Source: an optimization exercise on an open RTL-to-GDS flow (aim: small area). Production flows keep margins and buffers that such runs may drop.
RTL that was checked went through simulation tests only; none was proved equivalent to the original.
The series may have gaps, and a smaller design here may also do less where the tests do not look.
No functional check of the RTL was part of runs 1 to 3.

==> run_1/placement_by_type.png <==
Drawn at 2 px/micron.
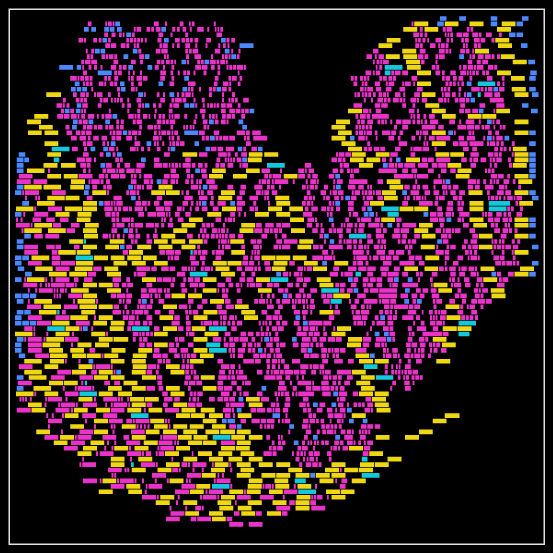
==> run_1/placement.png <==
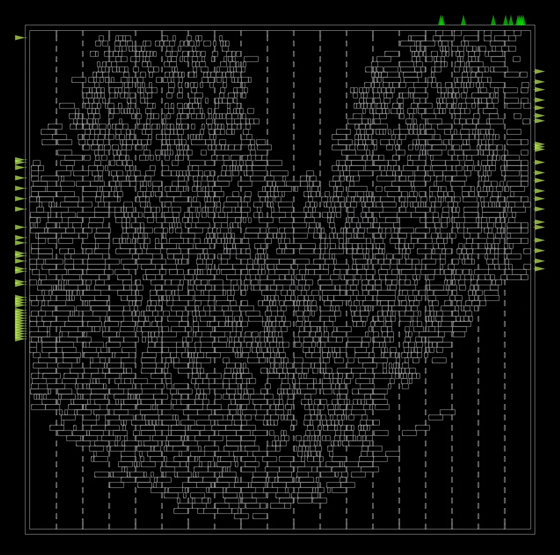
==> run_1/logic_types.png <==
Drawn at 2 px/micron.
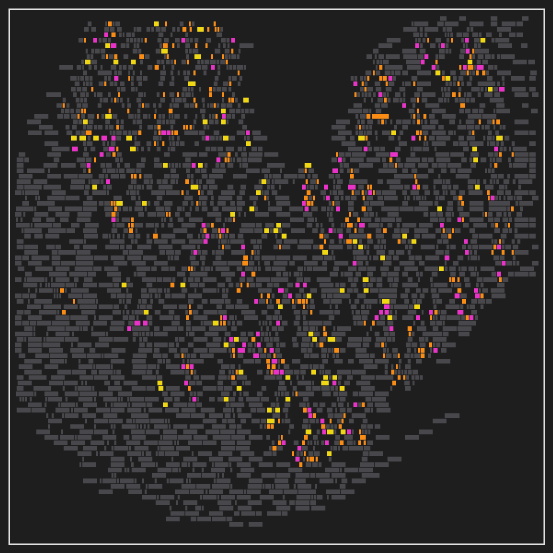
==> run_1/layer_met1.png <==
Drawn at 2 px/micron. Supply wires on this layer in grey.
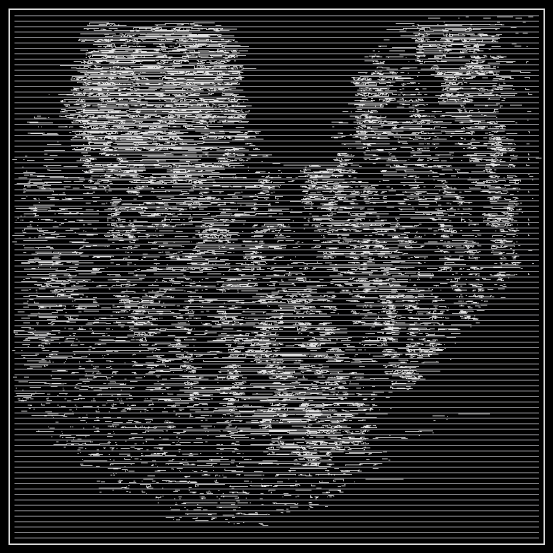
==> flow/design.v, too long to show whole: its modules and the start of the top module <==
// module nco: 1504 lines
module nco (
	input  wire        clk_i,
	input  wire        rst_n,
	input  wire [31:0] acc_i,
	output wire [15:0] cos_o,
	output wire [15:0] sin_o
);
  // ...
==> flow/run.sh <==
#!/bin/bash
# synth_recipe.tcl (not shown) runs the flow's synth.tcl, then flattens the netlist and writes it again
# the make line also repeats each setting of config.mk as NAME=value (left out here)
make -C /OpenROAD-flow-scripts/flow DESIGN_CONFIG=/design/flow/config.mk WORK_HOME=/design/flow/orfs CLKGATE_MAP_FILE= SYNTH_SCRIPT=/design/flow/synth_recipe.tcl finish
==> flow/config.mk <==
export PLATFORM = sky130hd
export DESIGN_NAME = nco
export DESIGN_NICKNAME = nco
export VERILOG_FILES = /design/flow/design.v
export SDC_FILE = /design/flow/constraint.sdc
export NUM_CORES = 4
export LEC_CHECK = 0
export CAP_MARGIN = 20
export CORE_MARGIN = 2
export CORE_UTILIZATION = 40
export CTS_BUF_LIST = sky130_fd_sc_hd__clkbuf_16
export CTS_CLUSTER_DIAMETER = 100
export CTS_CLUSTER_SIZE = 30
export SLEW_MARGIN = 20
==> flow/constraint.sdc <==
create_clock -name core_clock -period 5.0 [get_ports {clk_i}]
set_input_delay 1.0000 -clock core_clock [delete_from_list [all_inputs] [get_ports {clk_i}]]
set_output_delay 1.0000 -clock core_clock [all_outputs]
set_load 0.01 [all_outputs]
==> flow_summary_export.csv, run 1 <==
group,metric,value,unit
run_status,status,"timing/DRC/antenna clean",
critical_path,worst_path_max_delay_cell,"ha_1",
clocking,clockRootBuffer,"clkbuf_16",
sta,setup_viol,0,
drt,viasPerCell,5.167,
logic_synthesis,yosysTopAreaCell,"dfxtp_1",
clocking,cts.path.max_buffers,3,
critical_path,crit_arrival,5.22,ns
logic_synthesis,yosys-top-cells-area,"dfxtp_1 (31%), xnor2_1 (10%), fa_1 (8.0%)",
final_layout,n_antenna_cell,0,
drt,drt_iter0_markers,1413,
clocking,cts_hold_buf,0,
clocking,clock_sinks,460,
critical_path,reg2reg_depth,25,
logic_synthesis,synthesis.area,27610,sq um
logic_synthesis,synth_common_cells,"dfxtp_1 (425), xnor2_1 (330), inv_1 (238)",
logic_synthesis,async_flop_share,7.609,%
logic_synthesis,synthFlopType,"dfxtp_1",
logic_synthesis,yosysWarningCount,1,
sta,max-slew-margin-rel,36.35,%
final_layout,post-route-util,45.43,%
drt,antenna_left,0,
critical_path,reg2reg_slack,0.28,ns
die,io-pin-count,66,
critical_path,endpoint_kind,"flop",
critical_path,path_buf_inv,2,
placed_design,dp_hpwl,49600,microns
sta,final_hold_viol_count,0,
run,cap_violations,0,
final_layout,nets,3463,
clocking,clk_pin_slew_worst_paths,0.11,ns
clocking,h-tree-depth,1,
sta,fin_worst_skew,0.02841,ns
critical_path,cp_max_fo,8,
clocking,cts_made_buffers,23,
die,die_x,266.7,microns
critical_path,cp_top_family,"compound AO/OA/AOI/OAI gates",
logic_synthesis,ys_seq_area_share,33.99,%
die,start_util,40.33,%
critical_path,crit_path_max_incr_delay,0.36,ns
global_routing,antenna_found_initial,0,
sta,min_period,4.722,ns
critical_path,path_class,"flop to flop",
final_layout,synthToLayoutAreaGrowth,12.67,%
global_routing,grt_pass1_wl,102000,microns
critical_path,crit_required,5.50,ns
sta,finalCritPeriodShare,94.43,%
global_routing,grt_max_degree,39,
placed_design,io_buffers,65,
logic_synthesis,synth_most_common_cell,"dfxtp_1",
sta,worst-slew-pin-transition,0.9534,ns
drt,wl_per_cell,15.45,microns
die,die-area,71140,sq um
drt,post-route-drc-count,0,
critical_path,start_kind,"flop",
sta,final-max-slew-violation-count,0,
Notes on placement_by_type.png above:
| colour | class | cells | share of their area |
|---|---|---|---|
| cyan | clock drivers and dummy loads | 40 | 2.6% |
| yellow | flops | 460 | 31% |
| blue | other buffers and delay cells | 221 | 6.3% |
| magenta | combinational and other logic | 2470 | 60% |
Post-Layout Inst Area: 31110 sq um
# rows: 96

Notes on placement.png above:
sequential cell count: 460
core area: 68470 sq um
Fillers: 6668

Notes on logic_types.png above:
| colour | family | cells |
|---|---|---|
| orange | NAND gates | 305 |
| magenta | AND and OR gates | 119 |
| yellow | AND-OR and OR-AND gates | 93 |
multi-input combinational area share: 54.71%
Final Non-Filler Cells: 4073
most common cell after layout, fill and taps aside: dfxtp_1

Notes on layer_met1.png above:
nets with wire on the layer: 3285
wire length on this layer: 26.8 mm
main direction: horizontal
DR vias: 21050
drt total wl: 62940 microns
GR Layer Usage met1: 21.59%

==> run 1: through the flow <==
stage	instance area, sq um	setup TNS (ns)	hold WS, ns	instances
floorplan	27630	-0.006162	0.3096	3052
global placement	30050	-0.01406	0.3100	4025
detailed placement	30050	-0.04284	0.3121	4025
CTS	30830	0	0.3328	4065
global route	31110	-0.1964	0.3374	4073
finish	31110	0	0.3286	4073
==> run 1: cell usage in the layout (no fill, tap or decap), types with 33 or more instances in the layout <==
master / Yosys / layout
xor2_1: 146 / 145
nor3_1: 74 / 71
dfxtp_1: 425 / 417
fa_1: 111 / 111
nor2b_1: 39 / 37
a21oi_1: 202 / 195
a21o_1: 33 / 33
clkdlybuf4s50_1: 0 / 65
nand3_1: 66 / 66
ha_1: 142 / 141
xnor2_1: 330 / 324
dfrtp_1: 35 / 35
buf_4: 1 / 150
nor2_1: 215 / 213
nand2_1: 178 / 176
inv_1: 238 / 241
o21ai_0: 161 / 157
==> run 1: final cells by class <==
type	instances	area, sq um
clock buffers	23	575.6
clock inverters	17	195.2
fillers	6668	37360
inverters	249	937.1
multi-input cells	2221	17020
flip-flops and latches	460	9397
well taps	882	1104
repair buffers	221	1879
==> run 1: cells by family after synthesis <==
kind of cell / after synthesis / synth area share [%]
multiplexers: 36 / 1.396
flip-flops: 460 / 33.99
XOR/XNOR: 482 / 15.54
AO/OA/AOI/OAI: 663 / 15.27
AND/OR/NAND/NOR: 786 / 14.14
adder cells (fa/ha/maj): 254 / 14.52
buffers and inverters: 371 / 5.148
==> run 1: layer usage <==
layer,vias up,track usage (%),routed length (microns)
met2,515,32.23,31790
met3,94,1.725,2675
met4,0,4.950,1693
met1,9848,21.59,26780
li1,10590,-,-
met5,-,0,0
==> run 1: timing repair <==
action,4_1_cts,5_1_grt
setup endpoints to repair,4,58
resized for setup,2,47
buffers inserted,0,8
pin swaps,0,9
==> run_1/io_fan.png <==
Drawn at 2 px/micron.
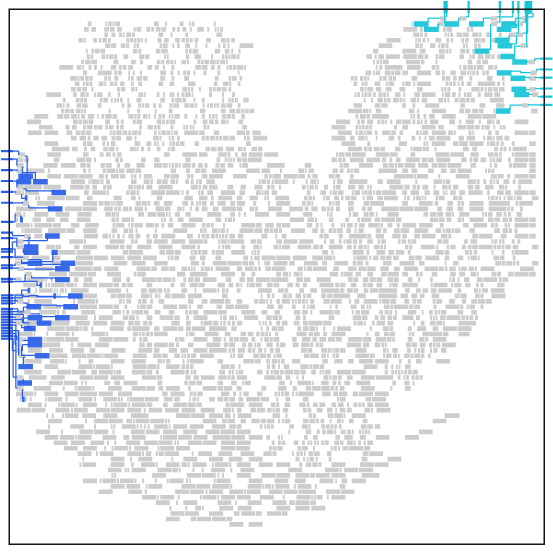

==> run 2: too many edits to list; what changed since run 1 <==
flow/design.v: 1504 -> 1574 lines; modules unchanged: 0
  nco: edited, 1504 -> 1574 lines
==> run_2/io_fan.png <==
Drawn at 2 px/micron.
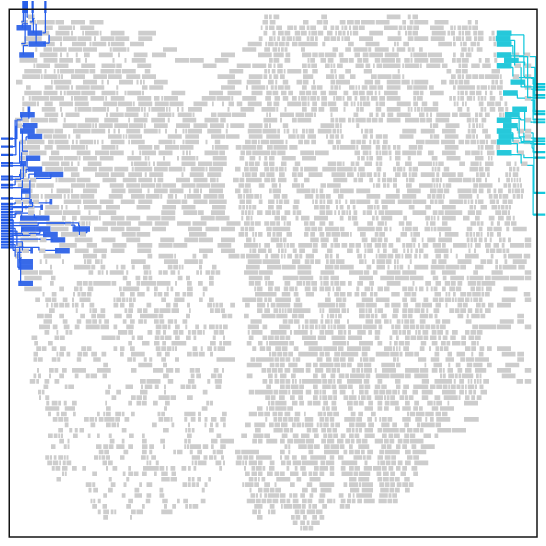
| colour | port | bits | direction | edge | end cells | buffers | wire |
|---|---|---|---|---|---|---|---|
| blue | acc_i | 32 | input | 27 left, 5 top | 32 | 32 | 568 microns |
| cyan | cos_o | 16 | output | right | 16 | 16 | 372 microns |
I/O Buffers: 65
Ports: 66

==> run_2/logic_types.png <==
Drawn at 2 px/micron.
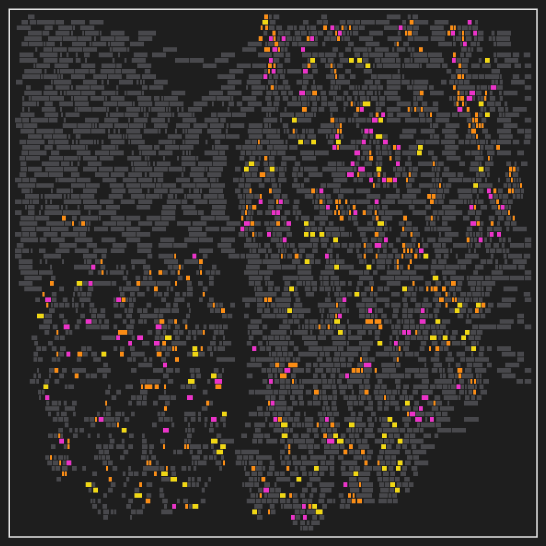
| colour | family | cells |
|---|---|---|
| yellow | AND-OR and OR-AND gates | 94 |
| magenta | AND and OR gates | 116 |
| orange | NAND gates | 296 |
Final Non-Filler Cells: 4304
multi-input combinational area share: 51.09%

==> flow_summary_export.csv, run 2 <==
group,metric,value,unit
logic_synthesis,synth_common_cells,"dfxtp_1 (395), xnor2_1 (367), inv_1 (283)",
sta,final_hold_viol_count,0,
clocking,cts.path.max_buffers,3,
critical_path,reg2reg_slack,-0.71,ns
placed_design,post_dp_cell_area,31940,sq um
drt,post-route-drc-count,0,
die,core_area,66800,sq um
drt,route.vias.total,21710,
global_routing,grt_pass1_wl,115800,microns
clocking,clockRootBuffer,"clkbuf_16",
final_layout,nets,3716,
die,start_util,40.22,%
logic_synthesis,synth_most_common_cell,"dfxtp_1",
critical_path,start_kind,"flop",
sta,final-max-slew-violation-count,0,
sta,finalCritPeriodShare,114.3,%
logic_synthesis,yosys-top-cells-area,"dfxtp_1 (29%), xnor2_1 (12%), fa_1 (8.9%)",
logic_synthesis,yosysTopAreaCell,"dfxtp_1",
critical_path,path_class,"flop to flop",
final_layout,layout_commonest_cell,"buf_4",
logic_synthesis,ys_seq_area_share,32.69,%
sta,setup_viol,20,
global_routing,grt_max_degree,42,
final_layout,final_cell_mix,"buf_4 (514), dfxtp_1 (385), xnor2_1 (354), inv_1 (283), nand2_1 (162)",
final_layout,largest_reg_flops,32,
clocking,cts_made_buffers,20,
die,fp-row-count,95,
sta,fin_worst_skew,0.02820,ns
sta,max-slew-margin-rel,44.26,%
drt,viasPerCell,5.043,
placed_design,dp_cells,4199,
sta,fin_tns_setup,-8.340,ns
logic_synthesis,async_flop_share,8.140,%
sta,setup_slack,-0.7131,ns
run,cap_violations,0,
logic_synthesis,yosysWarningCount,1,
global_routing,antenna_found_initial,1,
drt,drt_iter0_markers,1092,
clocking,cts_hold_buf,0,
critical_path,crit_path_max_incr_delay,0.38,ns
die,die-area,69260,sq um
final_layout,n_antenna_cell,0,
sta,worst-slew-pin-transition,0.8302,ns
sta,worst_hold_slack,0.3298,ns
run_status,violations,"setup timing",
critical_path,crit_required,5.44,ns
final_layout,fillers,6179,
sta,min_period,5.713,ns
drt,antenna_left,0,
die,die_x,263.2,microns
drt,wl_per_cell,16.95,microns
critical_path,crit_arrival,6.16,ns
logic_synthesis,synthesis.area,26870,sq um
critical_path,worst_path_max_delay_cell,"dfxtp_4",
critical_path,reg2reg_depth,39,
placed_design,dp_hpwl,58690,microns
final_layout,finalInstanceArea,33910,sq um
clocking,clk_pin_slew_worst_paths,0.11,ns
logic_synthesis,synthFlopType,"dfxtp_1",
final_layout,post-route-util,50.75,%
clocking,h-tree-depth,1,
logic_synthesis,avgSynthCellArea,9.246,sq um
drt,wl,72950,microns
critical_path,endpoint_kind,"flop",
critical_path,cp_max_fo,7,
run_status,status,"finished with violations",
final_layout,synthToLayoutAreaGrowth,26.19,%
clocking,clock_sinks,430,
run 2: changes by cell type in the layout (fill, tap and decap cells not counted), sizes merged, moves of 16 or more:
cell | previous run | this run
xnor2 | 332 | 374
nor2 | 216 | 144
nand2b | 32 | 48
and3 | 33 | 15
o21a | 33 | 12
nor3 | 77 | 59
dfxtp | 425 | 395
inv | 255 | 290
buf | 156 | 543
a21oi | 203 | 154
a21o | 33 | 54
run 2: timing repair:
item                                    in CTS  in global routing
hold endpoints to repair                     0                  0
pin swaps                                   49                 69
gates resized for setup                     73                113
setup buffers                               46                 26
endpoints found under the setup margin      32                 64
gates cloned                                 0                  2
run 2: cells by family after synthesis:
logic type               synth area share [%]
AND/OR/NAND/NOR                         12.95
buffers and inverters                   6.049
adder cells (fa/ha/maj)                 15.43
XOR/XNOR                                16.99
multiplexers                            1.560
AO/OA/AOI/OAI                           14.32
flip-flops                              32.69
run 2: per-layer routing:
metal	GRT usage, %	vias up	routed length, microns
met5	0	-	0
met1	26.65	10390	32140
met4	5.853	0	2324
met2	36.87	452	35750
li1	-	10760	-
met3	2.077	113	2735
run 2: worst max-delay path, delay by kind of cell, from the launching register on:
kind,cells,cell delay (ns)
xor+xnor,4,0.48
fa+ha+maj,2,0.51
buf+inv,18,2.20
compound gates,8,1.06
simple gates,7,0.94
flops,1,0.38
run 2: area by class of cell:
type | instances | area, sq um | area share [%]
Sequential cell | 430 | 8801 | 25.96
Clock inverter | 11 | 130.1 | 0.3838
Multi-Input combinational cell | 2077 | 17320 | 51.09
Timing Repair Buffer | 609 | 4990 | 14.72
Clock buffer | 20 | 500.5 | 1.476
Inverter | 284 | 1069 | 3.152
Tap cell | 873 | 1092 | 3.222
==> run_2/placement.png <==
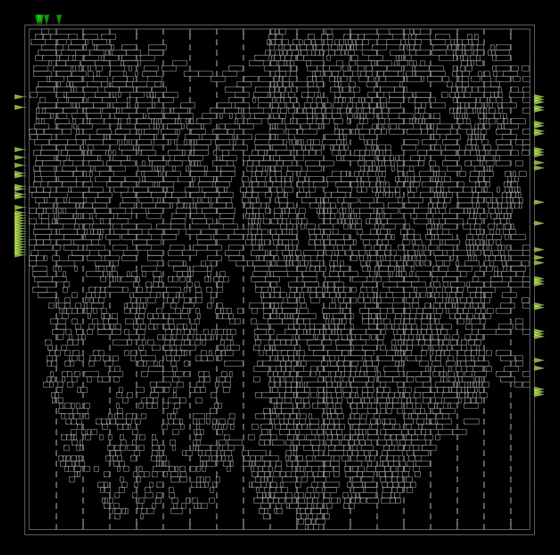

## Run 3: large edit since run 2, in outline
flow/design.v: 1574 -> 1928 lines; modules unchanged: 0
  nco: edited, 1574 -> 1928 lines
==> flow/flow/run.sh (new file) <==
#!/bin/bash
# The standard ORFS layout (standard.sh) with two changes passed as make variables:
#  - ports are buffered with sky130_fd_sc_hd__buf_1 (every input and output still gets a buffer)
#  - CTS does not insert dummy load cells
# The full output of the run is kept in standard.log; ORFS keeps its per-step logs under orfs/logs.
set -o pipefail
bash standard.sh \
  "BUFFER_PORTS_ARGS=-buffer_cell sky130_fd_sc_hd__buf_1" \
  "CTS_ARGS=-sink_clustering_enable -repair_clock_nets -sink_clustering_size 18 -sink_clustering_max_diameter 80 -buf_list sky130_fd_sc_hd__clkbuf_8 -dont_use_dummy_load" \
  finish > standard.log 2>&1
==> flow/standard.sh (new file) <==
#!/bin/bash
# synth_recipe.tcl (not shown) runs the flow's synth.tcl, then flattens the netlist and writes it again
# the make line also repeats each setting of config.mk as NAME=value (left out here)
make -C /OpenROAD-flow-scripts/flow DESIGN_CONFIG=/design/flow/config.mk WORK_HOME=/design/flow/orfs CLKGATE_MAP_FILE= SYNTH_SCRIPT=/design/flow/synth_recipe.tcl "${@:-finish}"
removed: flow/run.sh
==> run_3/placement.png <==
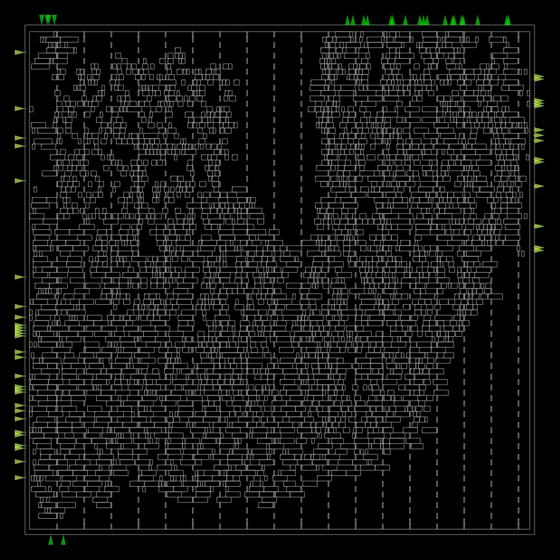
Final Non-Filler Cells: 3823
sequential cell count: 431
Core Util, Final: 46.53%

==> flow_summary_export.csv, run 3 <==
group,metric,value,unit
global_routing,antenna_found_initial,1,
logic_synthesis,yosysTopAreaCell,"dfxtp_1",
critical_path,crit_required,5.44,ns
drt,viasPerCell,4.999,
placed_design,post_dp_cell_area,28970,sq um
global_routing,grt_max_degree,56,
clocking,cts_made_buffers,35,
logic_synthesis,synth_most_common_cell,"dfxtp_1",
sta,finalCritPeriodShare,97.84,%
logic_synthesis,synth_common_cells,"dfxtp_1 (396), xnor2_1 (347), inv_1 (307)",
sta,final_hold_viol_count,0,
clocking,cts_hold_buf,0,
sta,fin_worst_skew,0.1119,ns
die,fp-row-count,93,
critical_path,crit_path_max_incr_delay,0.45,ns
sta,min_period,4.892,ns
logic_synthesis,synthFlopType,"dfxtp_1",
logic_synthesis,synthesis.area,26020,sq um
critical_path,endpoint_kind,"flop",
sta,setup_viol,0,
critical_path,path_buf_inv,1,
placed_design,dp_cells,3768,
die,die_x,259.1,microns
clocking,clk_pin_slew_worst_paths,0.10,ns
logic_synthesis,ys_seq_area_share,33.83,%
critical_path,worst_path_max_delay_cell,"fa_2",
die,io-pin-count,66,
die,die-area,67120,sq um
sta,fmax,204.4,MHz
placed_design,io_buffers,65,
drt,wl_per_cell,15.75,microns
final_layout,final_cell_mix,"dfxtp_1 (385), xnor2_1 (339), inv_1 (305), buf_4 (243), fa_1 (146)",
critical_path,cp.depth,23,
critical_path,cp_max_fo,5,
final_layout,largest_reg_flops,32,
clocking,cts.path.max_buffers,3,
clocking,insertion_delay,0.63,ns
sta,max-slew-margin-rel,39.43,%
logic_synthesis,syn_inst,2715,
critical_path,cp_top_family,"compound AO/OA/AOI/OAI gates",
critical_path,reg2reg_depth,23,
critical_path,path_class,"flop to flop",
drt,antenna_left,0,
clocking,clock_sinks,431,
critical_path,start_kind,"flop",
sta,worst_hold_slack,0.2968,ns
die,start_util,40.44,%
die,core_area,64350,sq um
placed_design,dp_hpwl,47330,microns
drt,drtPass1Iterations,7,
sta,worst-slew-pin-transition,0.9086,ns
logic_synthesis,yosysWarningCount,1,
clocking,clockRootBuffer,"clkbuf_8",
die,die_h,259.1,microns
final_layout,finalInstanceArea,29940,sq um
sta,fin_tns_setup,0,ns
logic_synthesis,avgSynthCellArea,9.586,sq um
final_layout,layout_commonest_cell,"dfxtp_1",
global_routing,grt_pass1_wl,99620,microns
sta,final-max-slew-violation-count,0,
run,cap_violations,0,
drt,post-route-drc-count,0,
logic_synthesis,async_flop_share,8.121,%
run_status,status,"timing/DRC/antenna clean",
final_layout,nets,3296,
drt,drt_iter0_markers,951,
clocking,h-tree-depth,2,
final_layout,synthToLayoutAreaGrowth,15.06,%
critical_path,reg2reg_slack,0.11,ns
logic_synthesis,synth_cell_types,86,
critical_path,crit_arrival,5.33,ns
logic_synthesis,yosys-top-cells-area,"dfxtp_1 (30%), fa_1 (12%), xnor2_1 (12%)",
==> run_3/layer_met1.png <==
Drawn at 2 px/micron. Supply wires on this layer in grey.
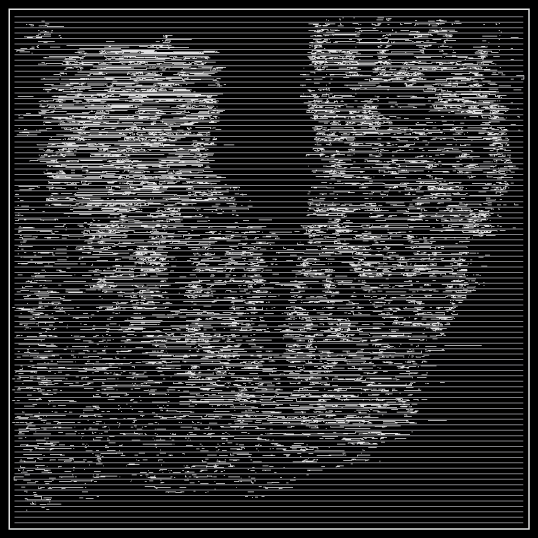
share of all routed wire: 41%
longest straight run: 63.0 microns
main direction: horizontal
drt total wl: 60210 microns
GR Layer Usage met1: 21.33%
DR vias: 19110

run 3: cell count changes in the layout (fill, tap and decap cells not counted), sizes merged, moves of 23 or more:
cell           previous run  this run
nand2                   166       126
buf                     543       316
clkdlybuf4s50            65         0
a21oi                   154       131
fa                      119       156
o21ai                   152        94
xnor2                   374       347
run 3: worst register-to-register path, cell delays in order (launching register included):
cell,delay (ns)
dfxtp_2,0.35
inv_2,0.05
fa_2,0.38
nor2b_1,0.12
o21ai_1,0.07
nand2b_1,0.10
a21o_1,0.14
a21oi_2,0.06
o21bai_1,0.19
a21oi_2,0.10
fa_2,0.45
nor4bb_4,0.32
mux2i_2,0.16
xnor2_1,0.22
ha_1,0.28
nor2b_4,0.13
o21a_1,0.20
o21a_1,0.17
o21ai_1,0.11
nand2b_1,0.12
a2111o_1,0.43
nor4_4,0.32
nand2_1,0.11
xnor2_1,0.14
run 3: logic make-up (layout without fill, tap and decap cells):
kind of cell | after synthesis | after routing | synth area share [%]
AOI/OAI and AO/OA | 473 | 473 | 11.82
buffers and inverters | 413 | 665 | 6.010
muxes | 43 | 43 | 1.755
xor gates and xnor gates | 492 | 492 | 16.80
and+or+nand+nor | 565 | 565 | 11.01
adders and majority gates | 298 | 298 | 18.78
DFF | 431 | 431 | 33.83
other | 0 | 1 | 0
run 3: what timing repair did:
action,4_1_cts,5_1_grt
resized for setup,22,68
setup buffers,3,16
pin swaps,6,51
setup endpoints to repair,20,44
run 3: metrics by stage:
| step | setup slack [ns] |
|---|---|
| detailed placement | -0.2432 |
| global placement | -0.04671 |
| CTS | 0.0002380 |
| global route | -0.1925 |
| floorplan | -0.05717 |
| finish | 0.1082 |
run 3: layout make-up:
cell class,count,area (sq um)
well taps,855,1070
flip-flops and latches,431,8820
inverters,313,1175
clock buffers,35,481.7
repair buffers,317,2232
diodes,1,2.502
multi-input cells,1871,16160
fillers,6125,34400
run 3: per-layer routing:
layer	GRT usage, %	wire length, microns
met4	6.503	2170
met5	0	0
met3	2.412	2273
met1	21.33	24670
met2	33.70	31090
==> run_3/io_fan.png <==
Drawn at 2 px/micron.
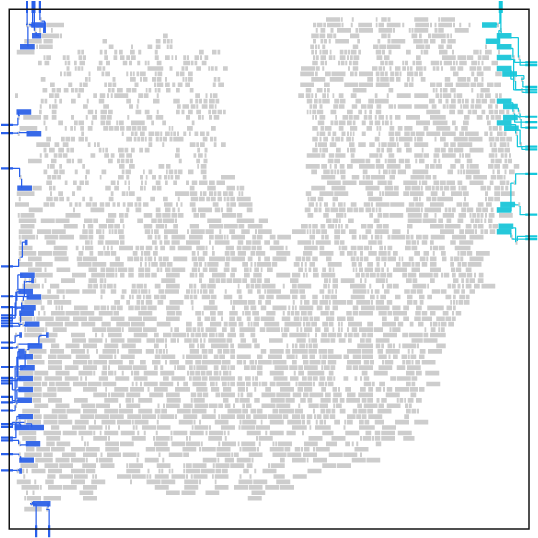

## Run 4: large edit since run 3, in outline
flow/design.v: 1928 -> 1383 lines; modules unchanged: 0
  nco: edited, 1928 -> 1383 lines
==> flow/run.sh (new file) <==
#!/bin/bash
# synth_recipe.tcl (not shown) runs the flow's synth.tcl, then flattens the netlist and writes it again
# the make line also repeats each setting of config.mk as NAME=value (left out here)
make -C /OpenROAD-flow-scripts/flow DESIGN_CONFIG=/design/flow/config.mk WORK_HOME=/design/flow/orfs CLKGATE_MAP_FILE= SYNTH_SCRIPT=/design/flow/synth_recipe.tcl finish
--- a/flow/config.mk
+++ b/flow/config.mk
@@ -9,6 +9,6 @@
 export CORE_MARGIN = 2
 export CORE_UTILIZATION = 40
-export CTS_BUF_LIST = sky130_fd_sc_hd__clkbuf_16
-export CTS_CLUSTER_DIAMETER = 100
-export CTS_CLUSTER_SIZE = 30
+export CTS_BUF_LIST = sky130_fd_sc_hd__clkbuf_8
+export CTS_CLUSTER_DIAMETER = 60
+export CTS_CLUSTER_SIZE = 16
 export SLEW_MARGIN = 20
removed: flow/flow/run.sh
removed: flow/standard.sh
==> run_4/io_fan.png <==
Drawn at 2 px/micron.
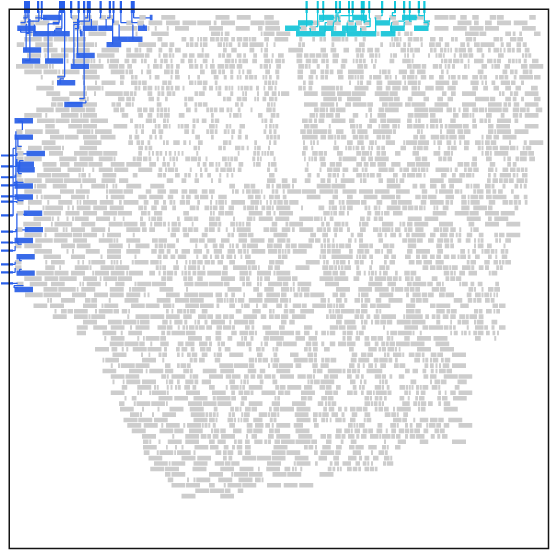
| colour | port | bits | direction | edge | end cells | buffers | wire |
|---|---|---|---|---|---|---|---|
| blue | acc_i | 32 | input | 19 top, 13 left | 32 | 32 | 597 microns |
| cyan | cos_o | 16 | output | top | 16 | 16 | 167 microns |

==> flow_summary_export.csv, run 4 <==
group,metric,value,unit
run_status,status,"timing/DRC/antenna clean",
drt,viasPerCell,5.067,
drt,drtPass1Iterations,6,
final_layout,synthToLayoutAreaGrowth,12.80,%
critical_path,reg2reg_slack,0.31,ns
die,die-area,72320,sq um
final_layout,fillers,6743,
sta,setup_slack,0.3084,ns
clocking,h-tree-depth,2,
sta,fmax,213.1,MHz
final_layout,final_cell_mix,"dfxtp_1 (378), xnor2_1 (328), inv_1 (242), nor2_1 (200), nand2_1 (194)",
placed_design,post_dp_cell_area,30690,sq um
die,die_h,268.9,microns
drt,route.vias.total,21180,
clocking,clk_pin_slew_worst_paths,0.10,ns
final_layout,finalInstanceArea,31670,sq um
sta,final_hold_viol_count,0,
sta,setup_viol,0,
critical_path,cp_top_family,"compound AO/OA/AOI/OAI gates",
sta,fin_worst_skew,0.04603,ns
drt,wl_per_cell,15.17,microns
critical_path,endpoint_kind,"flop",
final_layout,final_cells,4180,
sta,worst_hold_slack,0.3120,ns
drt,wl,63430,microns
drt,drt_iter0_markers,1277,
final_layout,post-route-util,45.38,%
critical_path,crit_path_max_incr_delay,0.52,ns
logic_synthesis,yosysTopAreaCell,"dfxtp_1",
critical_path,path_buf_inv,2,
logic_synthesis,async_flop_share,17.58,%
logic_synthesis,ys_seq_area_share,35.14,%
critical_path,reg2reg_depth,20,
logic_synthesis,synth_cell_types,94,
drt,post-route-drc-count,0,
placed_design,dp_cells,4104,
sta,finalCritPeriodShare,93.83,%
logic_synthesis,synth_common_cells,"dfxtp_1 (389), xnor2_1 (333), inv_1 (231)",
logic_synthesis,synth_most_common_cell,"dfxtp_1",
global_routing,grt_max_degree,93,
placed_design,dp_hpwl,49180,microns
run,cap_violations,0,
placed_design,pre_cts_slack,-0.002049,ns
critical_path,worst_path_max_delay_cell,"or4b_4",
sta,max-slew-margin-rel,32.19,%
die,die_x,268.9,microns
logic_synthesis,synthFlopType,"dfxtp_1",
critical_path,path_class,"flop to flop",
logic_synthesis,synthesis.area,28070,sq um
logic_synthesis,yosys-top-cells-area,"dfxtp_1 (28%), xnor2_1 (10%), fa_1 (7.8%)",
global_routing,grt_pass1_wl,103000,microns
sta,min_period,4.692,ns
global_routing,antenna_found_initial,1,
die,fp-row-count,97,
final_layout,multi_input_area,16930,sq um
die,io-pin-count,66,
die,core_area,69790,sq um
critical_path,start_kind,"flop",
final_layout,layout_commonest_cell,"dfxtp_1",
final_layout,nets,3482,
min_path,hold_class,"flop to flop",
sta,final-max-slew-violation-count,0,
logic_synthesis,avgSynthCellArea,9.141,sq um
critical_path,crit_required,5.53,ns
logic_synthesis,yosysWarningCount,1,
critical_path,cp_max_fo,6,
placed_design,io_buffers,65,
critical_path,cp.depth,20,
drt,antenna_left,0,
clocking,clock_sinks,472,
critical_path,crit_arrival,5.22,ns
sta,fin_tns_setup,0,ns
die,start_util,40.23,%
sta,worst-slew-pin-transition,1.001,ns
clocking,cts.path.max_buffers,3,
final_layout,regArea,9883,sq um
clocking,clockRootBuffer,"clkbuf_8",
logic_synthesis,syn_inst,3071,
==> run_4/clocks.png <==
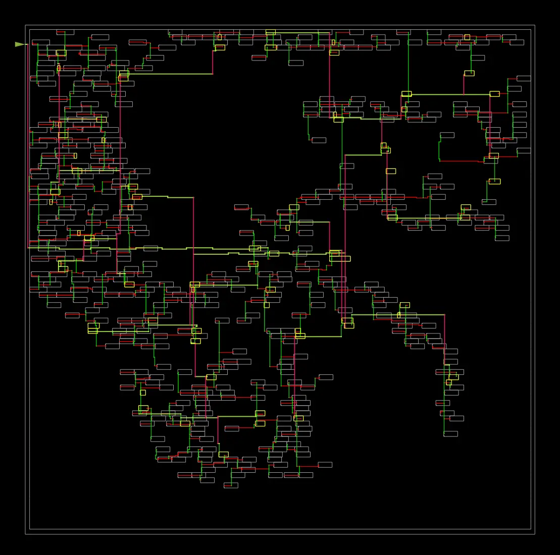
later-pin clock latency in the skew report: 0.65 ns
# clk buffers: 46
CTS Buf Count: 41

run 4: cell types whose count changed after synthesis, moves of 16 or more:
cell	delta
nor3_1	+17
o21ai_0	+52
inv_1	-76
o21bai_1	+16
fa_1	-46
nand2_1	+68
nor2_1	+56
nand3_1	+26
xor2_1	+33
clkbuf_1	+32
a21oi_1	+63
dfrtp_1	+48
run 4: layout make-up:
class / count / share of cell area (%)
multi-input cells: 2225 / 53.45
flip-flops and latches: 472 / 31.21
repair buffers: 227 / 6.057
well taps: 940 / 3.714
inverters: 241 / 2.857
clock buffers: 46 / 1.999
clock inverters: 27 / 0.6954
diodes: 2 / 0.01581
run 4: repair_timing:
| item | CTS | global route |
|---|---|---|
| endpoints found under the setup margin | 2 | 45 |
| resized for setup | 1 | 28 |
| hold buffers | 0 | 0 |
| buffers inserted | 0 | 1 |
| pin swaps | 0 | 2 |
run 4: worst register-to-register path: stages, from the launching register on:
cell	delay (ns)
dfxtp_2	0.37
buf_4	0.16
xor2_1	0.16
ha_1	0.31
nor2b_1	0.14
o21a_1	0.18
or4b_4	0.52
a211oi_4	0.30
xnor2_1	0.23
xnor2_2	0.17
inv_2	0.05
ha_1	0.36
a21oi_1	0.19
nand3_1	0.12
o31ai_2	0.12
a21oi_2	0.13
o311a_1	0.36
a21oi_2	0.18
and2_2	0.25
o21ai_0	0.12
xor2_1	0.15
run 4: per-layer routing:
| layer | vias to the layer above | share of wire (%) | track usage, % |
|---|---|---|---|
| met5 | - | 0 | 0 |
| met4 | 0 | 2.9 | 5.646 |
| met3 | 102 | 3.9 | 2.064 |
| met2 | 421 | 49 | 30.41 |
| met1 | 9959 | 45 | 22.72 |
| li1 | 10700 | - | - |
run 4: kinds of logic (layout without fill, tap and decap cells):
family                     Yosys count  in the layout  share of synthesized area (%)
DFF                                472            472                          35.14
muxes                               52             52                          2.023
xor gates and xnor gates           506            506                          15.79
and+or+nand+nor                    770            770                          13.48
AOI/OAI and AO/OA                  657            657                          14.86
other                                0              2                              0
buffers and inverters              374            541                          5.076
adders and majority gates          240            240                          13.64
==> run_4/placement_by_type.png <==
Drawn at 2 px/micron.
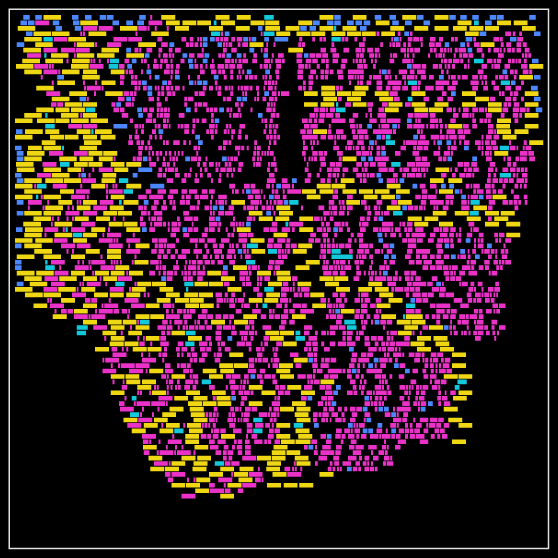

--- run 5 (diff from run 4) ---
==> flow/config.mk (replaced) <==
export PLATFORM = sky130hd
export DESIGN_NAME = nco
export DESIGN_NICKNAME = nco
export VERILOG_FILES = /design/flow/design.v
export SDC_FILE = /design/flow/constraint.sdc
export NUM_CORES = 4
export LEC_CHECK = 0
export CAP_MARGIN = 20
export CORE_MARGIN = 2
export CORE_UTILIZATION = 65
export CTS_BUF_LIST = sky130_fd_sc_hd__clkbuf_16
export CTS_CLUSTER_DIAMETER = 100
export CTS_CLUSTER_SIZE = 30
export GPL_TIMING_DRIVEN = 0
export SLEW_MARGIN = 20
==> run_5/placement_by_type.png <==
Drawn at 2 px/micron.
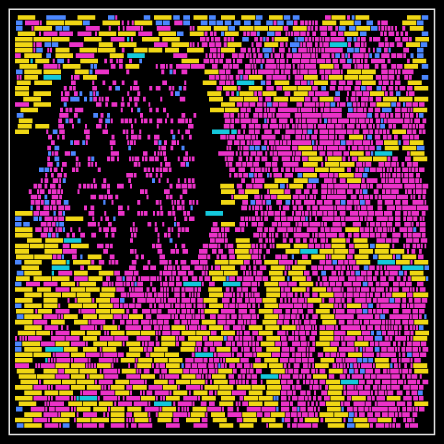
| colour | class | cells | share of their area |
|---|---|---|---|
| blue | other buffers and delay cells | 243 | 5.8% |
| cyan | clock drivers and dummy loads | 28 | 1.8% |
| magenta | combinational and other logic | 2467 | 60% |
| yellow | flops | 472 | 32% |
# rows: 76
sequential cell area share: 31.30%

==> run_5/layer_met1.png <==
Drawn at 3 px/micron. Supply wires on this layer in grey.
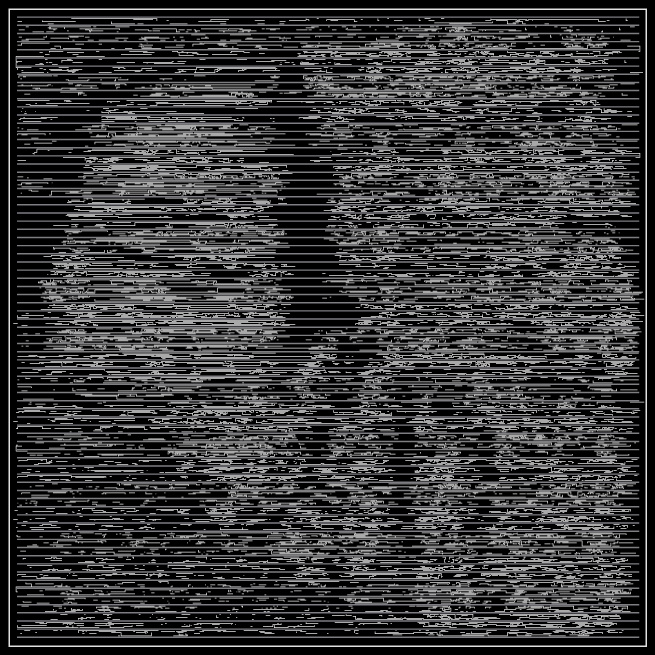
longest straight run: 48.3 microns
wire length on this layer: 30.3 mm
GR Layer Usage met1: 40.80%
DR vias: 23180

==> flow_summary_export.csv, run 5 <==
group,metric,value,unit
run_status,status,"finished with violations",
run_status,violations,"setup timing",
die,start_util,65.46,%
critical_path,cp_max_fo,10,
die,die_x,211.8,microns
clocking,clockRootBuffer,"clkbuf_16",
logic_synthesis,yosysWarningCount,1,
logic_synthesis,synth-compound-area-share,14.86,%
critical_path,path_buf_inv,4,
sta,fmax,200.0,MHz
logic_synthesis,ys_ff_latch,472,
final_layout,nets,3477,
logic_synthesis,synthAdderAreaFrac,13.64,%
logic_synthesis,synth_common_cells,"dfxtp_1 (389), xnor2_1 (333), inv_1 (231)",
critical_path,reg2reg_slack,-0.0001,ns
sta,max-slew-margin-rel,34.57,%
critical_path,path_class,"flop to flop",
critical_path,crit_arrival,5.44,ns
critical_path,start_kind,"flop",
logic_synthesis,synth_mux_area_share,2.023,%
placed_design,dp_hpwl,56800,microns
critical_path,reg2reg_depth,20,
global_routing,grt_pass1_wl,122200,microns
sta,final_hold_viol_count,0,
logic_synthesis,yosysTopAreaCell,"dfxtp_1",
sta,setup_viol,1,
sta,fin_worst_skew,0.01964,ns
global_routing,grt_max_degree,58,
critical_path,worstPathCellList,"buf_4 > xnor2_1 > buf_2 > inv_1 > ha_1 > nand2_1 > o21ai_4 > mux2i_2 > xor2_2 > xor2_2 > inv_1 > ha_1 > nand2_1 > nor3_1 > o21a_1 > o31a_1 > a221o_2 > o22ai_2 > nand3_2 > xor2_2",
sta,fin_tns_setup,-0.0001177,ns
global_routing,grt.total_usage,34.50,%
logic_synthesis,synth_most_common_cell,"dfxtp_1",
drt,wl_per_cell,20.91,microns
die,die_h,211.8,microns
clocking,insertion_delay,0.57,ns
logic_synthesis,yosys-top-cells-area,"dfxtp_1 (28%), xnor2_1 (10%), fa_1 (7.8%)",
die,core_area,42890,sq um
die,io-pin-count,66,
logic_synthesis,synth_top_family_by_area,"XOR/XNOR gates",
critical_path,crit_path_max_incr_delay,0.46,ns
logic_synthesis,synth_cell_types,94,
sta,min_period,5.000,ns
logic_synthesis,synth-xor-area-share,15.79,%
clocking,cts_made_buffers,19,
logic_synthesis,synthFlopType,"dfxtp_1",
final_layout,n_antenna_cell,0,
drt,post-route-drc-count,0,
final_layout,finalInstanceArea,31610,sq um
critical_path,worst_path_max_delay_cell,"a221o_2",
final_layout,drive_above_1_share,11.65,%
critical_path,cp_top_family,"compound AO/OA/AOI/OAI gates",
sta,final-max-slew-violation-count,0,
clocking,cts.path.max_buffers,3,
clocking,clock_sinks,472,
min_path,hold_class,"flop to flop",
final_layout,final_cells,3795,
die,die-area,44870,sq um
sta,worst-slew-pin-transition,0.9778,ns
clocking,h-tree-depth,1,
logic_synthesis,async_flop_share,17.58,%
drt,antenna_left,0,
critical_path,cp.depth,20,
final_layout,layout_commonest_cell,"dfxtp_1",
global_routing,antenna_found_initial,0,
drt,viasPerCell,6.109,
sta,setup_slack,-0.0001177,ns
final_layout,synthToLayoutAreaGrowth,12.61,%
drt,wl,79370,microns
drt,drtPass1Iterations,12,
logic_synthesis,synthesis.area,28070,sq um
placed_design,post_dp_cell_area,29540,sq um
logic_synthesis,synth-simple-area-share,13.48,%
placed_design,dp_cells,3722,
critical_path,endpoint_kind,"flop",
final_layout,final_cell_mix,"dfxtp_1 (373), xnor2_1 (309), inv_1 (235), nand2_1 (189), nor2_1 (189)",
logic_synthesis,syn_inst,3071,
logic_synthesis,synth_top_area_share,27.74,%
logic_synthesis,avgSynthCellArea,9.141,sq um
run,cap_violations,0,
sta,finalCritPeriodShare,100.0,%
drt,drt_iter0_markers,2147,
logic_synthesis,ys_seq_area_share,35.14,%
critical_path,crit_required,5.44,ns
clocking,clk_pin_slew_worst_paths,0.12,ns
placed_design,io_buffers,65,
run 5: changes by cell type in the layout (fill, tap and decap cells not counted), sizes merged:
cell      delta
clkinvlp     -6
inv          -5
clkinv       -6
buf         -67
clkbuf      +56
diode        -2
run 5: through the flow:
| step | setup WS, ns | hold WS [ns] | utilization, % |
|---|---|---|---|
| after floorplan | -0.01015 | 0.3096 | - |
| after global placement | -1.193 | 0.3109 | 68.81 |
| after detailed placement | -1.254 | 0.3121 | 68.88 |
| after CTS | -0.003401 | 0.3313 | 72.17 |
| after global routing | -0.1588 | 0.3425 | 73.71 |
| final | -0.0001177 | 0.3202 | 73.71 |
run 5: per-layer routing:
| layer | vias up | global-route usage [%] | part of all wire [%] |
|---|---|---|---|
| li1 | 10640 | - | - |
| met1 | 11240 | 40.80 | 38 |
| met2 | 1022 | 61.79 | 50 |
| met3 | 283 | 4.272 | 6.5 |
| met4 | 0 | 17.24 | 5.5 |
| met5 | - | 0 | 0 |
run 5: area by class of cell:
class / count / area [sq um]
buffer: 115 / 638.1
sequential: 472 / 9894
timing repair inverter: 1 / 7.507
fill: 2839 / 11270
tap: 585 / 732.0
inverter: 241 / 908.4
timing repair buffer: 128 / 1141
multi-input combinational: 2225 / 17750
clock buffer: 19 / 475.5
clock inverter: 9 / 66.31
run 5: timing repair:
item | 4_1_cts | 5_1_grt
hold buffers | 0 | 0
gates resized for setup | 181 | 134
cloned | 0 | 1
endpoints found under the setup margin | 125 | 88
pin swaps | 23 | 34
setup buffers | 23 | 39
run 5: worst reg2reg max path, stage by stage (launching register included):
cell and delay (ns):
dfxtp_4 0.40, buf_4 0.16, xnor2_1 0.27, buf_2 0.29
inv_1 0.07, ha_1 0.34, nand2_1 0.11, o21ai_4 0.31
mux2i_2 0.33, xor2_2 0.23, xor2_2 0.20, inv_1 0.07
ha_1 0.30, nand2_1 0.14, nor3_1 0.08, o21a_1 0.23
o31a_1 0.32, a221o_2 0.46, o22ai_2 0.22, nand3_2 0.13
xor2_2 0.18
run 5: kinds of logic (layout without fill, tap and decap cells):
kind of cell	after synthesis	count (layout)
adders and majority gates	240	240
muxes	52	52
DFF	472	472
xor gates and xnor gates	506	506
and+or+nand+nor	770	770
buffers and inverters	374	513
AOI/OAI and AO/OA	657	657
==> run_5/logic_types.png <==
Drawn at 2 px/micron.
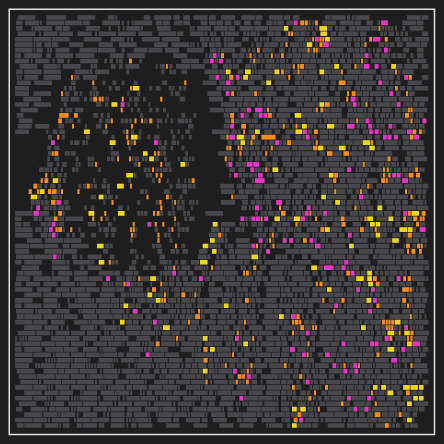

--- run 6 (diff from run 5) ---
--- a/flow/config.mk
+++ b/flow/config.mk
@@ -7,9 +7,8 @@
 export LEC_CHECK = 0
 export CAP_MARGIN = 20
 export CORE_MARGIN = 2
-export CORE_UTILIZATION = 65
+export CORE_UTILIZATION = 60
 export CTS_BUF_LIST = sky130_fd_sc_hd__clkbuf_16
 export CTS_CLUSTER_DIAMETER = 100
 export CTS_CLUSTER_SIZE = 30
-export GPL_TIMING_DRIVEN = 0
 export SLEW_MARGIN = 20
==> run_6/logic_types.png <==
Drawn at 2 px/micron.
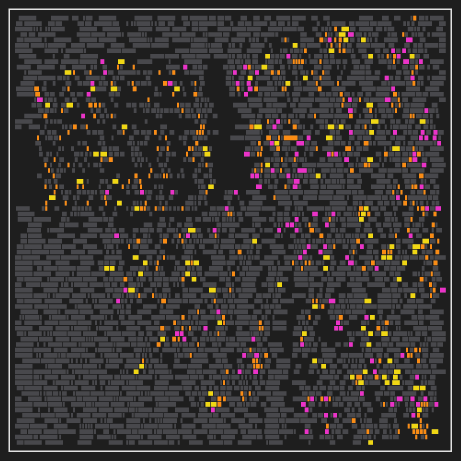
| colour | family | cells |
|---|---|---|
| yellow | AND-OR and OR-AND gates | 105 |
| magenta | AND and OR gates | 131 |
| orange | NAND gates | 310 |
multi-input combinational area share: 54.41%
Final Non-Filler Cells: 3830

==> run_6/layer_met1.png <==
Drawn at 2 px/micron. Supply wires on this layer in grey.
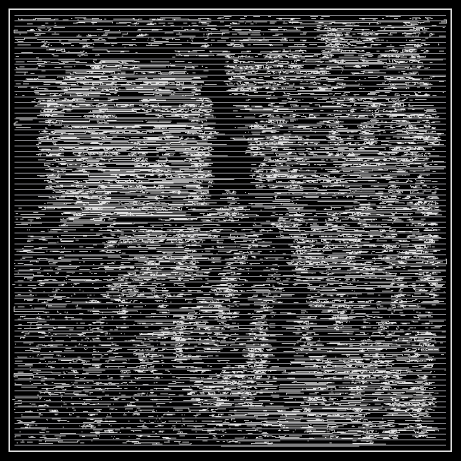
longest straight run: 69.0 microns
wire length on this layer: 29.2 mm
GR Layer Usage met1: 36.04%
drt total wl: 68170 microns
DR vias: 21990

==> flow_summary_export.csv, run 6 <==
group,metric,value,unit
placed_design,io_buffers,65,
global_routing,grt-ovfl-total,0,
sta,worst-slew-pin-transition,0.9049,ns
critical_path,crit_required,5.51,ns
run,cap_violations,0,
logic_synthesis,synth_cell_types,94,
clocking,clockRootBuffer,"clkbuf_16",
placed_design,post_dp_cell_area,30420,sq um
final_layout,synthToLayoutAreaGrowth,11.62,%
drt,antenna_left,0,
logic_synthesis,synth-simple-area-share,13.48,%
die,core_area,46360,sq um
sta,finalCritPeriodShare,94.25,%
drt,viasPerCell,5.742,
sta,fin_worst_skew,0.01649,ns
logic_synthesis,ys_ff_latch,472,
logic_synthesis,synth_most_common_cell,"dfxtp_1",
logic_synthesis,syn_inst,3071,
sta,setup_viol,0,
final_layout,post-route-util,67.59,%
critical_path,path_class,"flop to flop",
clocking,clock_sinks,472,
final_layout,finalInstanceArea,31340,sq um
final_layout,layout_commonest_cell,"dfxtp_1",
sta,final_hold_viol_count,0,
logic_synthesis,synth-xor-area-share,15.79,%
logic_synthesis,synth_top_area_share,27.74,%
die,die_h,220.3,microns
sta,final-max-slew-violation-count,0,
logic_synthesis,yosys-top-cells-area,"dfxtp_1 (28%), xnor2_1 (10%), fa_1 (7.8%)",
final_layout,n_antenna_cell,0,
die,fp-row-count,79,
logic_synthesis,synth_common_cells,"dfxtp_1 (389), xnor2_1 (333), inv_1 (231)",
final_layout,nets,3486,
global_routing,grt_max_degree,74,
drt,drtPass1Iterations,5,
sta,fin_tns_setup,0,ns
global_routing,grt.total_usage,28.15,%
clocking,h-tree-depth,1,
final_layout,drive_above_1_share,10.15,%
run_status,status,"timing/DRC/antenna clean",
global_routing,antenna_found_initial,0,
die,io-pin-count,66,
clocking,clk_pin_slew_worst_paths,0.11,ns
drt,wl_per_cell,17.80,microns
clocking,insertion_delay,0.58,ns
clocking,cts.path.max_buffers,3,
logic_synthesis,yosysWarningCount,1,
final_layout,final_cell_mix,"dfxtp_1 (377), xnor2_1 (328), inv_1 (235), nor2_1 (201), nand2_1 (194)",
global_routing,gr-max-usage-layer,"met2",
die,die_x,220.3,microns
critical_path,start_kind,"flop",
sta,fmax,212.2,MHz
clocking,cts_made_buffers,21,
global_routing,met3_usage,2.900,%
global_routing,met2_usage,50.62,%
logic_synthesis,synthesis.area,28070,sq um
logic_synthesis,synth-compound-area-share,14.86,%
drt,drt_iter0_markers,1621,
sta,max-slew-margin-rel,39.39,%
min_path,hold_class,"flop to flop",
critical_path,crit_arrival,5.22,ns
logic_synthesis,synth_top_family_by_area,"XOR/XNOR gates",
logic_synthesis,yosysTopAreaCell,"dfxtp_1",
die,start_util,60.56,%
clocking,cts_hold_buf,0,
logic_synthesis,synthAdderAreaFrac,13.64,%
die,die-area,48530,sq um
final_layout,fillers,3657,
drt,post-route-drc-count,0,
logic_synthesis,synthFlopType,"dfxtp_1",
logic_synthesis,ys_seq_area_share,35.14,%
critical_path,reg2reg_depth,18,
critical_path,cp_max_fo,7,
sta,min_period,4.713,ns
logic_synthesis,synth_mux_area_share,2.023,%
critical_path,endpoint_kind,"flop",
logic_synthesis,async_flop_share,17.58,%
logic_synthesis,avgSynthCellArea,9.141,sq um
placed_design,dp_hpwl,52520,microns
critical_path,reg2reg_slack,0.29,ns
global_routing,grt_pass1_wl,110400,microns
==> run 6: worst max-delay path: stages, from the launching register on <==
cell and delay (ns):
dfxtp_1 0.34, and2_1 0.16, or2_2 0.29, fa_2 0.40, a21oi_2 0.18, o21bai_2 0.12, nor4_4 0.31, buf_4 0.17
nor2_1 0.11, xnor2_1 0.27, nor2_1 0.08, xnor2_1 0.32, xnor2_1 0.12, ha_1 0.35, a21o_1 0.18, a221o_1 0.37
or4b_2 0.65, o21ai_2 0.08, xor2_1 0.15
==> run 6: cell families after synthesis <==
| kind of cell | Yosys count |
|---|---|
| adders and majority gates | 240 |
| xor gates and xnor gates | 506 |
| AOI/OAI and AO/OA | 657 |
| DFF | 472 |
| buffers and inverters | 374 |
| and+or+nand+nor | 770 |
| muxes | 52 |
==> run 6: area by class of cell <==
cell class	instances	area (sq um)	share of cell area (%)
clock buffer	21	525.5	1.677
clock inverter	13	112.6	0.3594
multi-input combinational	2225	17050	54.41
inverter	241	904.6	2.887
timing repair buffer	251	2095	6.684
tap	607	759.5	2.424
sequential	472	9889	31.56
==> run 6: routing by layer <==
metal / routed length, microns / part of all wire (%)
met4: 1871 / 2.7
met5: 0 / 0
met1: 29170 / 43
met3: 2989 / 4.4
met2: 34140 / 50
==> run 6: stage by stage <==
step / hold slack, ns / setup slack (ns) / cells
finish: 0.3235 / 0.2873 / 3830
global route: 0.3309 / -0.01617 / 3830
CTS: 0.3244 / 0.02847 / 3825
detailed placement: 0.3121 / -0.08244 / 3791
global placement: 0.3104 / 0.1003 / 3791
floorplan: 0.3096 / -0.01015 / 3071
==> run 6: timing repair <==
action | CTS | global route
pin swaps | 0 | 5
setup endpoints to repair | 7 | 56
setup buffers | 0 | 5
gates resized for setup | 2 | 51
==> run_6/placement.png <==
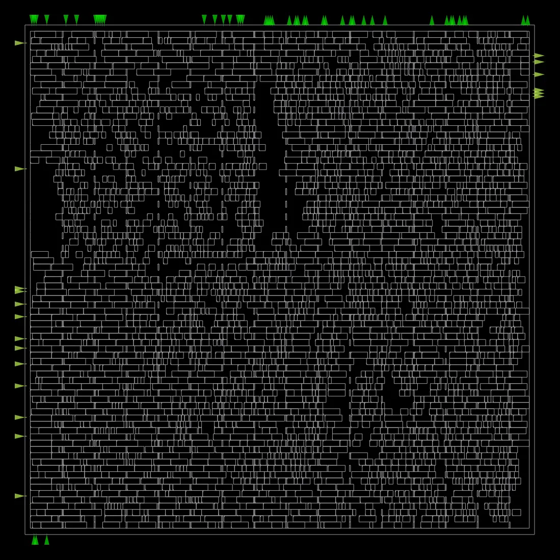

--- run 7 (diff from run 6) ---
--- a/flow/config.mk
+++ b/flow/config.mk
@@ -7,7 +7,7 @@
 export LEC_CHECK = 0
 export CAP_MARGIN = 20
 export CORE_MARGIN = 2
-export CORE_UTILIZATION = 60
+export CORE_UTILIZATION = 40
 export CTS_BUF_LIST = sky130_fd_sc_hd__clkbuf_16
 export CTS_CLUSTER_DIAMETER = 100
 export CTS_CLUSTER_SIZE = 30
==> run_7/placement.png <==
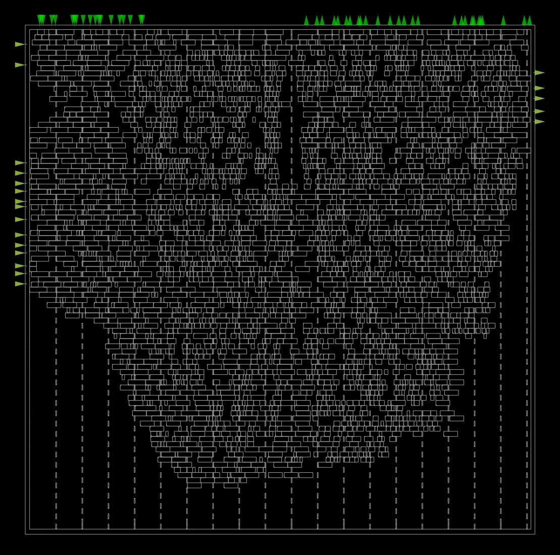
sequential cell count: 472
Core Util, Final: 45.30%
Fillers: 6734
n_taps: 940

==> flow_summary_export.csv, run 7 <==
group,metric,value,unit
die,die_x,268.9,microns
critical_path,cp_max_fo,6,
clocking,h-tree-depth,1,
logic_synthesis,yosysWarningCount,1,
min_path,hold_class,"flop to flop",
die,die-area,72320,sq um
clocking,clockRootBuffer,"clkbuf_16",
die,io-pin-count,66,
run,cap_violations,0,
sta,final_hold_viol_count,0,
critical_path,crit_required,5.46,ns
die,fp-row-count,97,
clocking,cts_made_buffers,24,
clocking,insertion_delay,0.60,ns
placed_design,io_buffers,65,
drt,met2_wirelength,30810,microns
critical_path,reg2reg_slack,0.25,ns
clocking,cts.path.max_buffers,3,
die,die_h,268.9,microns
drt,viasPerCell,5.094,
placed_design,gp_congestion,0.9212,
drt,antenna_left,0,
critical_path,endpoint_kind,"flop",
drt,post-route-drc-count,0,
critical_path,path_class,"flop to flop",
sta,fin_worst_skew,0.02859,ns
logic_synthesis,avgSynthCellArea,9.141,sq um
clocking,cts_tree,"yes",
global_routing,grt_pass1_wl,102400,microns
critical_path,start_kind,"flop",
drt,wl,63090,microns
final_layout,nets,3465,
critical_path,cp_top_family,"simple AND/OR/NAND/NOR gates",
placed_design,dp_cells,4104,
drt,drt_iter0_markers,1253,
critical_path,crit_arrival,5.21,ns
logic_synthesis,syn-num-nets,3345,
logic_synthesis,synthesis.area,28070,sq um
drt,met3_length,2345,microns
logic_synthesis,yosysTopAreaCell,"dfxtp_1",
sta,worst_hold_slack,0.2952,ns
critical_path,worst_path_max_delay_cell,"or4b_2",
sta,final-max-slew-violation-count,0,
critical_path,cp.depth,18,
final_layout,n_antenna_cell,0,
global_routing,grt_max_degree,93,
drt,route.vias.total,21130,
sta,worst-slew-pin-transition,1.001,ns
critical_path,path_buf_inv,0,
min_path,min_path_cells,0,
logic_synthesis,synth_top_area_share,27.74,%
final_layout,layout_commonest_cell,"dfxtp_1",
logic_synthesis,synth_common_cells,"dfxtp_1 (389), xnor2_1 (333), inv_1 (231)",
logic_synthesis,syn_inst,3071,
clocking,cts_hold_buf,0,
drt,drtPass1Iterations,6,
logic_synthesis,ys_ff_latch,472,
critical_path,worstPathCellList,"nor2_1 > or2_2 > fa_1 > a21oi_2 > o21bai_1 > nor4_2 > or2_2 > mux2i_2 > a21oi_1 > xnor2_1 > xnor2_1 > ha_1 > a21o_1 > a21o_1 > a221o_1 > or4b_2 > o21ai_0 > xor2_1",
logic_synthesis,async_flop_share,17.58,%
drt,wl_per_cell,15.21,microns
final_layout,drive_above_1_share,9.167,%
run_status,status,"timing/DRC/antenna clean",
critical_path,reg2reg_depth,18,
logic_synthesis,yosys-top-cells-area,"dfxtp_1 (28%), xnor2_1 (10%), fa_1 (7.8%)",
global_routing,grt-ovfl-total,0,
final_layout,final_cell_mix,"dfxtp_1 (378), xnor2_1 (329), inv_1 (236), nor2_1 (200), nand2_1 (194)",
sta,setup_viol,0,
logic_synthesis,synth-edff-count,0,
logic_synthesis,synth_most_common_cell,"dfxtp_1",
sta,min_period,4.752,ns
sta,fmax,210.4,MHz
logic_synthesis,synthFlopType,"dfxtp_1",
clocking,clk_pin_slew_worst_paths,0.10,ns
drt,met1_length,28210,microns
global_routing,grt.total_usage,17.35,%
global_routing,antenna_found_initial,0,
die,start_util,40.23,%
drt,dr.max_layer_used,"met4",
sta,finalCritPeriodShare,95.04,%
die,core_area,69790,sq um
critical_path,crit_path_max_incr_delay,0.62,ns
global_routing,grt_pass1_vias,19810,
final_layout,synthToLayoutAreaGrowth,12.62,%
clocking,clock_sinks,472,
logic_synthesis,ys_seq_area_share,35.14,%
sta,max-slew-margin-rel,32.19,%
logic_synthesis,synth_cell_types,94,
placed_design,dp_hpwl,49180,microns
==> run_7/logic_types.png <==
Drawn at 2 px/micron.
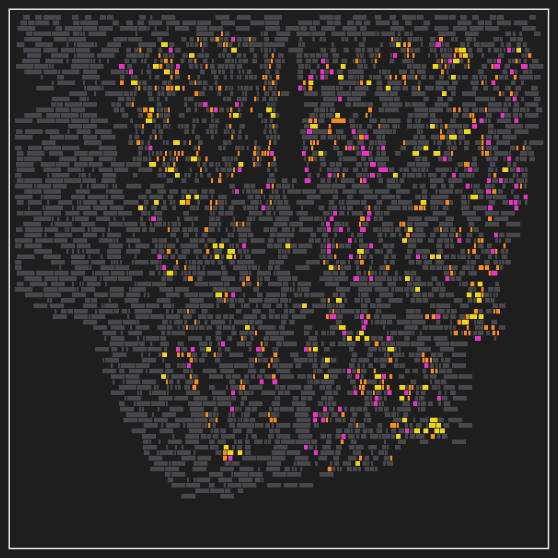
| colour | family | cells |
|---|---|---|
| orange | NAND gates | 310 |
| yellow | AND-OR and OR-AND gates | 105 |
| magenta | AND and OR gates | 131 |
multi-input combinational area share: 53.48%
Final Non-Filler Cells: 4147

run 7: cells by family (layout without fill, tap and decap cells):
kind of cell               count (synthesis)  count (layout)  synth area share [%]
muxes                                     52              52                 2.023
adders and majority gates                240             240                 13.64
AOI/OAI and AO/OA                        657             657                 14.86
DFF                                      472             472                 35.14
xor gates and xnor gates                 506             506                 15.79
buffers and inverters                    374             510                 5.076
and+or+nand+nor                          770             770                 13.48
run 7: layout make-up:
class	count	area [sq um]
repair buffers	227	1918
clock buffers	24	600.6
inverters	241	904.6
well taps	940	1176
multi-input cells	2225	16910
fillers	6734	38170
flip-flops and latches	472	9883
clock inverters	18	224.0
run 7: timing repair:
item,4_1_cts,5_1_grt
gates cloned,0,0
setup buffers,0,1
resized for setup,2,25
endpoints found under the setup margin,1,46
pin swaps,0,2
run 7: metrics by stage:
step           util (%)  worst slack [ns]    TNS, ns  area (sq um)
2_1_floorplan         -          -0.01015   -0.01015         28130
3_3_place_gp      43.97            0.1513          0         30690
3_5_place_dp      43.97         -0.002049  -0.002049         30690
4_1_cts           45.16           0.07558          0         31520
5_1_grt           45.30          -0.05774   -0.06459         31620
6_report          45.30            0.2482          0         31620
run 7: metal layers:
metal | up-vias | track usage, %
met3 | 91 | 1.580
met2 | 417 | 30.42
met5 | - | 0
li1 | 10660 | -
met1 | 9959 | 22.82
met4 | 0 | 4.670
==> run_7/io_fan.png <==
Drawn at 2 px/micron.
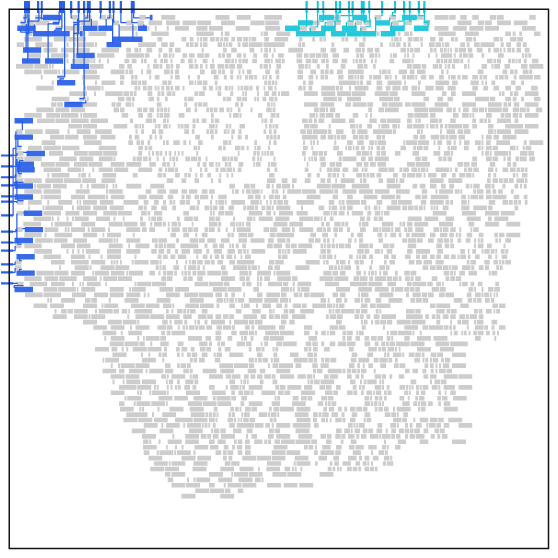

--- run 8 (diff from run 7) ---
--- a/flow/config.mk
+++ b/flow/config.mk
@@ -5,10 +5,10 @@
 export SDC_FILE = /design/flow/constraint.sdc
 export NUM_CORES = 4
 export LEC_CHECK = 0
-export CAP_MARGIN = 20
+export CAP_MARGIN = 0
 export CORE_MARGIN = 2
 export CORE_UTILIZATION = 40
 export CTS_BUF_LIST = sky130_fd_sc_hd__clkbuf_16
 export CTS_CLUSTER_DIAMETER = 100
 export CTS_CLUSTER_SIZE = 30
-export SLEW_MARGIN = 20
+export SLEW_MARGIN = 0
==> run_8/io_fan.png <==
Drawn at 2 px/micron.
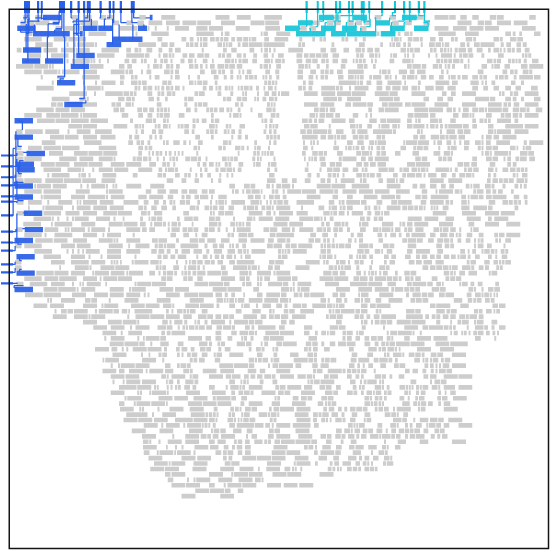
| colour | port | bits | direction | edge | end cells | buffers | wire |
|---|---|---|---|---|---|---|---|
| cyan | cos_o | 16 | output | top | 16 | 16 | 167 microns |
| blue | acc_i | 32 | input | 19 top, 13 left | 32 | 32 | 602 microns |

==> flow_summary_export.csv, run 8 <==
group,metric,value,unit
global_routing,grt_pass1_vias,19810,
clocking,clockRootBuffer,"clkbuf_16",
critical_path,crit_required,5.46,ns
final_layout,final_cell_mix,"dfxtp_1 (378), xnor2_1 (329), inv_1 (236), nor2_1 (200), nand2_1 (194)",
global_routing,grt.total_usage,17.35,%
run_status,status,"timing/DRC/antenna clean",
placed_design,dp_hpwl,49180,microns
sta,final-max-slew-violation-count,0,
logic_synthesis,async_flop_share,17.58,%
logic_synthesis,syn_inst,3071,
final_layout,finalInstanceArea,31610,sq um
clocking,cts_made_buffers,24,
critical_path,reg2reg_slack,0.25,ns
clocking,cts_tree,"yes",
clocking,cts.path.max_buffers,3,
final_layout,nets,3465,
logic_synthesis,syn-num-nets,3345,
die,die-area,72320,sq um
drt,drt_iter0_markers,1255,
drt,viasPerCell,5.098,
logic_synthesis,synth_most_common_cell,"dfxtp_1",
die,die_x,268.9,microns
min_path,min_path_cells,0,
final_layout,n_antenna_cell,0,
logic_synthesis,avgSynthCellArea,9.141,sq um
logic_synthesis,yosysWarningCount,1,
logic_synthesis,synth-edff-count,0,
final_layout,layout_commonest_cell,"dfxtp_1",
critical_path,reg2reg_depth,18,
sta,finalCritPeriodShare,95.08,%
critical_path,cp_max_fo,6,
placed_design,post_dp_cell_area,30690,sq um
global_routing,antenna_found_initial,0,
logic_synthesis,synth_common_cells,"dfxtp_1 (389), xnor2_1 (333), inv_1 (231)",
min_path,hold_class,"flop to flop",
logic_synthesis,ys_seq_area_share,35.14,%
critical_path,endpoint_kind,"flop",
placed_design,dp_cells,4104,
sta,worst-slew-pin-transition,1.001,ns
clocking,clock_sinks,472,
logic_synthesis,synth_top_area_share,27.74,%
placed_design,io_buffers,65,
sta,max-slew-margin-rel,32.19,%
die,io-pin-count,66,
sta,fmax,210.4,MHz
sta,setup_slack,0.2462,ns
global_routing,grt_pass1_wl,102400,microns
clocking,h-tree-depth,1,
drt,post-route-drc-count,0,
critical_path,start_kind,"flop",
critical_path,crit_arrival,5.21,ns
run,cap_violations,0,
drt,route.vias.total,21140,
sta,setup_viol,0,
die,fp-row-count,97,
sta,fin_worst_skew,0.02823,ns
sta,min_period,4.754,ns
final_layout,drive_above_1_share,9.167,%
clocking,insertion_delay,0.60,ns
sta,final_hold_viol_count,0,
placed_design,pre_cts_slack,-0.002049,ns
die,start_util,40.23,%
logic_synthesis,synthesis.area,28070,sq um
critical_path,path_class,"flop to flop",
final_layout,final_cells,4147,
placed_design,gp_congestion,0.9212,
logic_synthesis,synth_cell_types,94,
die,die_h,268.9,microns
logic_synthesis,ys_ff_latch,472,
drt,wl,63100,microns
sta,worst_hold_slack,0.2957,ns
clocking,clk_pin_slew_worst_paths,0.10,ns
drt,antenna_left,0,
final_layout,synthToLayoutAreaGrowth,12.60,%
logic_synthesis,synthFlopType,"dfxtp_1",
logic_synthesis,yosys-top-cells-area,"dfxtp_1 (28%), xnor2_1 (10%), fa_1 (7.8%)",
drt,wl_per_cell,15.22,microns
drt,drtPass1Iterations,8,
logic_synthesis,yosysTopAreaCell,"dfxtp_1",
global_routing,grt_max_degree,93,
global_routing,grt-ovfl-total,0,
==> run_8/placement_by_type.png <==
Drawn at 2 px/micron.
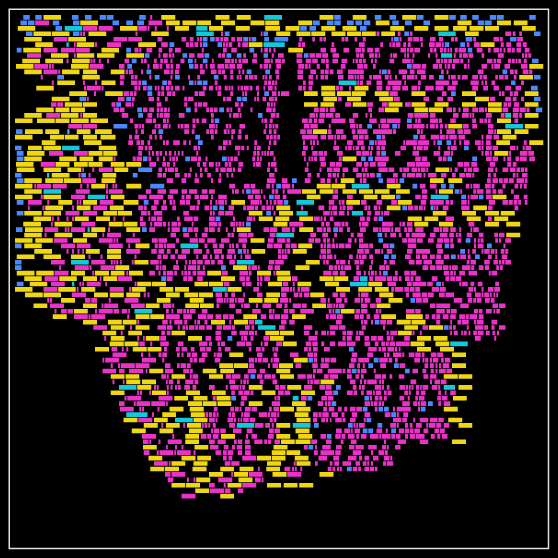
| colour | class | cells | share of their area |
|---|---|---|---|
| magenta | combinational and other logic | 2466 | 59% |
| blue | other buffers and delay cells | 227 | 6.3% |
| yellow | flops | 472 | 32% |
| cyan | clock drivers and dummy loads | 42 | 2.7% |
sequential cell area share: 31.26%
core area: 69790 sq um
Core Util, Final: 45.30%

[run 8: cell counts after synthesis]
No cell type changed its count.
[run 8: cell families after synthesis]
group | share of synthesized area, %
xor gates and xnor gates | 15.79
muxes | 2.023
DFF | 35.14
buffers and inverters | 5.076
and+or+nand+nor | 13.48
adders and majority gates | 13.64
AOI/OAI and AO/OA | 14.86
[run 8: layer usage]
layer,vias to the layer above,part of all wire [%],global-route usage (%)
met5,-,0,0
met1,9982,45,22.82
li1,10670,-,-
met3,84,3.8,1.580
met4,0,2.8,4.670
met2,407,49,30.42
[run 8: final cells by class]
class                           instances  area, sq um
Clock buffer                           24        600.6
Timing Repair Buffer                  227         1914
Sequential cell                       472         9883
Tap cell                              940         1176
Fill cell                            6734        38170
Multi-Input combinational cell       2225        16910
Inverter                              241        904.6
Clock inverter                         18        224.0
[run 8: worst max-delay path, cell delays in order, from the launching register on]
cell and delay (ns):
dfxtp_2 0.41, nor2_1 0.07, or2_2 0.31, fa_1 0.44
a21oi_2 0.18, o21bai_1 0.12, nor4_2 0.21, or2_2 0.21
mux2i_2 0.31, a21oi_1 0.09, xnor2_1 0.25, xnor2_1 0.10
ha_1 0.37, a21o_1 0.18, a21o_1 0.17, a221o_1 0.36
or4b_2 0.62, o21ai_0 0.12, xor2_1 0.09
[run 8: per-stage QoR]
step / TNS [ns]
floorplan: -0.01015
global placement: 0
detailed placement: -0.002049
CTS: 0
global route: -0.06459
finish: 0
[run 8: repair_timing]
item                                    in CTS  in global routing
buffers inserted                             0                  1
resized for setup                            2                 25
endpoints found under the setup margin       1                 46
pin swaps                                    0                  2
hold buffers                                 0                  0
==> run_8/logic_types.png <==
Drawn at 2 px/micron.
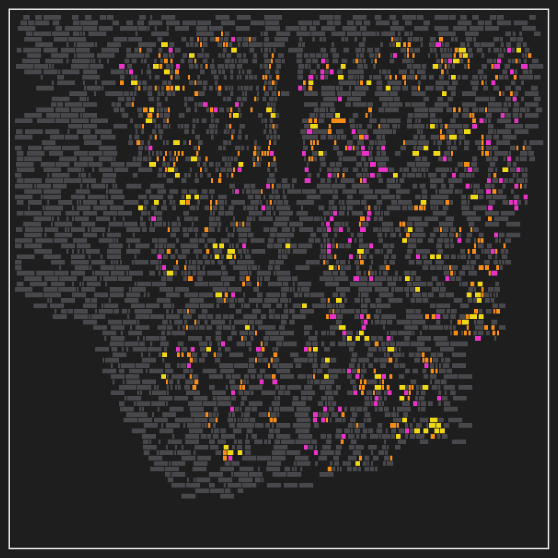

--- run 9: outline of the changes from run 8 ---
flow/design.v: 1383 -> 1534 lines; modules unchanged: 0
  nco: edited, 1383 -> 1534 lines
--- a/flow/config.mk
+++ b/flow/config.mk
@@ -6,9 +6,9 @@
 export NUM_CORES = 4
 export LEC_CHECK = 0
-export CAP_MARGIN = 0
+export CAP_MARGIN = 20
 export CORE_MARGIN = 2
 export CORE_UTILIZATION = 40
 export CTS_BUF_LIST = sky130_fd_sc_hd__clkbuf_16
-export CTS_CLUSTER_DIAMETER = 100
+export CTS_CLUSTER_DIAMETER = 150
 export CTS_CLUSTER_SIZE = 30
-export SLEW_MARGIN = 0
+export SLEW_MARGIN = 20
==> run_9/logic_types.png <==
Drawn at 2 px/micron.
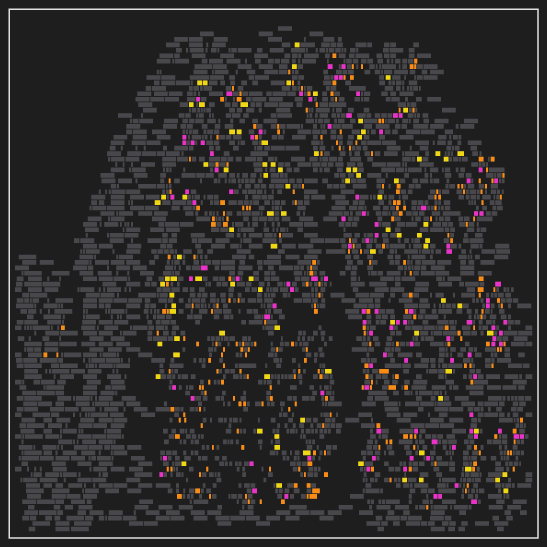
| colour | family | cells |
|---|---|---|
| orange | NAND gates | 258 |
| yellow | AND-OR and OR-AND gates | 91 |
| magenta | AND and OR gates | 105 |
Final Non-Filler Cells: 3940
multi-input combinational area share: 55.37%

==> flow_summary_export.csv, run 9 <==
group,metric,value,unit
run_status,status,"timing/DRC/antenna clean",
drt,viasPerCell,5.197,
drt,antenna_left,0,
logic_synthesis,synthesis.area,26950,sq um
critical_path,path_class,"flop to flop",
logic_synthesis,synth-edff-count,0,
clocking,insertion_delay,0.59,ns
placed_design,dp_cells,3913,
drt,met1_length,28190,microns
critical_path,crit_path_max_incr_delay,0.46,ns
logic_synthesis,yosys-top-cells-area,"dfxtp_1 (30%), xnor2_1 (12%), fa_1 (8.8%)",
logic_synthesis,synth_common_cells,"dfxtp_1 (400), xnor2_1 (380), inv_1 (286)",
sta,worst-slew-pin-transition,0.9651,ns
sta,finalCritPeriodShare,94.92,%
global_routing,antenna_found_initial,0,
logic_synthesis,ys_ff_latch,435,
sta,fin_tns_setup,0,ns
sta,max-slew-margin-rel,35.57,%
drt,drtPass1Iterations,5,
sta,fmax,210.7,MHz
logic_synthesis,synth_most_common_cell,"dfxtp_1",
final_layout,multi_input_area,16700,sq um
clocking,clock_sinks,435,
global_routing,grt_pass1_vias,20590,
critical_path,reg2reg_slack,0.25,ns
die,start_util,40.27,%
logic_synthesis,syn-num-nets,3231,
die,die_h,263.6,microns
drt,wl,65920,microns
clocking,cts_tree,"yes",
final_layout,drive_above_1_share,8.673,%
clocking,cts.path.max_buffers,3,
die,die_x,263.6,microns
final_layout,synthToLayoutAreaGrowth,11.91,%
logic_synthesis,synthFlopType,"dfxtp_1",
die,io-pin-count,66,
placed_design,pre_cts_slack,0.08700,ns
critical_path,cp_max_fo,6,
clocking,clockRootBuffer,"clkbuf_16",
sta,worst_hold_slack,0.3174,ns
drt,wl_per_cell,16.73,microns
placed_design,gp_congestion,0.8761,
critical_path,worst_path_max_delay_cell,"a2111o_1",
global_routing,grt_max_degree,42,
logic_synthesis,synth_top_area_share,29.71,%
critical_path,endpoint_kind,"flop",
run,cap_violations,0,
critical_path,crit_arrival,5.18,ns
logic_synthesis,synth_cell_types,107,
placed_design,dp_hpwl,51660,microns
sta,setup_slack,0.2539,ns
min_path,min_path_cells,0,
sta,final-max-slew-violation-count,0,
global_routing,grt.total_usage,18.78,%
global_routing,grt_pass1_wl,107100,microns
drt,met2_wirelength,33560,microns
logic_synthesis,async_flop_share,8.046,%
critical_path,start_kind,"flop",
critical_path,worstPathCellList,"inv_1 > fa_1 > fa_1 > nor2b_1 > o31a_1 > o211ai_1 > a21oi_1 > buf_4 > o21ai_0 > o31a_1 > xnor2_2 > ha_1 > o21ai_0 > a21boi_1 > o21ai_1 > a21oi_2 > a2111o_1 > nor4_2 > and2b_2 > nand2_1 > xnor2_1",
sta,min_period,4.746,ns
sta,fin_worst_skew,0.05285,ns
drt,route.vias.total,20480,
final_layout,final_cell_mix,"dfxtp_1 (391), xnor2_1 (376), inv_1 (289), a21oi_1 (186), nor2_1 (171)",
clocking,cts_made_buffers,18,
clocking,clk_pin_slew_worst_paths,0.12,ns
logic_synthesis,yosysTopAreaCell,"dfxtp_1",
die,die-area,69470,sq um
placed_design,io_buffers,65,
critical_path,crit_required,5.44,ns
final_layout,n_antenna_cell,0,
critical_path,reg2reg_depth,21,
logic_synthesis,syn_inst,2928,
clocking,h-tree-depth,1,
sta,setup_viol,0,
logic_synthesis,ys_seq_area_share,32.96,%
drt,drt_iter0_markers,1423,
min_path,hold_class,"flop to flop",
drt,dr.max_layer_used,"met4",
logic_synthesis,yosysWarningCount,1,
final_layout,layout_commonest_cell,"dfxtp_1",
final_layout,regArea,8895,sq um
sta,final_hold_viol_count,0,
final_layout,largest_reg_flops,32,
drt,post-route-drc-count,0,
drt,met3_length,2202,microns
==> run_9/placement.png <==
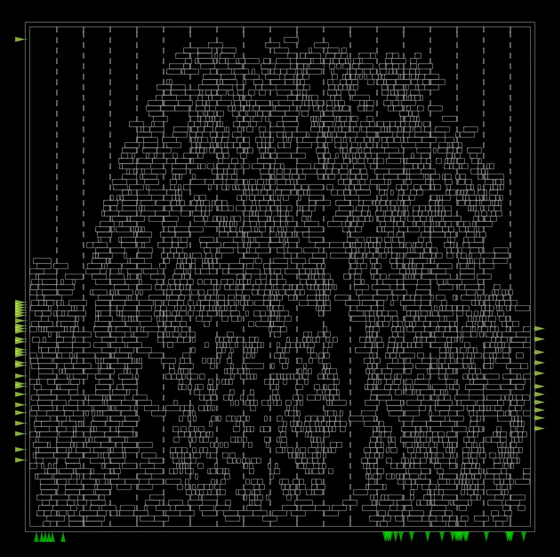
sequential cell count: 435
Core Util, Final: 45.07%
core area: 66920 sq um
# rows: 95
Fillers: 6381

[run 9: cell type report]
cell class	instances	area share [%]
clock buffers	18	1.493
clock inverters	6	0.1576
repair buffers	219	6.156
well taps	873	3.622
inverters	298	3.709
multi-input cells	2091	55.37
flip-flops and latches	435	29.49
[run 9: timing repair]
action | in CTS | in global routing
endpoints found under the setup margin | 0 | 28
buffers inserted | 0 | 3
hold buffers | 0 | 0
gates resized for setup | 0 | 31
[run 9: cell families (layout without fill, tap and decap cells)]
family	count (synthesis)	after routing	share of synthesized area [%]
buf+inv	402	541	5.692
compound gates	621	621	14.93
fa+ha+maj	273	273	15.95
mux	32	32	1.230
flops	435	435	32.96
simple gates	647	647	11.97
xor+xnor	518	518	17.26
[run 9: per-layer routing]
| metal | vias to the layer above | global-route usage [%] |
|---|---|---|
| met4 | 0 | 5.714 |
| met2 | 406 | 34.65 |
| li1 | 10130 | - |
| met1 | 9839 | 22.98 |
| met5 | - | 0 |
| met3 | 105 | 1.758 |
[run 9: stage by stage]
step           area, sq um  utilization (%)
3_3_place_gp         29500            44.08
2_1_floorplan        26950                -
5_1_grt              30160            45.07
4_1_cts              30010            44.84
6_report             30160            45.07
3_5_place_dp         29510            44.09
[run 9: worst max-delay path: cells and delay by family, from the launching register on]
family | cells | cell delay, ns
fa+ha+maj | 3 | 1.17
flops | 1 | 0.37
buf+inv | 2 | 0.24
simple gates | 4 | 0.72
compound gates | 10 | 1.81
xor+xnor | 2 | 0.30
==> run_9/clocks.png <==
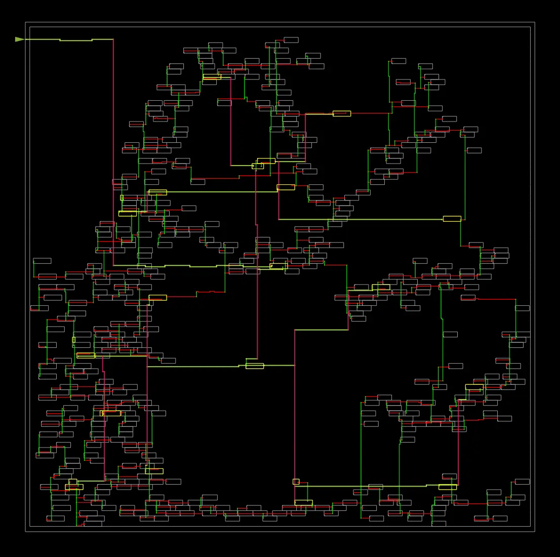

--- run 10 (diff from run 9) ---
--- a/flow/config.mk
+++ b/flow/config.mk
@@ -9,6 +9,6 @@
 export CORE_MARGIN = 2
 export CORE_UTILIZATION = 40
 export CTS_BUF_LIST = sky130_fd_sc_hd__clkbuf_16
-export CTS_CLUSTER_DIAMETER = 150
+export CTS_CLUSTER_DIAMETER = 100
 export CTS_CLUSTER_SIZE = 30
 export SLEW_MARGIN = 20
==> run_10/clocks.png <==
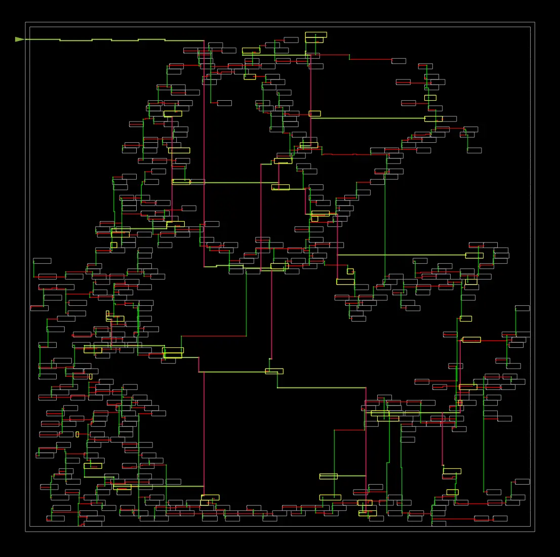
later-pin clock latency in the skew report: 0.61 ns

==> run_10/placement.png <==
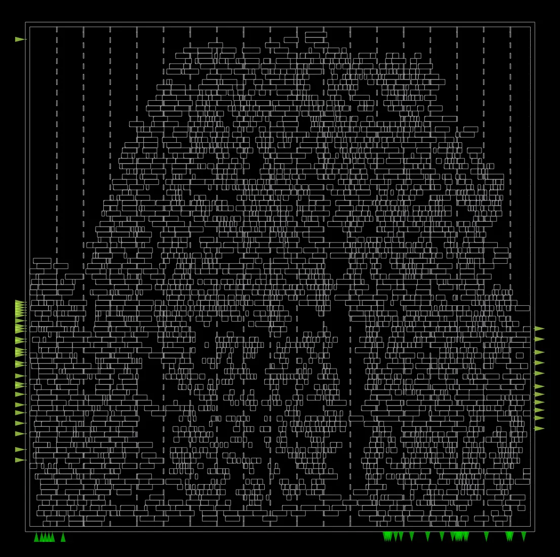
n_taps: 873
sequential cell area share: 29.02%

==> flow_summary_export.csv, run 10 <==
group,metric,value,unit
placed_design,dp_cells,3913,
global_routing,grt_pass1_vias,20700,
sta,min_period,4.764,ns
critical_path,cp_max_fo,5,
final_layout,drive_above_1_share,9.159,%
drt,route.vias.total,20510,
logic_synthesis,avgSynthCellArea,9.205,sq um
final_layout,layout_commonest_cell,"dfxtp_1",
clocking,clockRootBuffer,"clkbuf_16",
die,core_area,66920,sq um
critical_path,endpoint_kind,"flop",
clocking,cts_hold_buf,0,
logic_synthesis,async_flop_share,8.046,%
logic_synthesis,synth_top_area_share,29.71,%
clocking,clock_sinks,435,
global_routing,grt-ovfl-total,0,
clocking,cts.path.max_buffers,3,
drt,post-route-drc-count,0,
sta,fin_worst_skew,0.04159,ns
logic_synthesis,yosysWarningCount,1,
placed_design,dp_hpwl,51660,microns
final_layout,nets,3374,
placed_design,gp_congestion,0.8761,
logic_synthesis,synth-edff-count,0,
logic_synthesis,synthFlopType,"dfxtp_1",
die,die_x,263.6,microns
run_status,status,"timing/DRC/antenna clean",
die,die-area,69470,sq um
logic_synthesis,syn_inst,2928,
sta,worst-slew-pin-transition,0.9692,ns
die,fp-row-count,95,
die,start_util,40.27,%
global_routing,grt_max_degree,42,
placed_design,pre_cts_slack,0.08700,ns
logic_synthesis,yosys-top-cells-area,"dfxtp_1 (30%), xnor2_1 (12%), fa_1 (8.8%)",
drt,viasPerCell,5.175,
clocking,cts_made_buffers,26,
drt,drtPass1Iterations,6,
critical_path,path_class,"flop to flop",
drt,wl_per_cell,16.64,microns
## run 10: cell counts after synthesis
No cell type changed its count.
## run 10: what timing repair did
| action | 4_1_cts | 5_1_grt |
|---|---|---|
| setup buffers | 0 | 3 |
| gates resized for setup | 0 | 25 |
| endpoints found under the setup margin | 0 | 30 |
## run 10: cell families (layout without fill, tap and decap cells)
kind of cell,count (synthesis),count (layout),synth area share [%]
xor+xnor,518,518,17.26
simple gates,647,647,11.97
buf+inv,402,564,5.692
fa+ha+maj,273,273,15.95
flops,435,435,32.96
mux,32,32,1.230
compound gates,621,621,14.93
## run 10: metrics by stage
stage	cell area (sq um)	TNS, ns	hold WS [ns]
2_1_floorplan	26950	0	0.3096
3_3_place_gp	29500	0	0.3095
3_5_place_dp	29510	0	0.3120
4_1_cts	30500	0	0.3189
5_1_grt	30640	-0.1920	0.3225
6_report	30640	0	0.3177
## run 10: cell type report
type / instances / area (sq um)
inverters: 298 / 1119
clock inverters: 20 / 321.6
well taps: 873 / 1092
fillers: 6350 / 36280
repair buffers: 219 / 1857
clock buffers: 27 / 675.6
flip-flops and latches: 435 / 8891
multi-input cells: 2091 / 16690
## run 10: per-layer routing
metal | wire, microns | global-route usage (%) | part of all wire (%)
met5 | 0 | 0 | 0
met4 | 2074 | 5.931 | 3.1
met3 | 2474 | 1.861 | 3.8
met2 | 33390 | 34.60 | 51
met1 | 28000 | 23.12 | 42
## run 10: worst max-delay path, cell delays in order, from the launching register on
cell	delay [ns]
dfxtp_1	0.38
inv_1	0.07
fa_1	0.40
fa_1	0.42
nor2b_1	0.17
o2111ai_1	0.18
nand3_1	0.19
nand4_1	0.14
or3_1	0.33
o31ai_1	0.17
xnor2_1	0.24
ha_1	0.38
a21o_1	0.16
a21o_1	0.20
a211oi_1	0.28
buf_4	0.19
nand4_1	0.15
nor3_2	0.21
buf_4	0.16
nand4_1	0.11
xnor2_1	0.15
--- run 11 (diff from run 10) ---
==> flow/flow/run.sh (new file) <==
#!/bin/bash
# Standard layout, unchanged; keeps its full output in standard.log
bash standard.sh > standard.log 2>&1
==> flow/standard.sh (new file) <==
#!/bin/bash
# synth_recipe.tcl (not shown) runs the flow's synth.tcl, then flattens the netlist and writes it again
# the make line also repeats each setting of config.mk as NAME=value (left out here)
make -C /OpenROAD-flow-scripts/flow DESIGN_CONFIG=/design/flow/config.mk WORK_HOME=/design/flow/orfs CLKGATE_MAP_FILE= SYNTH_SCRIPT=/design/flow/synth_recipe.tcl "${@:-finish}"
removed: flow/run.sh
==> run_11/logic_types.png <==
Drawn at 2 px/micron.
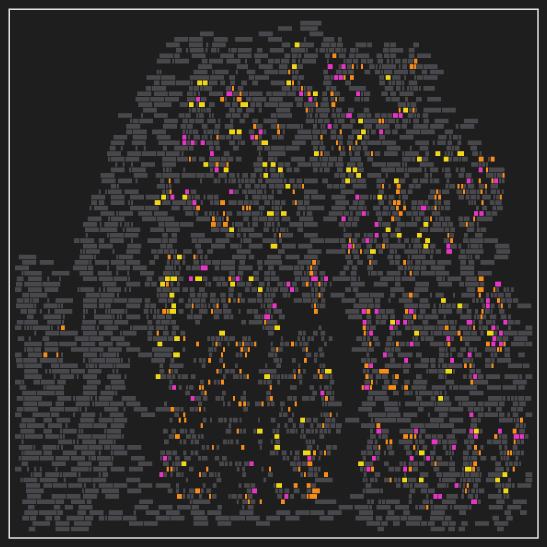
| colour | family | cells |
|---|---|---|
| yellow | AND-OR and OR-AND gates | 91 |
| magenta | AND and OR gates | 105 |
| orange | NAND gates | 258 |
multi-input combinational area share: 54.45%
Final Non-Filler Cells: 3963

==> run_11/io_fan.png <==
Drawn at 2 px/micron.
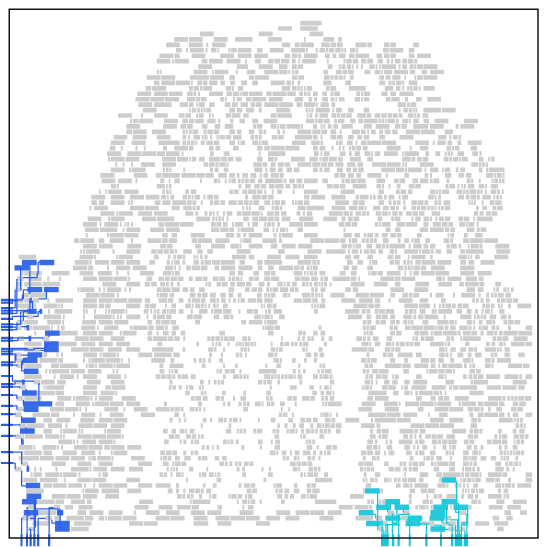
| colour | port | bits | direction | edge | end cells | buffers | wire |
|---|---|---|---|---|---|---|---|
| blue | acc_i | 32 | input | 26 left, 6 bottom | 32 | 32 | 480 microns |
| cyan | cos_o | 16 | output | bottom | 16 | 16 | 250 microns |

==> flow_summary_export.csv, run 11 <==
group,metric,value,unit
sta,max-slew-margin-rel,35.30,%
clocking,cts_made_buffers,26,
critical_path,crit_arrival,5.25,ns
logic_synthesis,synth_most_common_cell,"dfxtp_1",
drt,wl,65940,microns
sta,min_period,4.764,ns
sta,fmax,209.9,MHz
clocking,cts_hold_buf,0,
clocking,cts.path.max_buffers,3,
drt,viasPerCell,5.175,
clocking,cts_tree,"yes",
min_path,min_path_cells,0,
logic_synthesis,synth_common_cells,"dfxtp_1 (400), xnor2_1 (380), inv_1 (286)",
logic_synthesis,synth_cell_types,107,
drt,wl_per_cell,16.64,microns
sta,setup_viol,0,
sta,worst_hold_slack,0.3177,ns
drt,antenna_left,0,
critical_path,endpoint_kind,"flop",
global_routing,grt_max_degree,42,
logic_synthesis,ys_ff_latch,435,
drt,drt_iter0_markers,1349,
logic_synthesis,syn_inst,2928,
final_layout,synthToLayoutAreaGrowth,13.70,%
logic_synthesis,synth-edff-count,0,
final_layout,n_antenna_cell,0,
logic_synthesis,synth_top_area_share,29.71,%
logic_synthesis,async_flop_share,8.046,%
global_routing,grt_pass1_wl,107500,microns
clocking,clockRootBuffer,"clkbuf_16",
die,start_util,40.27,%
clocking,clk_pin_slew_worst_paths,0.10,ns
final_layout,post-route-util,45.79,%
global_routing,grt_pass1_vias,20700,
die,die-area,69470,sq um
logic_synthesis,avgSynthCellArea,9.205,sq um
run_status,status,"timing/DRC/antenna clean",
drt,post-route-drc-count,0,
logic_synthesis,yosysTopAreaCell,"dfxtp_1",
drt,dr.max_layer_used,"met4",
drt,route.vias.total,20510,
drt,drtPass1Iterations,6,
drt,met2_wirelength,33390,microns
critical_path,path_class,"flop to flop",
global_routing,antenna_found_initial,0,
critical_path,reg2reg_depth,20,
min_path,hold_class,"flop to flop",
run 11: area by class of cell:
cell class	count	area [sq um]	area share (%)
clock inverters	20	321.6	1.049
multi-input cells	2091	16690	54.45
flip-flops and latches	435	8891	29.02
inverters	298	1119	3.650
repair buffers	219	1857	6.060
well taps	873	1092	3.565
clock buffers	27	675.6	2.205
run 11: what timing repair did:
| item | in CTS | in global routing |
|---|---|---|
| gates resized for setup | 0 | 25 |
| endpoints found under the setup margin | 0 | 30 |
| setup buffers | 0 | 3 |
run 11: cell families (layout without fill, tap and decap cells):
family                   count (synthesis)  in the layout  share of synthesized area, %
AND/OR/NAND/NOR                        647            647                         11.97
AO/OA/AOI/OAI                          621            621                         14.93
XOR/XNOR                               518            518                         17.26
flip-flops                             435            435                         32.96
buffers and inverters                  402            564                         5.692
adder cells (fa/ha/maj)                273            273                         15.95
multiplexers                            32             32                         1.230
run 11: metrics by stage:
step / cells / setup slack, ns / instance area (sq um) / setup TNS, ns
after global placement: 3913 / 0.2145 / 29500 / 0
after CTS: 3960 / 0.05376 / 30500 / 0
after global routing: 3963 / -0.08379 / 30640 / -0.1920
after detailed placement: 3913 / 0.08700 / 29510 / 0
final: 3963 / 0.2360 / 30640 / 0
after floorplan: 2928 / 0.2458 / 26950 / 0
run 11: worst max-delay path, stage by stage (launching register included):
cell and delay [ns]:
dfxtp_1 0.38, inv_1 0.07, fa_1 0.40, fa_1 0.42
nor2b_1 0.17, o2111ai_1 0.18, nand3_1 0.19, nand4_1 0.14
or3_1 0.33, o31ai_1 0.17, xnor2_1 0.24, ha_1 0.38
a21o_1 0.16, a21o_1 0.20, a211oi_1 0.28, buf_4 0.19
nand4_1 0.15, nor3_2 0.21, buf_4 0.16, nand4_1 0.11
xnor2_1 0.15
run 11: per-layer routing:
metal	global-route usage, %	vias to the layer above
met2	34.60	447
met1	23.12	9790
met3	1.861	125
li1	-	10150
met5	0	-
met4	5.931	0
==> run_11/placement_by_type.png <==
Drawn at 2 px/micron.
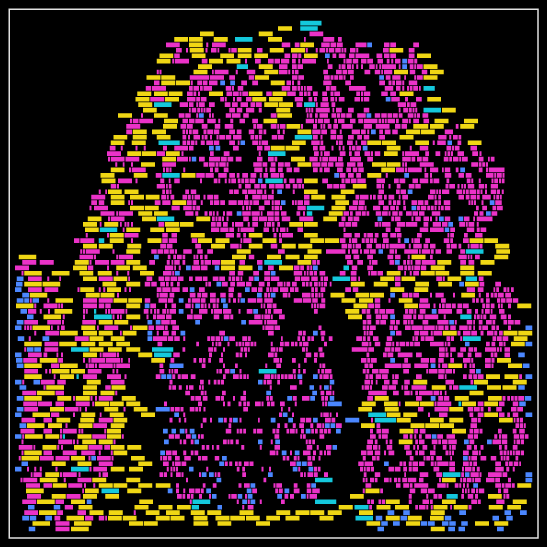

--- run 12 (diff from run 11) ---
==> flow/flow/run.sh (replaced) <==
#!/bin/bash
# The standard ORFS layout (standard.sh) with two changes passed as make variables:
#  - ports are buffered with sky130_fd_sc_hd__buf_1 (every input and output still gets a buffer)
#  - CTS does not insert dummy load cells
# The full output of the run is kept in standard.log; ORFS keeps its per-step logs under orfs/logs.
set -o pipefail
bash standard.sh \
  "BUFFER_PORTS_ARGS=-buffer_cell sky130_fd_sc_hd__buf_1" \
  "CTS_ARGS=-sink_clustering_enable -repair_clock_nets -sink_clustering_size 30 -sink_clustering_max_diameter 100 -buf_list sky130_fd_sc_hd__clkbuf_16 -dont_use_dummy_load" \
  finish > standard.log 2>&1
==> run_12/placement_by_type.png <==
Drawn at 2 px/micron.
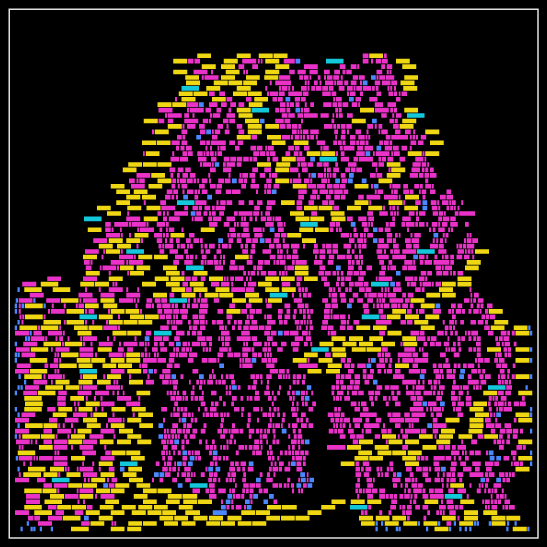
| colour | class | cells | share of their area |
|---|---|---|---|
| magenta | combinational and other logic | 2389 | 63% |
| cyan | clock drivers | 25 | 2.2% |
| blue | other buffers and delay cells | 171 | 3.7% |
| yellow | flops | 435 | 31% |
Core Util, Final: 44.06%
Post-Layout Inst Area: 29480 sq um
sequential cell area share: 30.16%

==> flow_summary_export.csv, run 12 <==
group,metric,value,unit
final_layout,n_antenna_cell,0,
logic_synthesis,synthFlopType,"dfxtp_1",
sta,final_hold_viol_count,0,
placed_design,io_buffers,65,
logic_synthesis,synthesis.area,26950,sq um
logic_synthesis,yosysTopAreaCell,"dfxtp_1",
logic_synthesis,synth-edff-count,0,
sta,fin_tns_setup,0,ns
drt,antenna_left,0,
critical_path,reg2reg_slack,0.34,ns
final_layout,nets,3325,
logic_synthesis,synth_common_cells,"dfxtp_1 (400), xnor2_1 (380), inv_1 (286)",
logic_synthesis,synth_most_common_cell,"dfxtp_1",
final_layout,final_cell_mix,"dfxtp_1 (394), xnor2_1 (376), inv_1 (286), a21oi_1 (184), nor2_1 (171)",
final_layout,largest_reg_flops,32,
critical_path,crit_path_max_incr_delay,0.43,ns
drt,post-route-drc-count,0,
die,die-area,69470,sq um
clocking,clock_sinks,435,
global_routing,grt-ovfl-total,0,
die,die_x,263.6,microns
clocking,h-tree-depth,1,
critical_path,worst_path_max_delay_cell,"fa_1",
drt,route.vias.total,19790,
run_status,status,"timing/DRC/antenna clean",
clocking,cts_hold_buf,0,
min_path,hold_class,"flop to flop",
global_routing,met1_usage,21.43,%
clocking,insertion_delay,0.59,ns
drt,viasPerCell,5.082,
logic_synthesis,syn-num-nets,3231,
critical_path,endpoint_kind,"flop",
logic_synthesis,synth_top_area_share,29.71,%
sta,fin_worst_skew,0.05978,ns
sta,fmax,214.7,MHz
clocking,clockRootBuffer,"clkbuf_16",
placed_design,dp_hpwl,47230,microns
critical_path,crit_arrival,5.17,ns
global_routing,grt.total_usage,17.13,%
==> run_12/io_fan.png <==
Drawn at 2 px/micron.
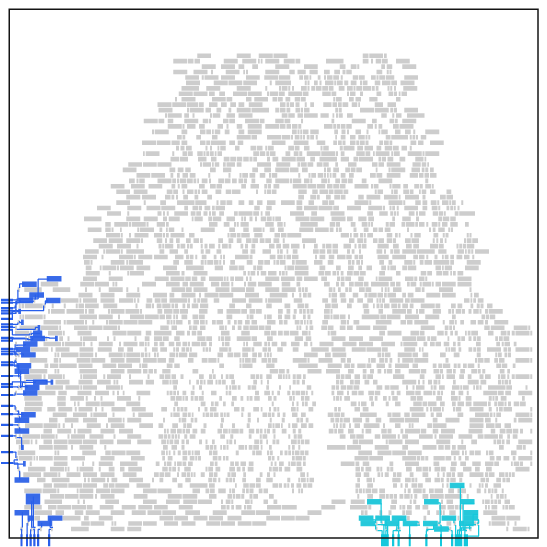
| colour | port | bits | direction | edge | end cells | buffers | wire |
|---|---|---|---|---|---|---|---|
| cyan | cos_o | 16 | output | bottom | 16 | 16 | 224 microns |
| blue | acc_i | 32 | input | 26 left, 6 bottom | 32 | 32 | 401 microns |

-- run 12: cell counts after synthesis --
No cell type changed its count.
-- run 12: per-stage QoR --
stage	util, %	area, sq um	instances	setup WS [ns]
6_report	44.06	29480	3893	0.3428
5_1_grt	44.06	29480	3893	0.009475
4_1_cts	43.79	29300	3888	0.09775
3_5_place_dp	42.86	28680	3863	0.1060
3_3_place_gp	42.86	28680	3863	0.1497
2_1_floorplan	-	26950	2928	0.2458
-- run 12: cells by family (layout without fill, tap and decap cells) --
logic type	count (synthesis)	count (layout)	share of synthesized area [%]
AO/OA/AOI/OAI	621	621	14.93
XOR/XNOR	518	518	17.26
adder cells (fa/ha/maj)	273	273	15.95
buffers and inverters	402	494	5.692
flip-flops	435	435	32.96
multiplexers	32	32	1.230
AND/OR/NAND/NOR	647	647	11.97
-- run 12: timing repair --
action	4_1_cts	5_1_grt
gates resized for setup	0	31
setup buffers	0	5
endpoints found under the setup margin	0	27
-- run 12: cell type report --
cell class	count	area, sq um
flip-flops and latches	435	8891
fillers	6536	37440
well taps	873	1092
inverters	298	1119
clock buffers	25	625.6
multi-input cells	2091	16700
repair buffers	171	1054
-- run 12: worst max-delay path, delay by kind of cell, from the launching register on --
kind,cells,cell delay [ns]
mux,1,0.20
simple gates,6,1.14
compound gates,6,1.33
buf+inv,1,0.09
fa+ha+maj,3,1.14
flops,1,0.38
xor+xnor,2,0.30
-- run 12: layer usage --
layer  up-vias  routed length, microns  share of wire, %
li1      10020                       -                 -
met1      9195                   25920                43
met2       469                   29400                49
met3       106                    2719               4.5
met4         0                    2161               3.6
met5         -                       0                 0
==> run_12/clocks.png <==
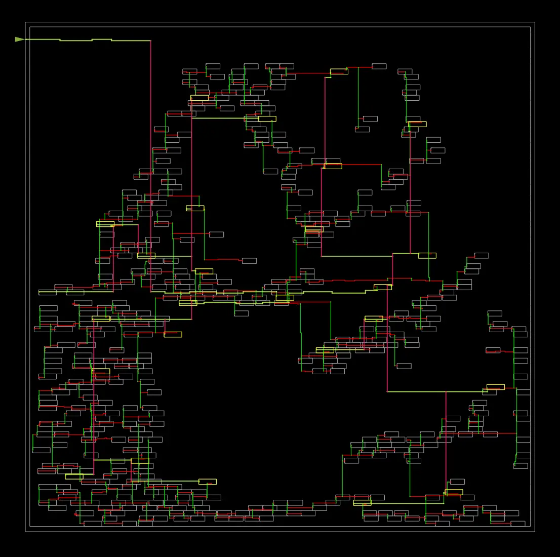

--- run 13 (diff from run 12) ---
==> flow/flow/run.sh (replaced) <==
#!/bin/bash
# The standard ORFS layout (standard.sh) with two changes passed as make variables:
#  - ports are buffered with sky130_fd_sc_hd__buf_1 (every input and output still gets a buffer)
#  - CTS does not insert dummy load cells
#  - global placement is not timing-driven (timing is repaired by the later standard steps)
# The full output of the run is kept in standard.log; ORFS keeps its per-step logs under orfs/logs.
set -o pipefail
bash standard.sh \
  "BUFFER_PORTS_ARGS=-buffer_cell sky130_fd_sc_hd__buf_1" \
  "CTS_ARGS=-sink_clustering_enable -repair_clock_nets -sink_clustering_size 30 -sink_clustering_max_diameter 100 -buf_list sky130_fd_sc_hd__clkbuf_16 -dont_use_dummy_load" \
  "GPL_TIMING_DRIVEN=0" \
  finish > standard.log 2>&1
==> run_13/clocks.png <==
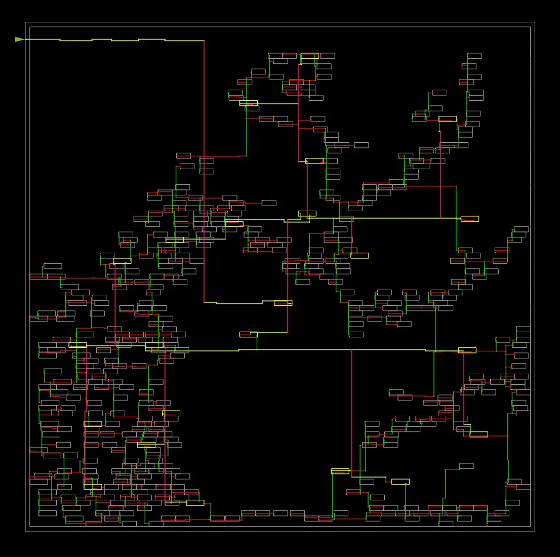
Fin Clk Skew: 0.09829 ns
Clock Sinks: 435
CTS Buf Count: 23
# clk buffers: 23

==> run_13/layer_met1.png <==
Drawn at 2 px/micron. Supply wires on this layer in grey.
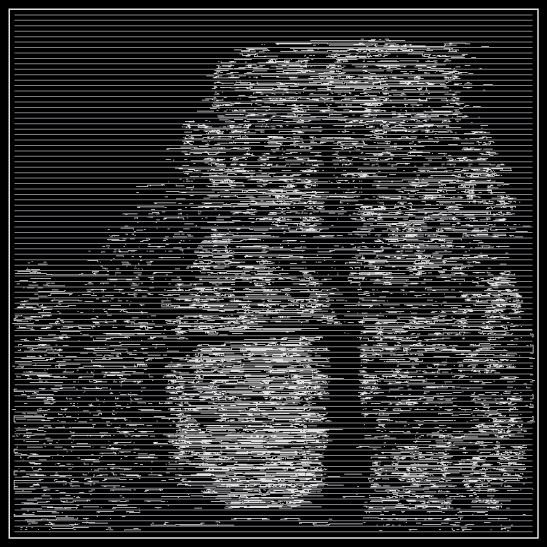
wire length on this layer: 27.7 mm
nets with wire on the layer: 3180
main direction: horizontal
DR vias: 20270
drt total wl: 64720 microns
GR Layer Usage met1: 22.71%

==> flow_summary_export.csv, run 13 <==
group,metric,value,unit
die,core_area,66920,sq um
drt,met2_wirelength,31510,microns
final_layout,layout_commonest_cell,"dfxtp_1",
logic_synthesis,synthFlopType,"dfxtp_1",
final_layout,synthToLayoutAreaGrowth,9.921,%
sta,worst-slew-pin-transition,1.038,ns
sta,final-max-slew-violation-count,0,
drt,met1_length,27710,microns
critical_path,crit_path_max_incr_delay,0.66,ns
die,io-pin-count,66,
die,die_h,263.6,microns
run_status,status,"timing/DRC/antenna clean",
logic_synthesis,synth_most_common_cell,"dfxtp_1",
final_layout,drive_above_1_share,7.824,%
critical_path,reg2reg_depth,18,
critical_path,worstPathCellList,"clkbuf_2 > clkbuf_4 > nor2_1 > a32oi_1 > nor2_1 > a311o_1 > xnor2_1 > fa_1 > a21o_1 > a21oi_2 > o21bai_1 > a21oi_1 > o21bai_1 > a21oi_1 > o21ai_1 > or3_1 > a31oi_1 > xnor2_1",
logic_synthesis,synth_top_area_share,29.71,%
placed_design,post_dp_cell_area,28310,sq um
critical_path,reg2reg_slack,0.20,ns
drt,dr.max_layer_used,"met5",
placed_design,gp_congestion,0.9762,
sta,finalCritPeriodShare,95.93,%
logic_synthesis,syn-num-nets,3231,
clocking,clockRootBuffer,"clkbuf_16",
final_layout,finalInstanceArea,29620,sq um
drt,drt_iter0_markers,1302,
clocking,cts_hold_buf,0,
drt,drtPass1Iterations,5,
logic_synthesis,synthesis.area,26950,sq um
global_routing,grt_pass1_wl,103400,microns
sta,final_hold_viol_count,0,
critical_path,worst_path_max_delay_cell,"nor2_1",
global_routing,grt_pass1_vias,19720,
critical_path,endpoint_kind,"flop",
drt,viasPerCell,5.177,
global_routing,grt.total_usage,18.36,%
logic_synthesis,syn_inst,2928,
critical_path,crit_required,5.45,ns
clocking,insertion_delay,0.60,ns
die,die-area,69470,sq um
drt,wl_per_cell,16.53,microns
logic_synthesis,yosysTopAreaCell,"dfxtp_1",
drt,post-route-drc-count,0,
drt,antenna_left,0,
min_path,hold_class,"input port to asynchronous set/reset pin",
critical_path,path_class,"flop to flop",
die,die_x,263.6,microns
clocking,h-tree-depth,1,
logic_synthesis,async_flop_share,8.046,%
logic_synthesis,ys_ff_latch,435,
die,fp-row-count,95,
placed_design,dp_hpwl,50400,microns
global_routing,grt_max_degree,32,
logic_synthesis,synth_cell_types,107,
sta,max-slew-margin-rel,30.58,%
final_layout,fillers,6584,
final_layout,nets,3347,
die,start_util,40.27,%
logic_synthesis,synth_common_cells,"dfxtp_1 (400), xnor2_1 (380), inv_1 (286)",
global_routing,antenna_found_initial,1,
logic_synthesis,ys_seq_area_share,32.96,%
global_routing,grt-ovfl-total,0,
critical_path,start_kind,"flop",
sta,fmax,208.5,MHz
placed_design,io_buffers,65,
run,cap_violations,0,
final_layout,post-route-util,44.27,%
critical_path,crit_arrival,5.25,ns
clocking,cts_tree,"yes",
logic_synthesis,yosysWarningCount,1,
drt,met3_length,2959,microns
final_layout,largest_reg_flops,32,
clocking,cts.path.max_buffers,3,
logic_synthesis,avgSynthCellArea,9.205,sq um
-- run 13: cell count changes in the layout (fill, tap and decap cells not counted), sizes merged --
cell / previous run / this run
inv: 295 / 294
clkbuf: 26 / 102
buf: 170 / 116
clkinvlp: 0 / 2
diode: 0 / 1
clkinv: 3 / 2
-- run 13: layer usage --
| layer | track usage [%] | up-vias |
|---|---|---|
| met2 | 32.38 | 488 |
| met1 | 22.71 | 9587 |
| met3 | 2.320 | 142 |
| met4 | 7.166 | 2 |
| met5 | 0 | - |
| li1 | - | 10060 |
-- run 13: timing repair --
action / CTS / global route
setup endpoints to repair: 76 / 81
pin swaps: 8 / 13
gates resized for setup: 56 / 111
hold endpoints to repair: 0 / 0
setup buffers: 6 / 24
-- run 13: final cells by class --
class                      count  area, sq um  share of cell area [%]
inverter                     298         1126                   3.801
antenna                        1        2.502                0.008447
buffer                        99        480.5                   1.622
timing repair buffer          96        490.5                   1.656
multi-input combinational   2091        16960                   57.25
sequential                   435         8896                   30.03
clock buffer                  23        575.6                   1.943
tap                          873         1092                   3.687
-- run 13: cells by family (layout without fill, tap and decap cells) --
logic type      count (synthesis)  after routing  synth area share (%)
other cells                     0              1                     0
simple gates                  647            647                 11.97
xor+xnor                      518            518                 17.26
fa+ha+maj                     273            273                 15.95
buf+inv                       402            516                 5.692
flops                         435            435                 32.96
mux                            32             32                 1.230
compound gates                621            621                 14.93
-- run 13: critical path, delay by kind of cell, from the launching register on --
kind / cells / cell delay, ns
flops: 1 / 0.36
simple gates: 3 / 1.10
xor+xnor: 2 / 0.35
fa+ha+maj: 1 / 0.50
buf+inv: 2 / 0.49
compound gates: 10 / 1.85
-- run 13: through the flow --
step | instances | setup WS [ns] | hold slack, ns | TNS [ns]
after floorplan | 2928 | 0.2458 | 0.3096 | 0
after global placement | 3866 | -0.8617 | 0.3095 | -24.08
after detailed placement | 3867 | -0.7382 | 0.3121 | -21.60
after CTS | 3893 | 0.001718 | 0.1591 | 0
after global routing | 3915 | -0.01510 | 0.1671 | -0.03708
final | 3916 | 0.2037 | 0.1987 | 0
==> run_13/placement_by_type.png <==
Drawn at 2 px/micron.
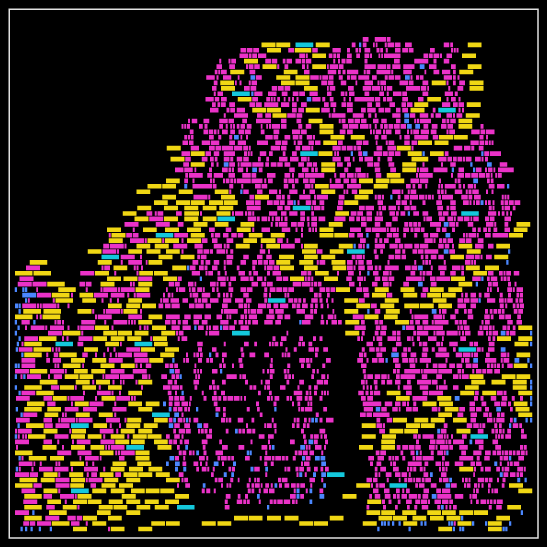

--- run 14 (diff from run 13) ---
==> flow/flow/run.sh (replaced) <==
#!/bin/bash
# The standard ORFS layout (standard.sh) with these changes passed as make variables:
#  - ports are buffered with sky130_fd_sc_hd__buf_1 (every input and output still gets a buffer)
#  - CTS does not insert dummy load cells
#  - timing-driven global placement does not keep the resizer's buffers (GPL_KEEP_OVERFLOW=0);
#    timing is repaired later by the standard post-CTS and post-route repair steps
# The full output of the run is kept in standard.log; ORFS keeps its per-step logs under orfs/logs.
set -o pipefail
bash standard.sh \
  "BUFFER_PORTS_ARGS=-buffer_cell sky130_fd_sc_hd__buf_1" \
  "CTS_ARGS=-sink_clustering_enable -repair_clock_nets -sink_clustering_size 30 -sink_clustering_max_diameter 100 -buf_list sky130_fd_sc_hd__clkbuf_16 -dont_use_dummy_load" \
  "GPL_KEEP_OVERFLOW=0" \
  finish > standard.log 2>&1
==> run_14/placement_by_type.png <==
Drawn at 2 px/micron.
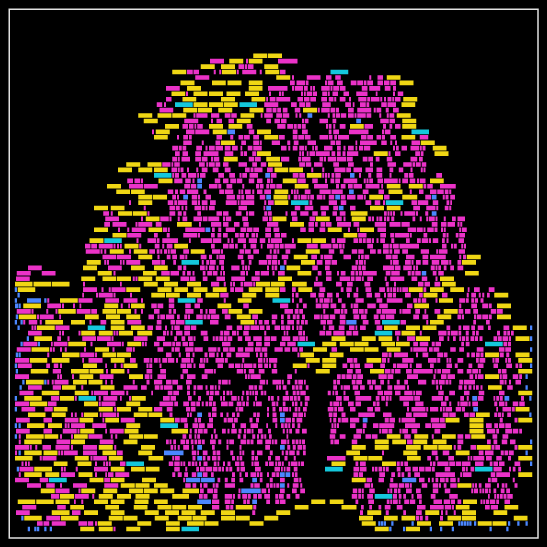
| colour | class | cells | share of their area |
|---|---|---|---|
| magenta | combinational and other logic | 2391 | 64% |
| cyan | clock drivers | 25 | 2.2% |
| yellow | flops | 435 | 31% |
| blue | other buffers and delay cells | 107 | 2.4% |
Core Util, Final: 44.05%
Post-Layout Inst Area: 29480 sq um
sequential cell area share: 30.26%

==> run_14/placement.png <==
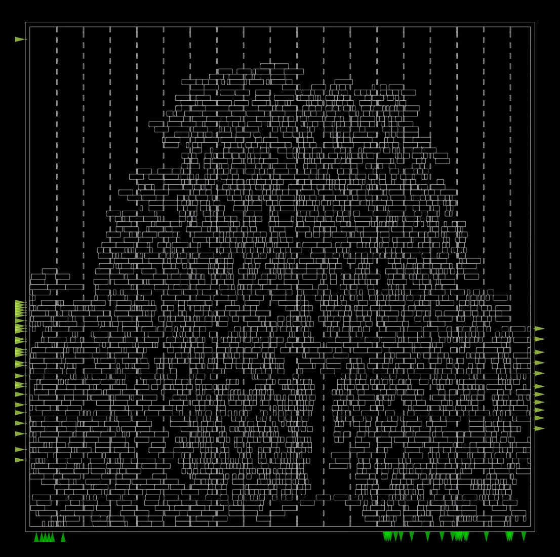
Final Non-Filler Cells: 3831
Fillers: 6574

==> flow_summary_export.csv, run 14 <==
group,metric,value,unit
run_status,status,"timing/DRC/antenna clean",
logic_synthesis,synth_most_common_cell,"dfxtp_1",
global_routing,grt_max_degree,72,
sta,fin_tns_setup,0,ns
critical_path,reg2reg_depth,18,
global_routing,grt_pass1_wl,95880,microns
logic_synthesis,async_flop_share,8.046,%
critical_path,endpoint_kind,"flop",
logic_synthesis,avgSynthCellArea,9.205,sq um
global_routing,grt_pass1_vias,18930,
die,fp-row-count,95,
logic_synthesis,syn-num-nets,3231,
sta,final_hold_viol_count,0,
clocking,cts_made_buffers,25,
logic_synthesis,synth_common_cells,"dfxtp_1 (400), xnor2_1 (380), inv_1 (286)",
logic_synthesis,synth-xor-area-share,17.26,%
sta,setup_viol,0,
final_layout,drive_above_1_share,7.302,%
clocking,h-tree-depth,1,
critical_path,path_buf_inv,1,
critical_path,crit_arrival,5.21,ns
clocking,cts_tree,"yes",
clocking,clockRootBuffer,"clkbuf_16",
sta,min_period,4.785,ns
sta,finalCritPeriodShare,95.70,%
critical_path,crit_path_max_incr_delay,0.52,ns
placed_design,io_buffers,65,
logic_synthesis,synth-compound-area-share,14.93,%
drt,drtPass1Iterations,6,
drt,antenna_left,0,
die,start_util,40.27,%
clocking,clk_pin_slew_worst_paths,0.11,ns
sta,max-slew-margin-rel,32.68,%
placed_design,gp_congestion,0.9122,
logic_synthesis,synth-simple-area-share,11.97,%
logic_synthesis,synth_cell_types,107,
drt,wl,58930,microns
global_routing,antenna_found_initial,0,
critical_path,start_kind,"flop",
final_layout,synthToLayoutAreaGrowth,9.369,%
logic_synthesis,synth_mux_area_share,1.230,%
logic_synthesis,ys_ff_latch,435,
sta,fin_worst_skew,0.06686,ns
clocking,insertion_delay,0.58,ns
final_layout,n_antenna_cell,0,
critical_path,reg2reg_slack,0.22,ns
critical_path,cp_max_fo,4,
logic_synthesis,synthFlopType,"dfxtp_1",
clocking,clock_sinks,435,
critical_path,cp.depth,18,
critical_path,cp_top_family,"compound AO/OA/AOI/OAI gates",
die,die-area,69470,sq um
sta,fmax,209.0,MHz
final_layout,layout_commonest_cell,"dfxtp_1",
drt,post-route-drc-count,0,
logic_synthesis,synth-edff-count,0,
critical_path,worst_path_max_delay_cell,"fa_1",
critical_path,crit_required,5.42,ns
clocking,cts.path.max_buffers,3,
drt,route.vias.total,19780,
global_routing,grt-ovfl-total,0,
final_layout,final_cell_mix,"dfxtp_1 (384), xnor2_1 (361), inv_1 (284), a21oi_1 (180), nor2_1 (168)",
global_routing,grt.total_usage,16.65,%
sta,worst-slew-pin-transition,1.008,ns
logic_synthesis,yosysTopAreaCell,"dfxtp_1",
placed_design,dp_cells,3770,
critical_path,worstPathCellList,"fa_1 > fa_1 > nor2b_1 > o2111ai_1 > and3_1 > o211ai_1 > a21oi_1 > xnor2_2 > ha_1 > a21o_1 > a21o_1 > a21o_1 > a211oi_4 > nand4_1 > buf_4 > nor3_4 > nand4_1 > xnor2_1",
placed_design,dp_hpwl,44690,microns
logic_synthesis,yosys-top-cells-area,"dfxtp_1 (30%), xnor2_1 (12%), fa_1 (8.8%)",
logic_synthesis,syn_inst,2928,
critical_path,path_class,"flop to flop",
die,core_area,66920,sq um
die,die_h,263.6,microns
logic_synthesis,ys_seq_area_share,32.96,%
drt,viasPerCell,5.162,
drt,wl_per_cell,15.38,microns
min_path,hold_class,"input port to asynchronous set/reset pin",
final_layout,largest_reg_flops,32,
logic_synthesis,synth_top_area_share,29.71,%
logic_synthesis,synthesis.area,26950,sq um
drt,drt_iter0_markers,1397,
logic_synthesis,synthAdderAreaFrac,15.95,%
critical_path,crit_path_frequent_cell,"a21o_1",
final_layout,nets,3263,
die,die_x,263.6,microns
logic_synthesis,yosysWarningCount,1,
sta,final-max-slew-violation-count,0,
logic_synthesis,synth_top_family_by_area,"XOR/XNOR gates",
die,io-pin-count,66,
run,cap_violations,0,
placed_design,post_dp_cell_area,28130,sq um
-- run 14: cell counts after synthesis --
Identical to the previous run, type by type.
-- run 14: worst reg2reg max path, cell delays in order (launching register included) --
cell and delay [ns]:
dfxtp_1 0.40, fa_1 0.52, fa_1 0.43, nor2b_1 0.18, o2111ai_1 0.18, and3_1 0.25
o211ai_1 0.28, a21oi_1 0.16, xnor2_2 0.17, ha_1 0.34, a21o_1 0.20, a21o_1 0.18
a21o_1 0.22, a211oi_4 0.33, nand4_1 0.12, buf_4 0.17, nor3_4 0.23, nand4_1 0.14
xnor2_1 0.15
-- run 14: cells by family after synthesis --
logic type / after synthesis
AO/OA/AOI/OAI: 621
XOR/XNOR: 518
buffers and inverters: 402
AND/OR/NAND/NOR: 647
multiplexers: 32
flip-flops: 435
adder cells (fa/ha/maj): 273
-- run 14: layout make-up --
class	count	area, sq um
timing repair buffer	107	674.4
multi-input combinational	2091	17030
tap	873	1092
sequential	435	8919
inverter	298	1130
fill	6574	37440
clock buffer	25	625.6
timing repair inverter	2	10.01
-- run 14: metal layers --
metal / track usage (%) / routed length [microns] / vias up
met3: 2.058 / 2930 / 132
met4: 5.066 / 1846 / 0
met1: 20.67 / 24780 / 9193
li1: - / - / 9898
met5: 0 / 0 / -
met2: 29.99 / 29370 / 552
-- run 14: stage by stage --
step | worst slack (ns) | hold WS, ns
2_1_floorplan | 0.2458 | 0.3096
3_3_place_gp | -2.500 | 0.3099
3_5_place_dp | -0.6537 | 0.3121
4_1_cts | 0.01117 | 0.1990
5_1_grt | -0.04730 | 0.2024
6_report | 0.2151 | 0.2278
-- run 14: timing repair --
item	4_1_cts	5_1_grt
gates cloned	1	1
hold buffers	0	0
pin swaps	4	13
resized for setup	22	75
buffers inserted	6	28
setup endpoints to repair	54	84

-- static timing again, ports no longer ideal --
The flow's constraints put no driver on any port. The routed layouts listed below were extracted and timed again, unchanged, in two steps. Step 1 assumes that a clkbuf_16 drives the clock port and a buf_2 every other input. Step 2 also shifts input and output timing later by t, the mid clock arrival at the registers, as if the neighbouring blocks saw the same clock. a / b / c = no drivers / after step 1 / after step 2; a / b = the first two.
run | t (ns) | setup slack, ns | worst setup path after step 2 | worst slew at a driven data input, ns | cell pins on the clock port's net
run 1 | 0.635 | 0.278 / 0.278 / 0.278 | register to register | 0.04 | 1
run 2 | 0.603 | -0.713 / -0.713 / -0.713 | register to register | 0.05 | 1
run 3 | 0.629 | 0.108 / 0.108 / 0.108 | register to register | 0.03 | 1
run 4 | 0.682 | 0.308 / 0.308 / 0.308 | register to register | 0.05 | 1
run 5 | 0.623 | 0.000 / 0.000 / 0.000 | register to register | 0.05 | 1
run 6 | 0.625 | 0.287 / 0.287 / 0.287 | register to register | 0.04 | 1
run 7 | 0.648 | 0.248 / 0.248 / 0.248 | register to register | 0.05 | 1
run 8 | 0.648 | 0.246 / 0.246 / 0.246 | register to register | 0.05 | 1
run 9 | 0.629 | 0.254 / 0.254 / 0.254 | register to register | 0.04 | 1
run 10 | 0.648 | 0.236 / 0.236 / 0.236 | register to register | 0.04 | 1
run 11 | 0.648 | 0.236 / 0.236 / 0.236 | register to register | 0.04 | 1
run 12 | 0.619 | 0.343 / 0.343 / 0.343 | register to register | 0.03 | 1
run 13 | 0.614 | 0.204 / 0.204 / 0.204 | register to register | 0.03 | 1
run 14 | 0.611 | 0.215 / 0.215 / 0.215 | register to register | 0.04 | 1
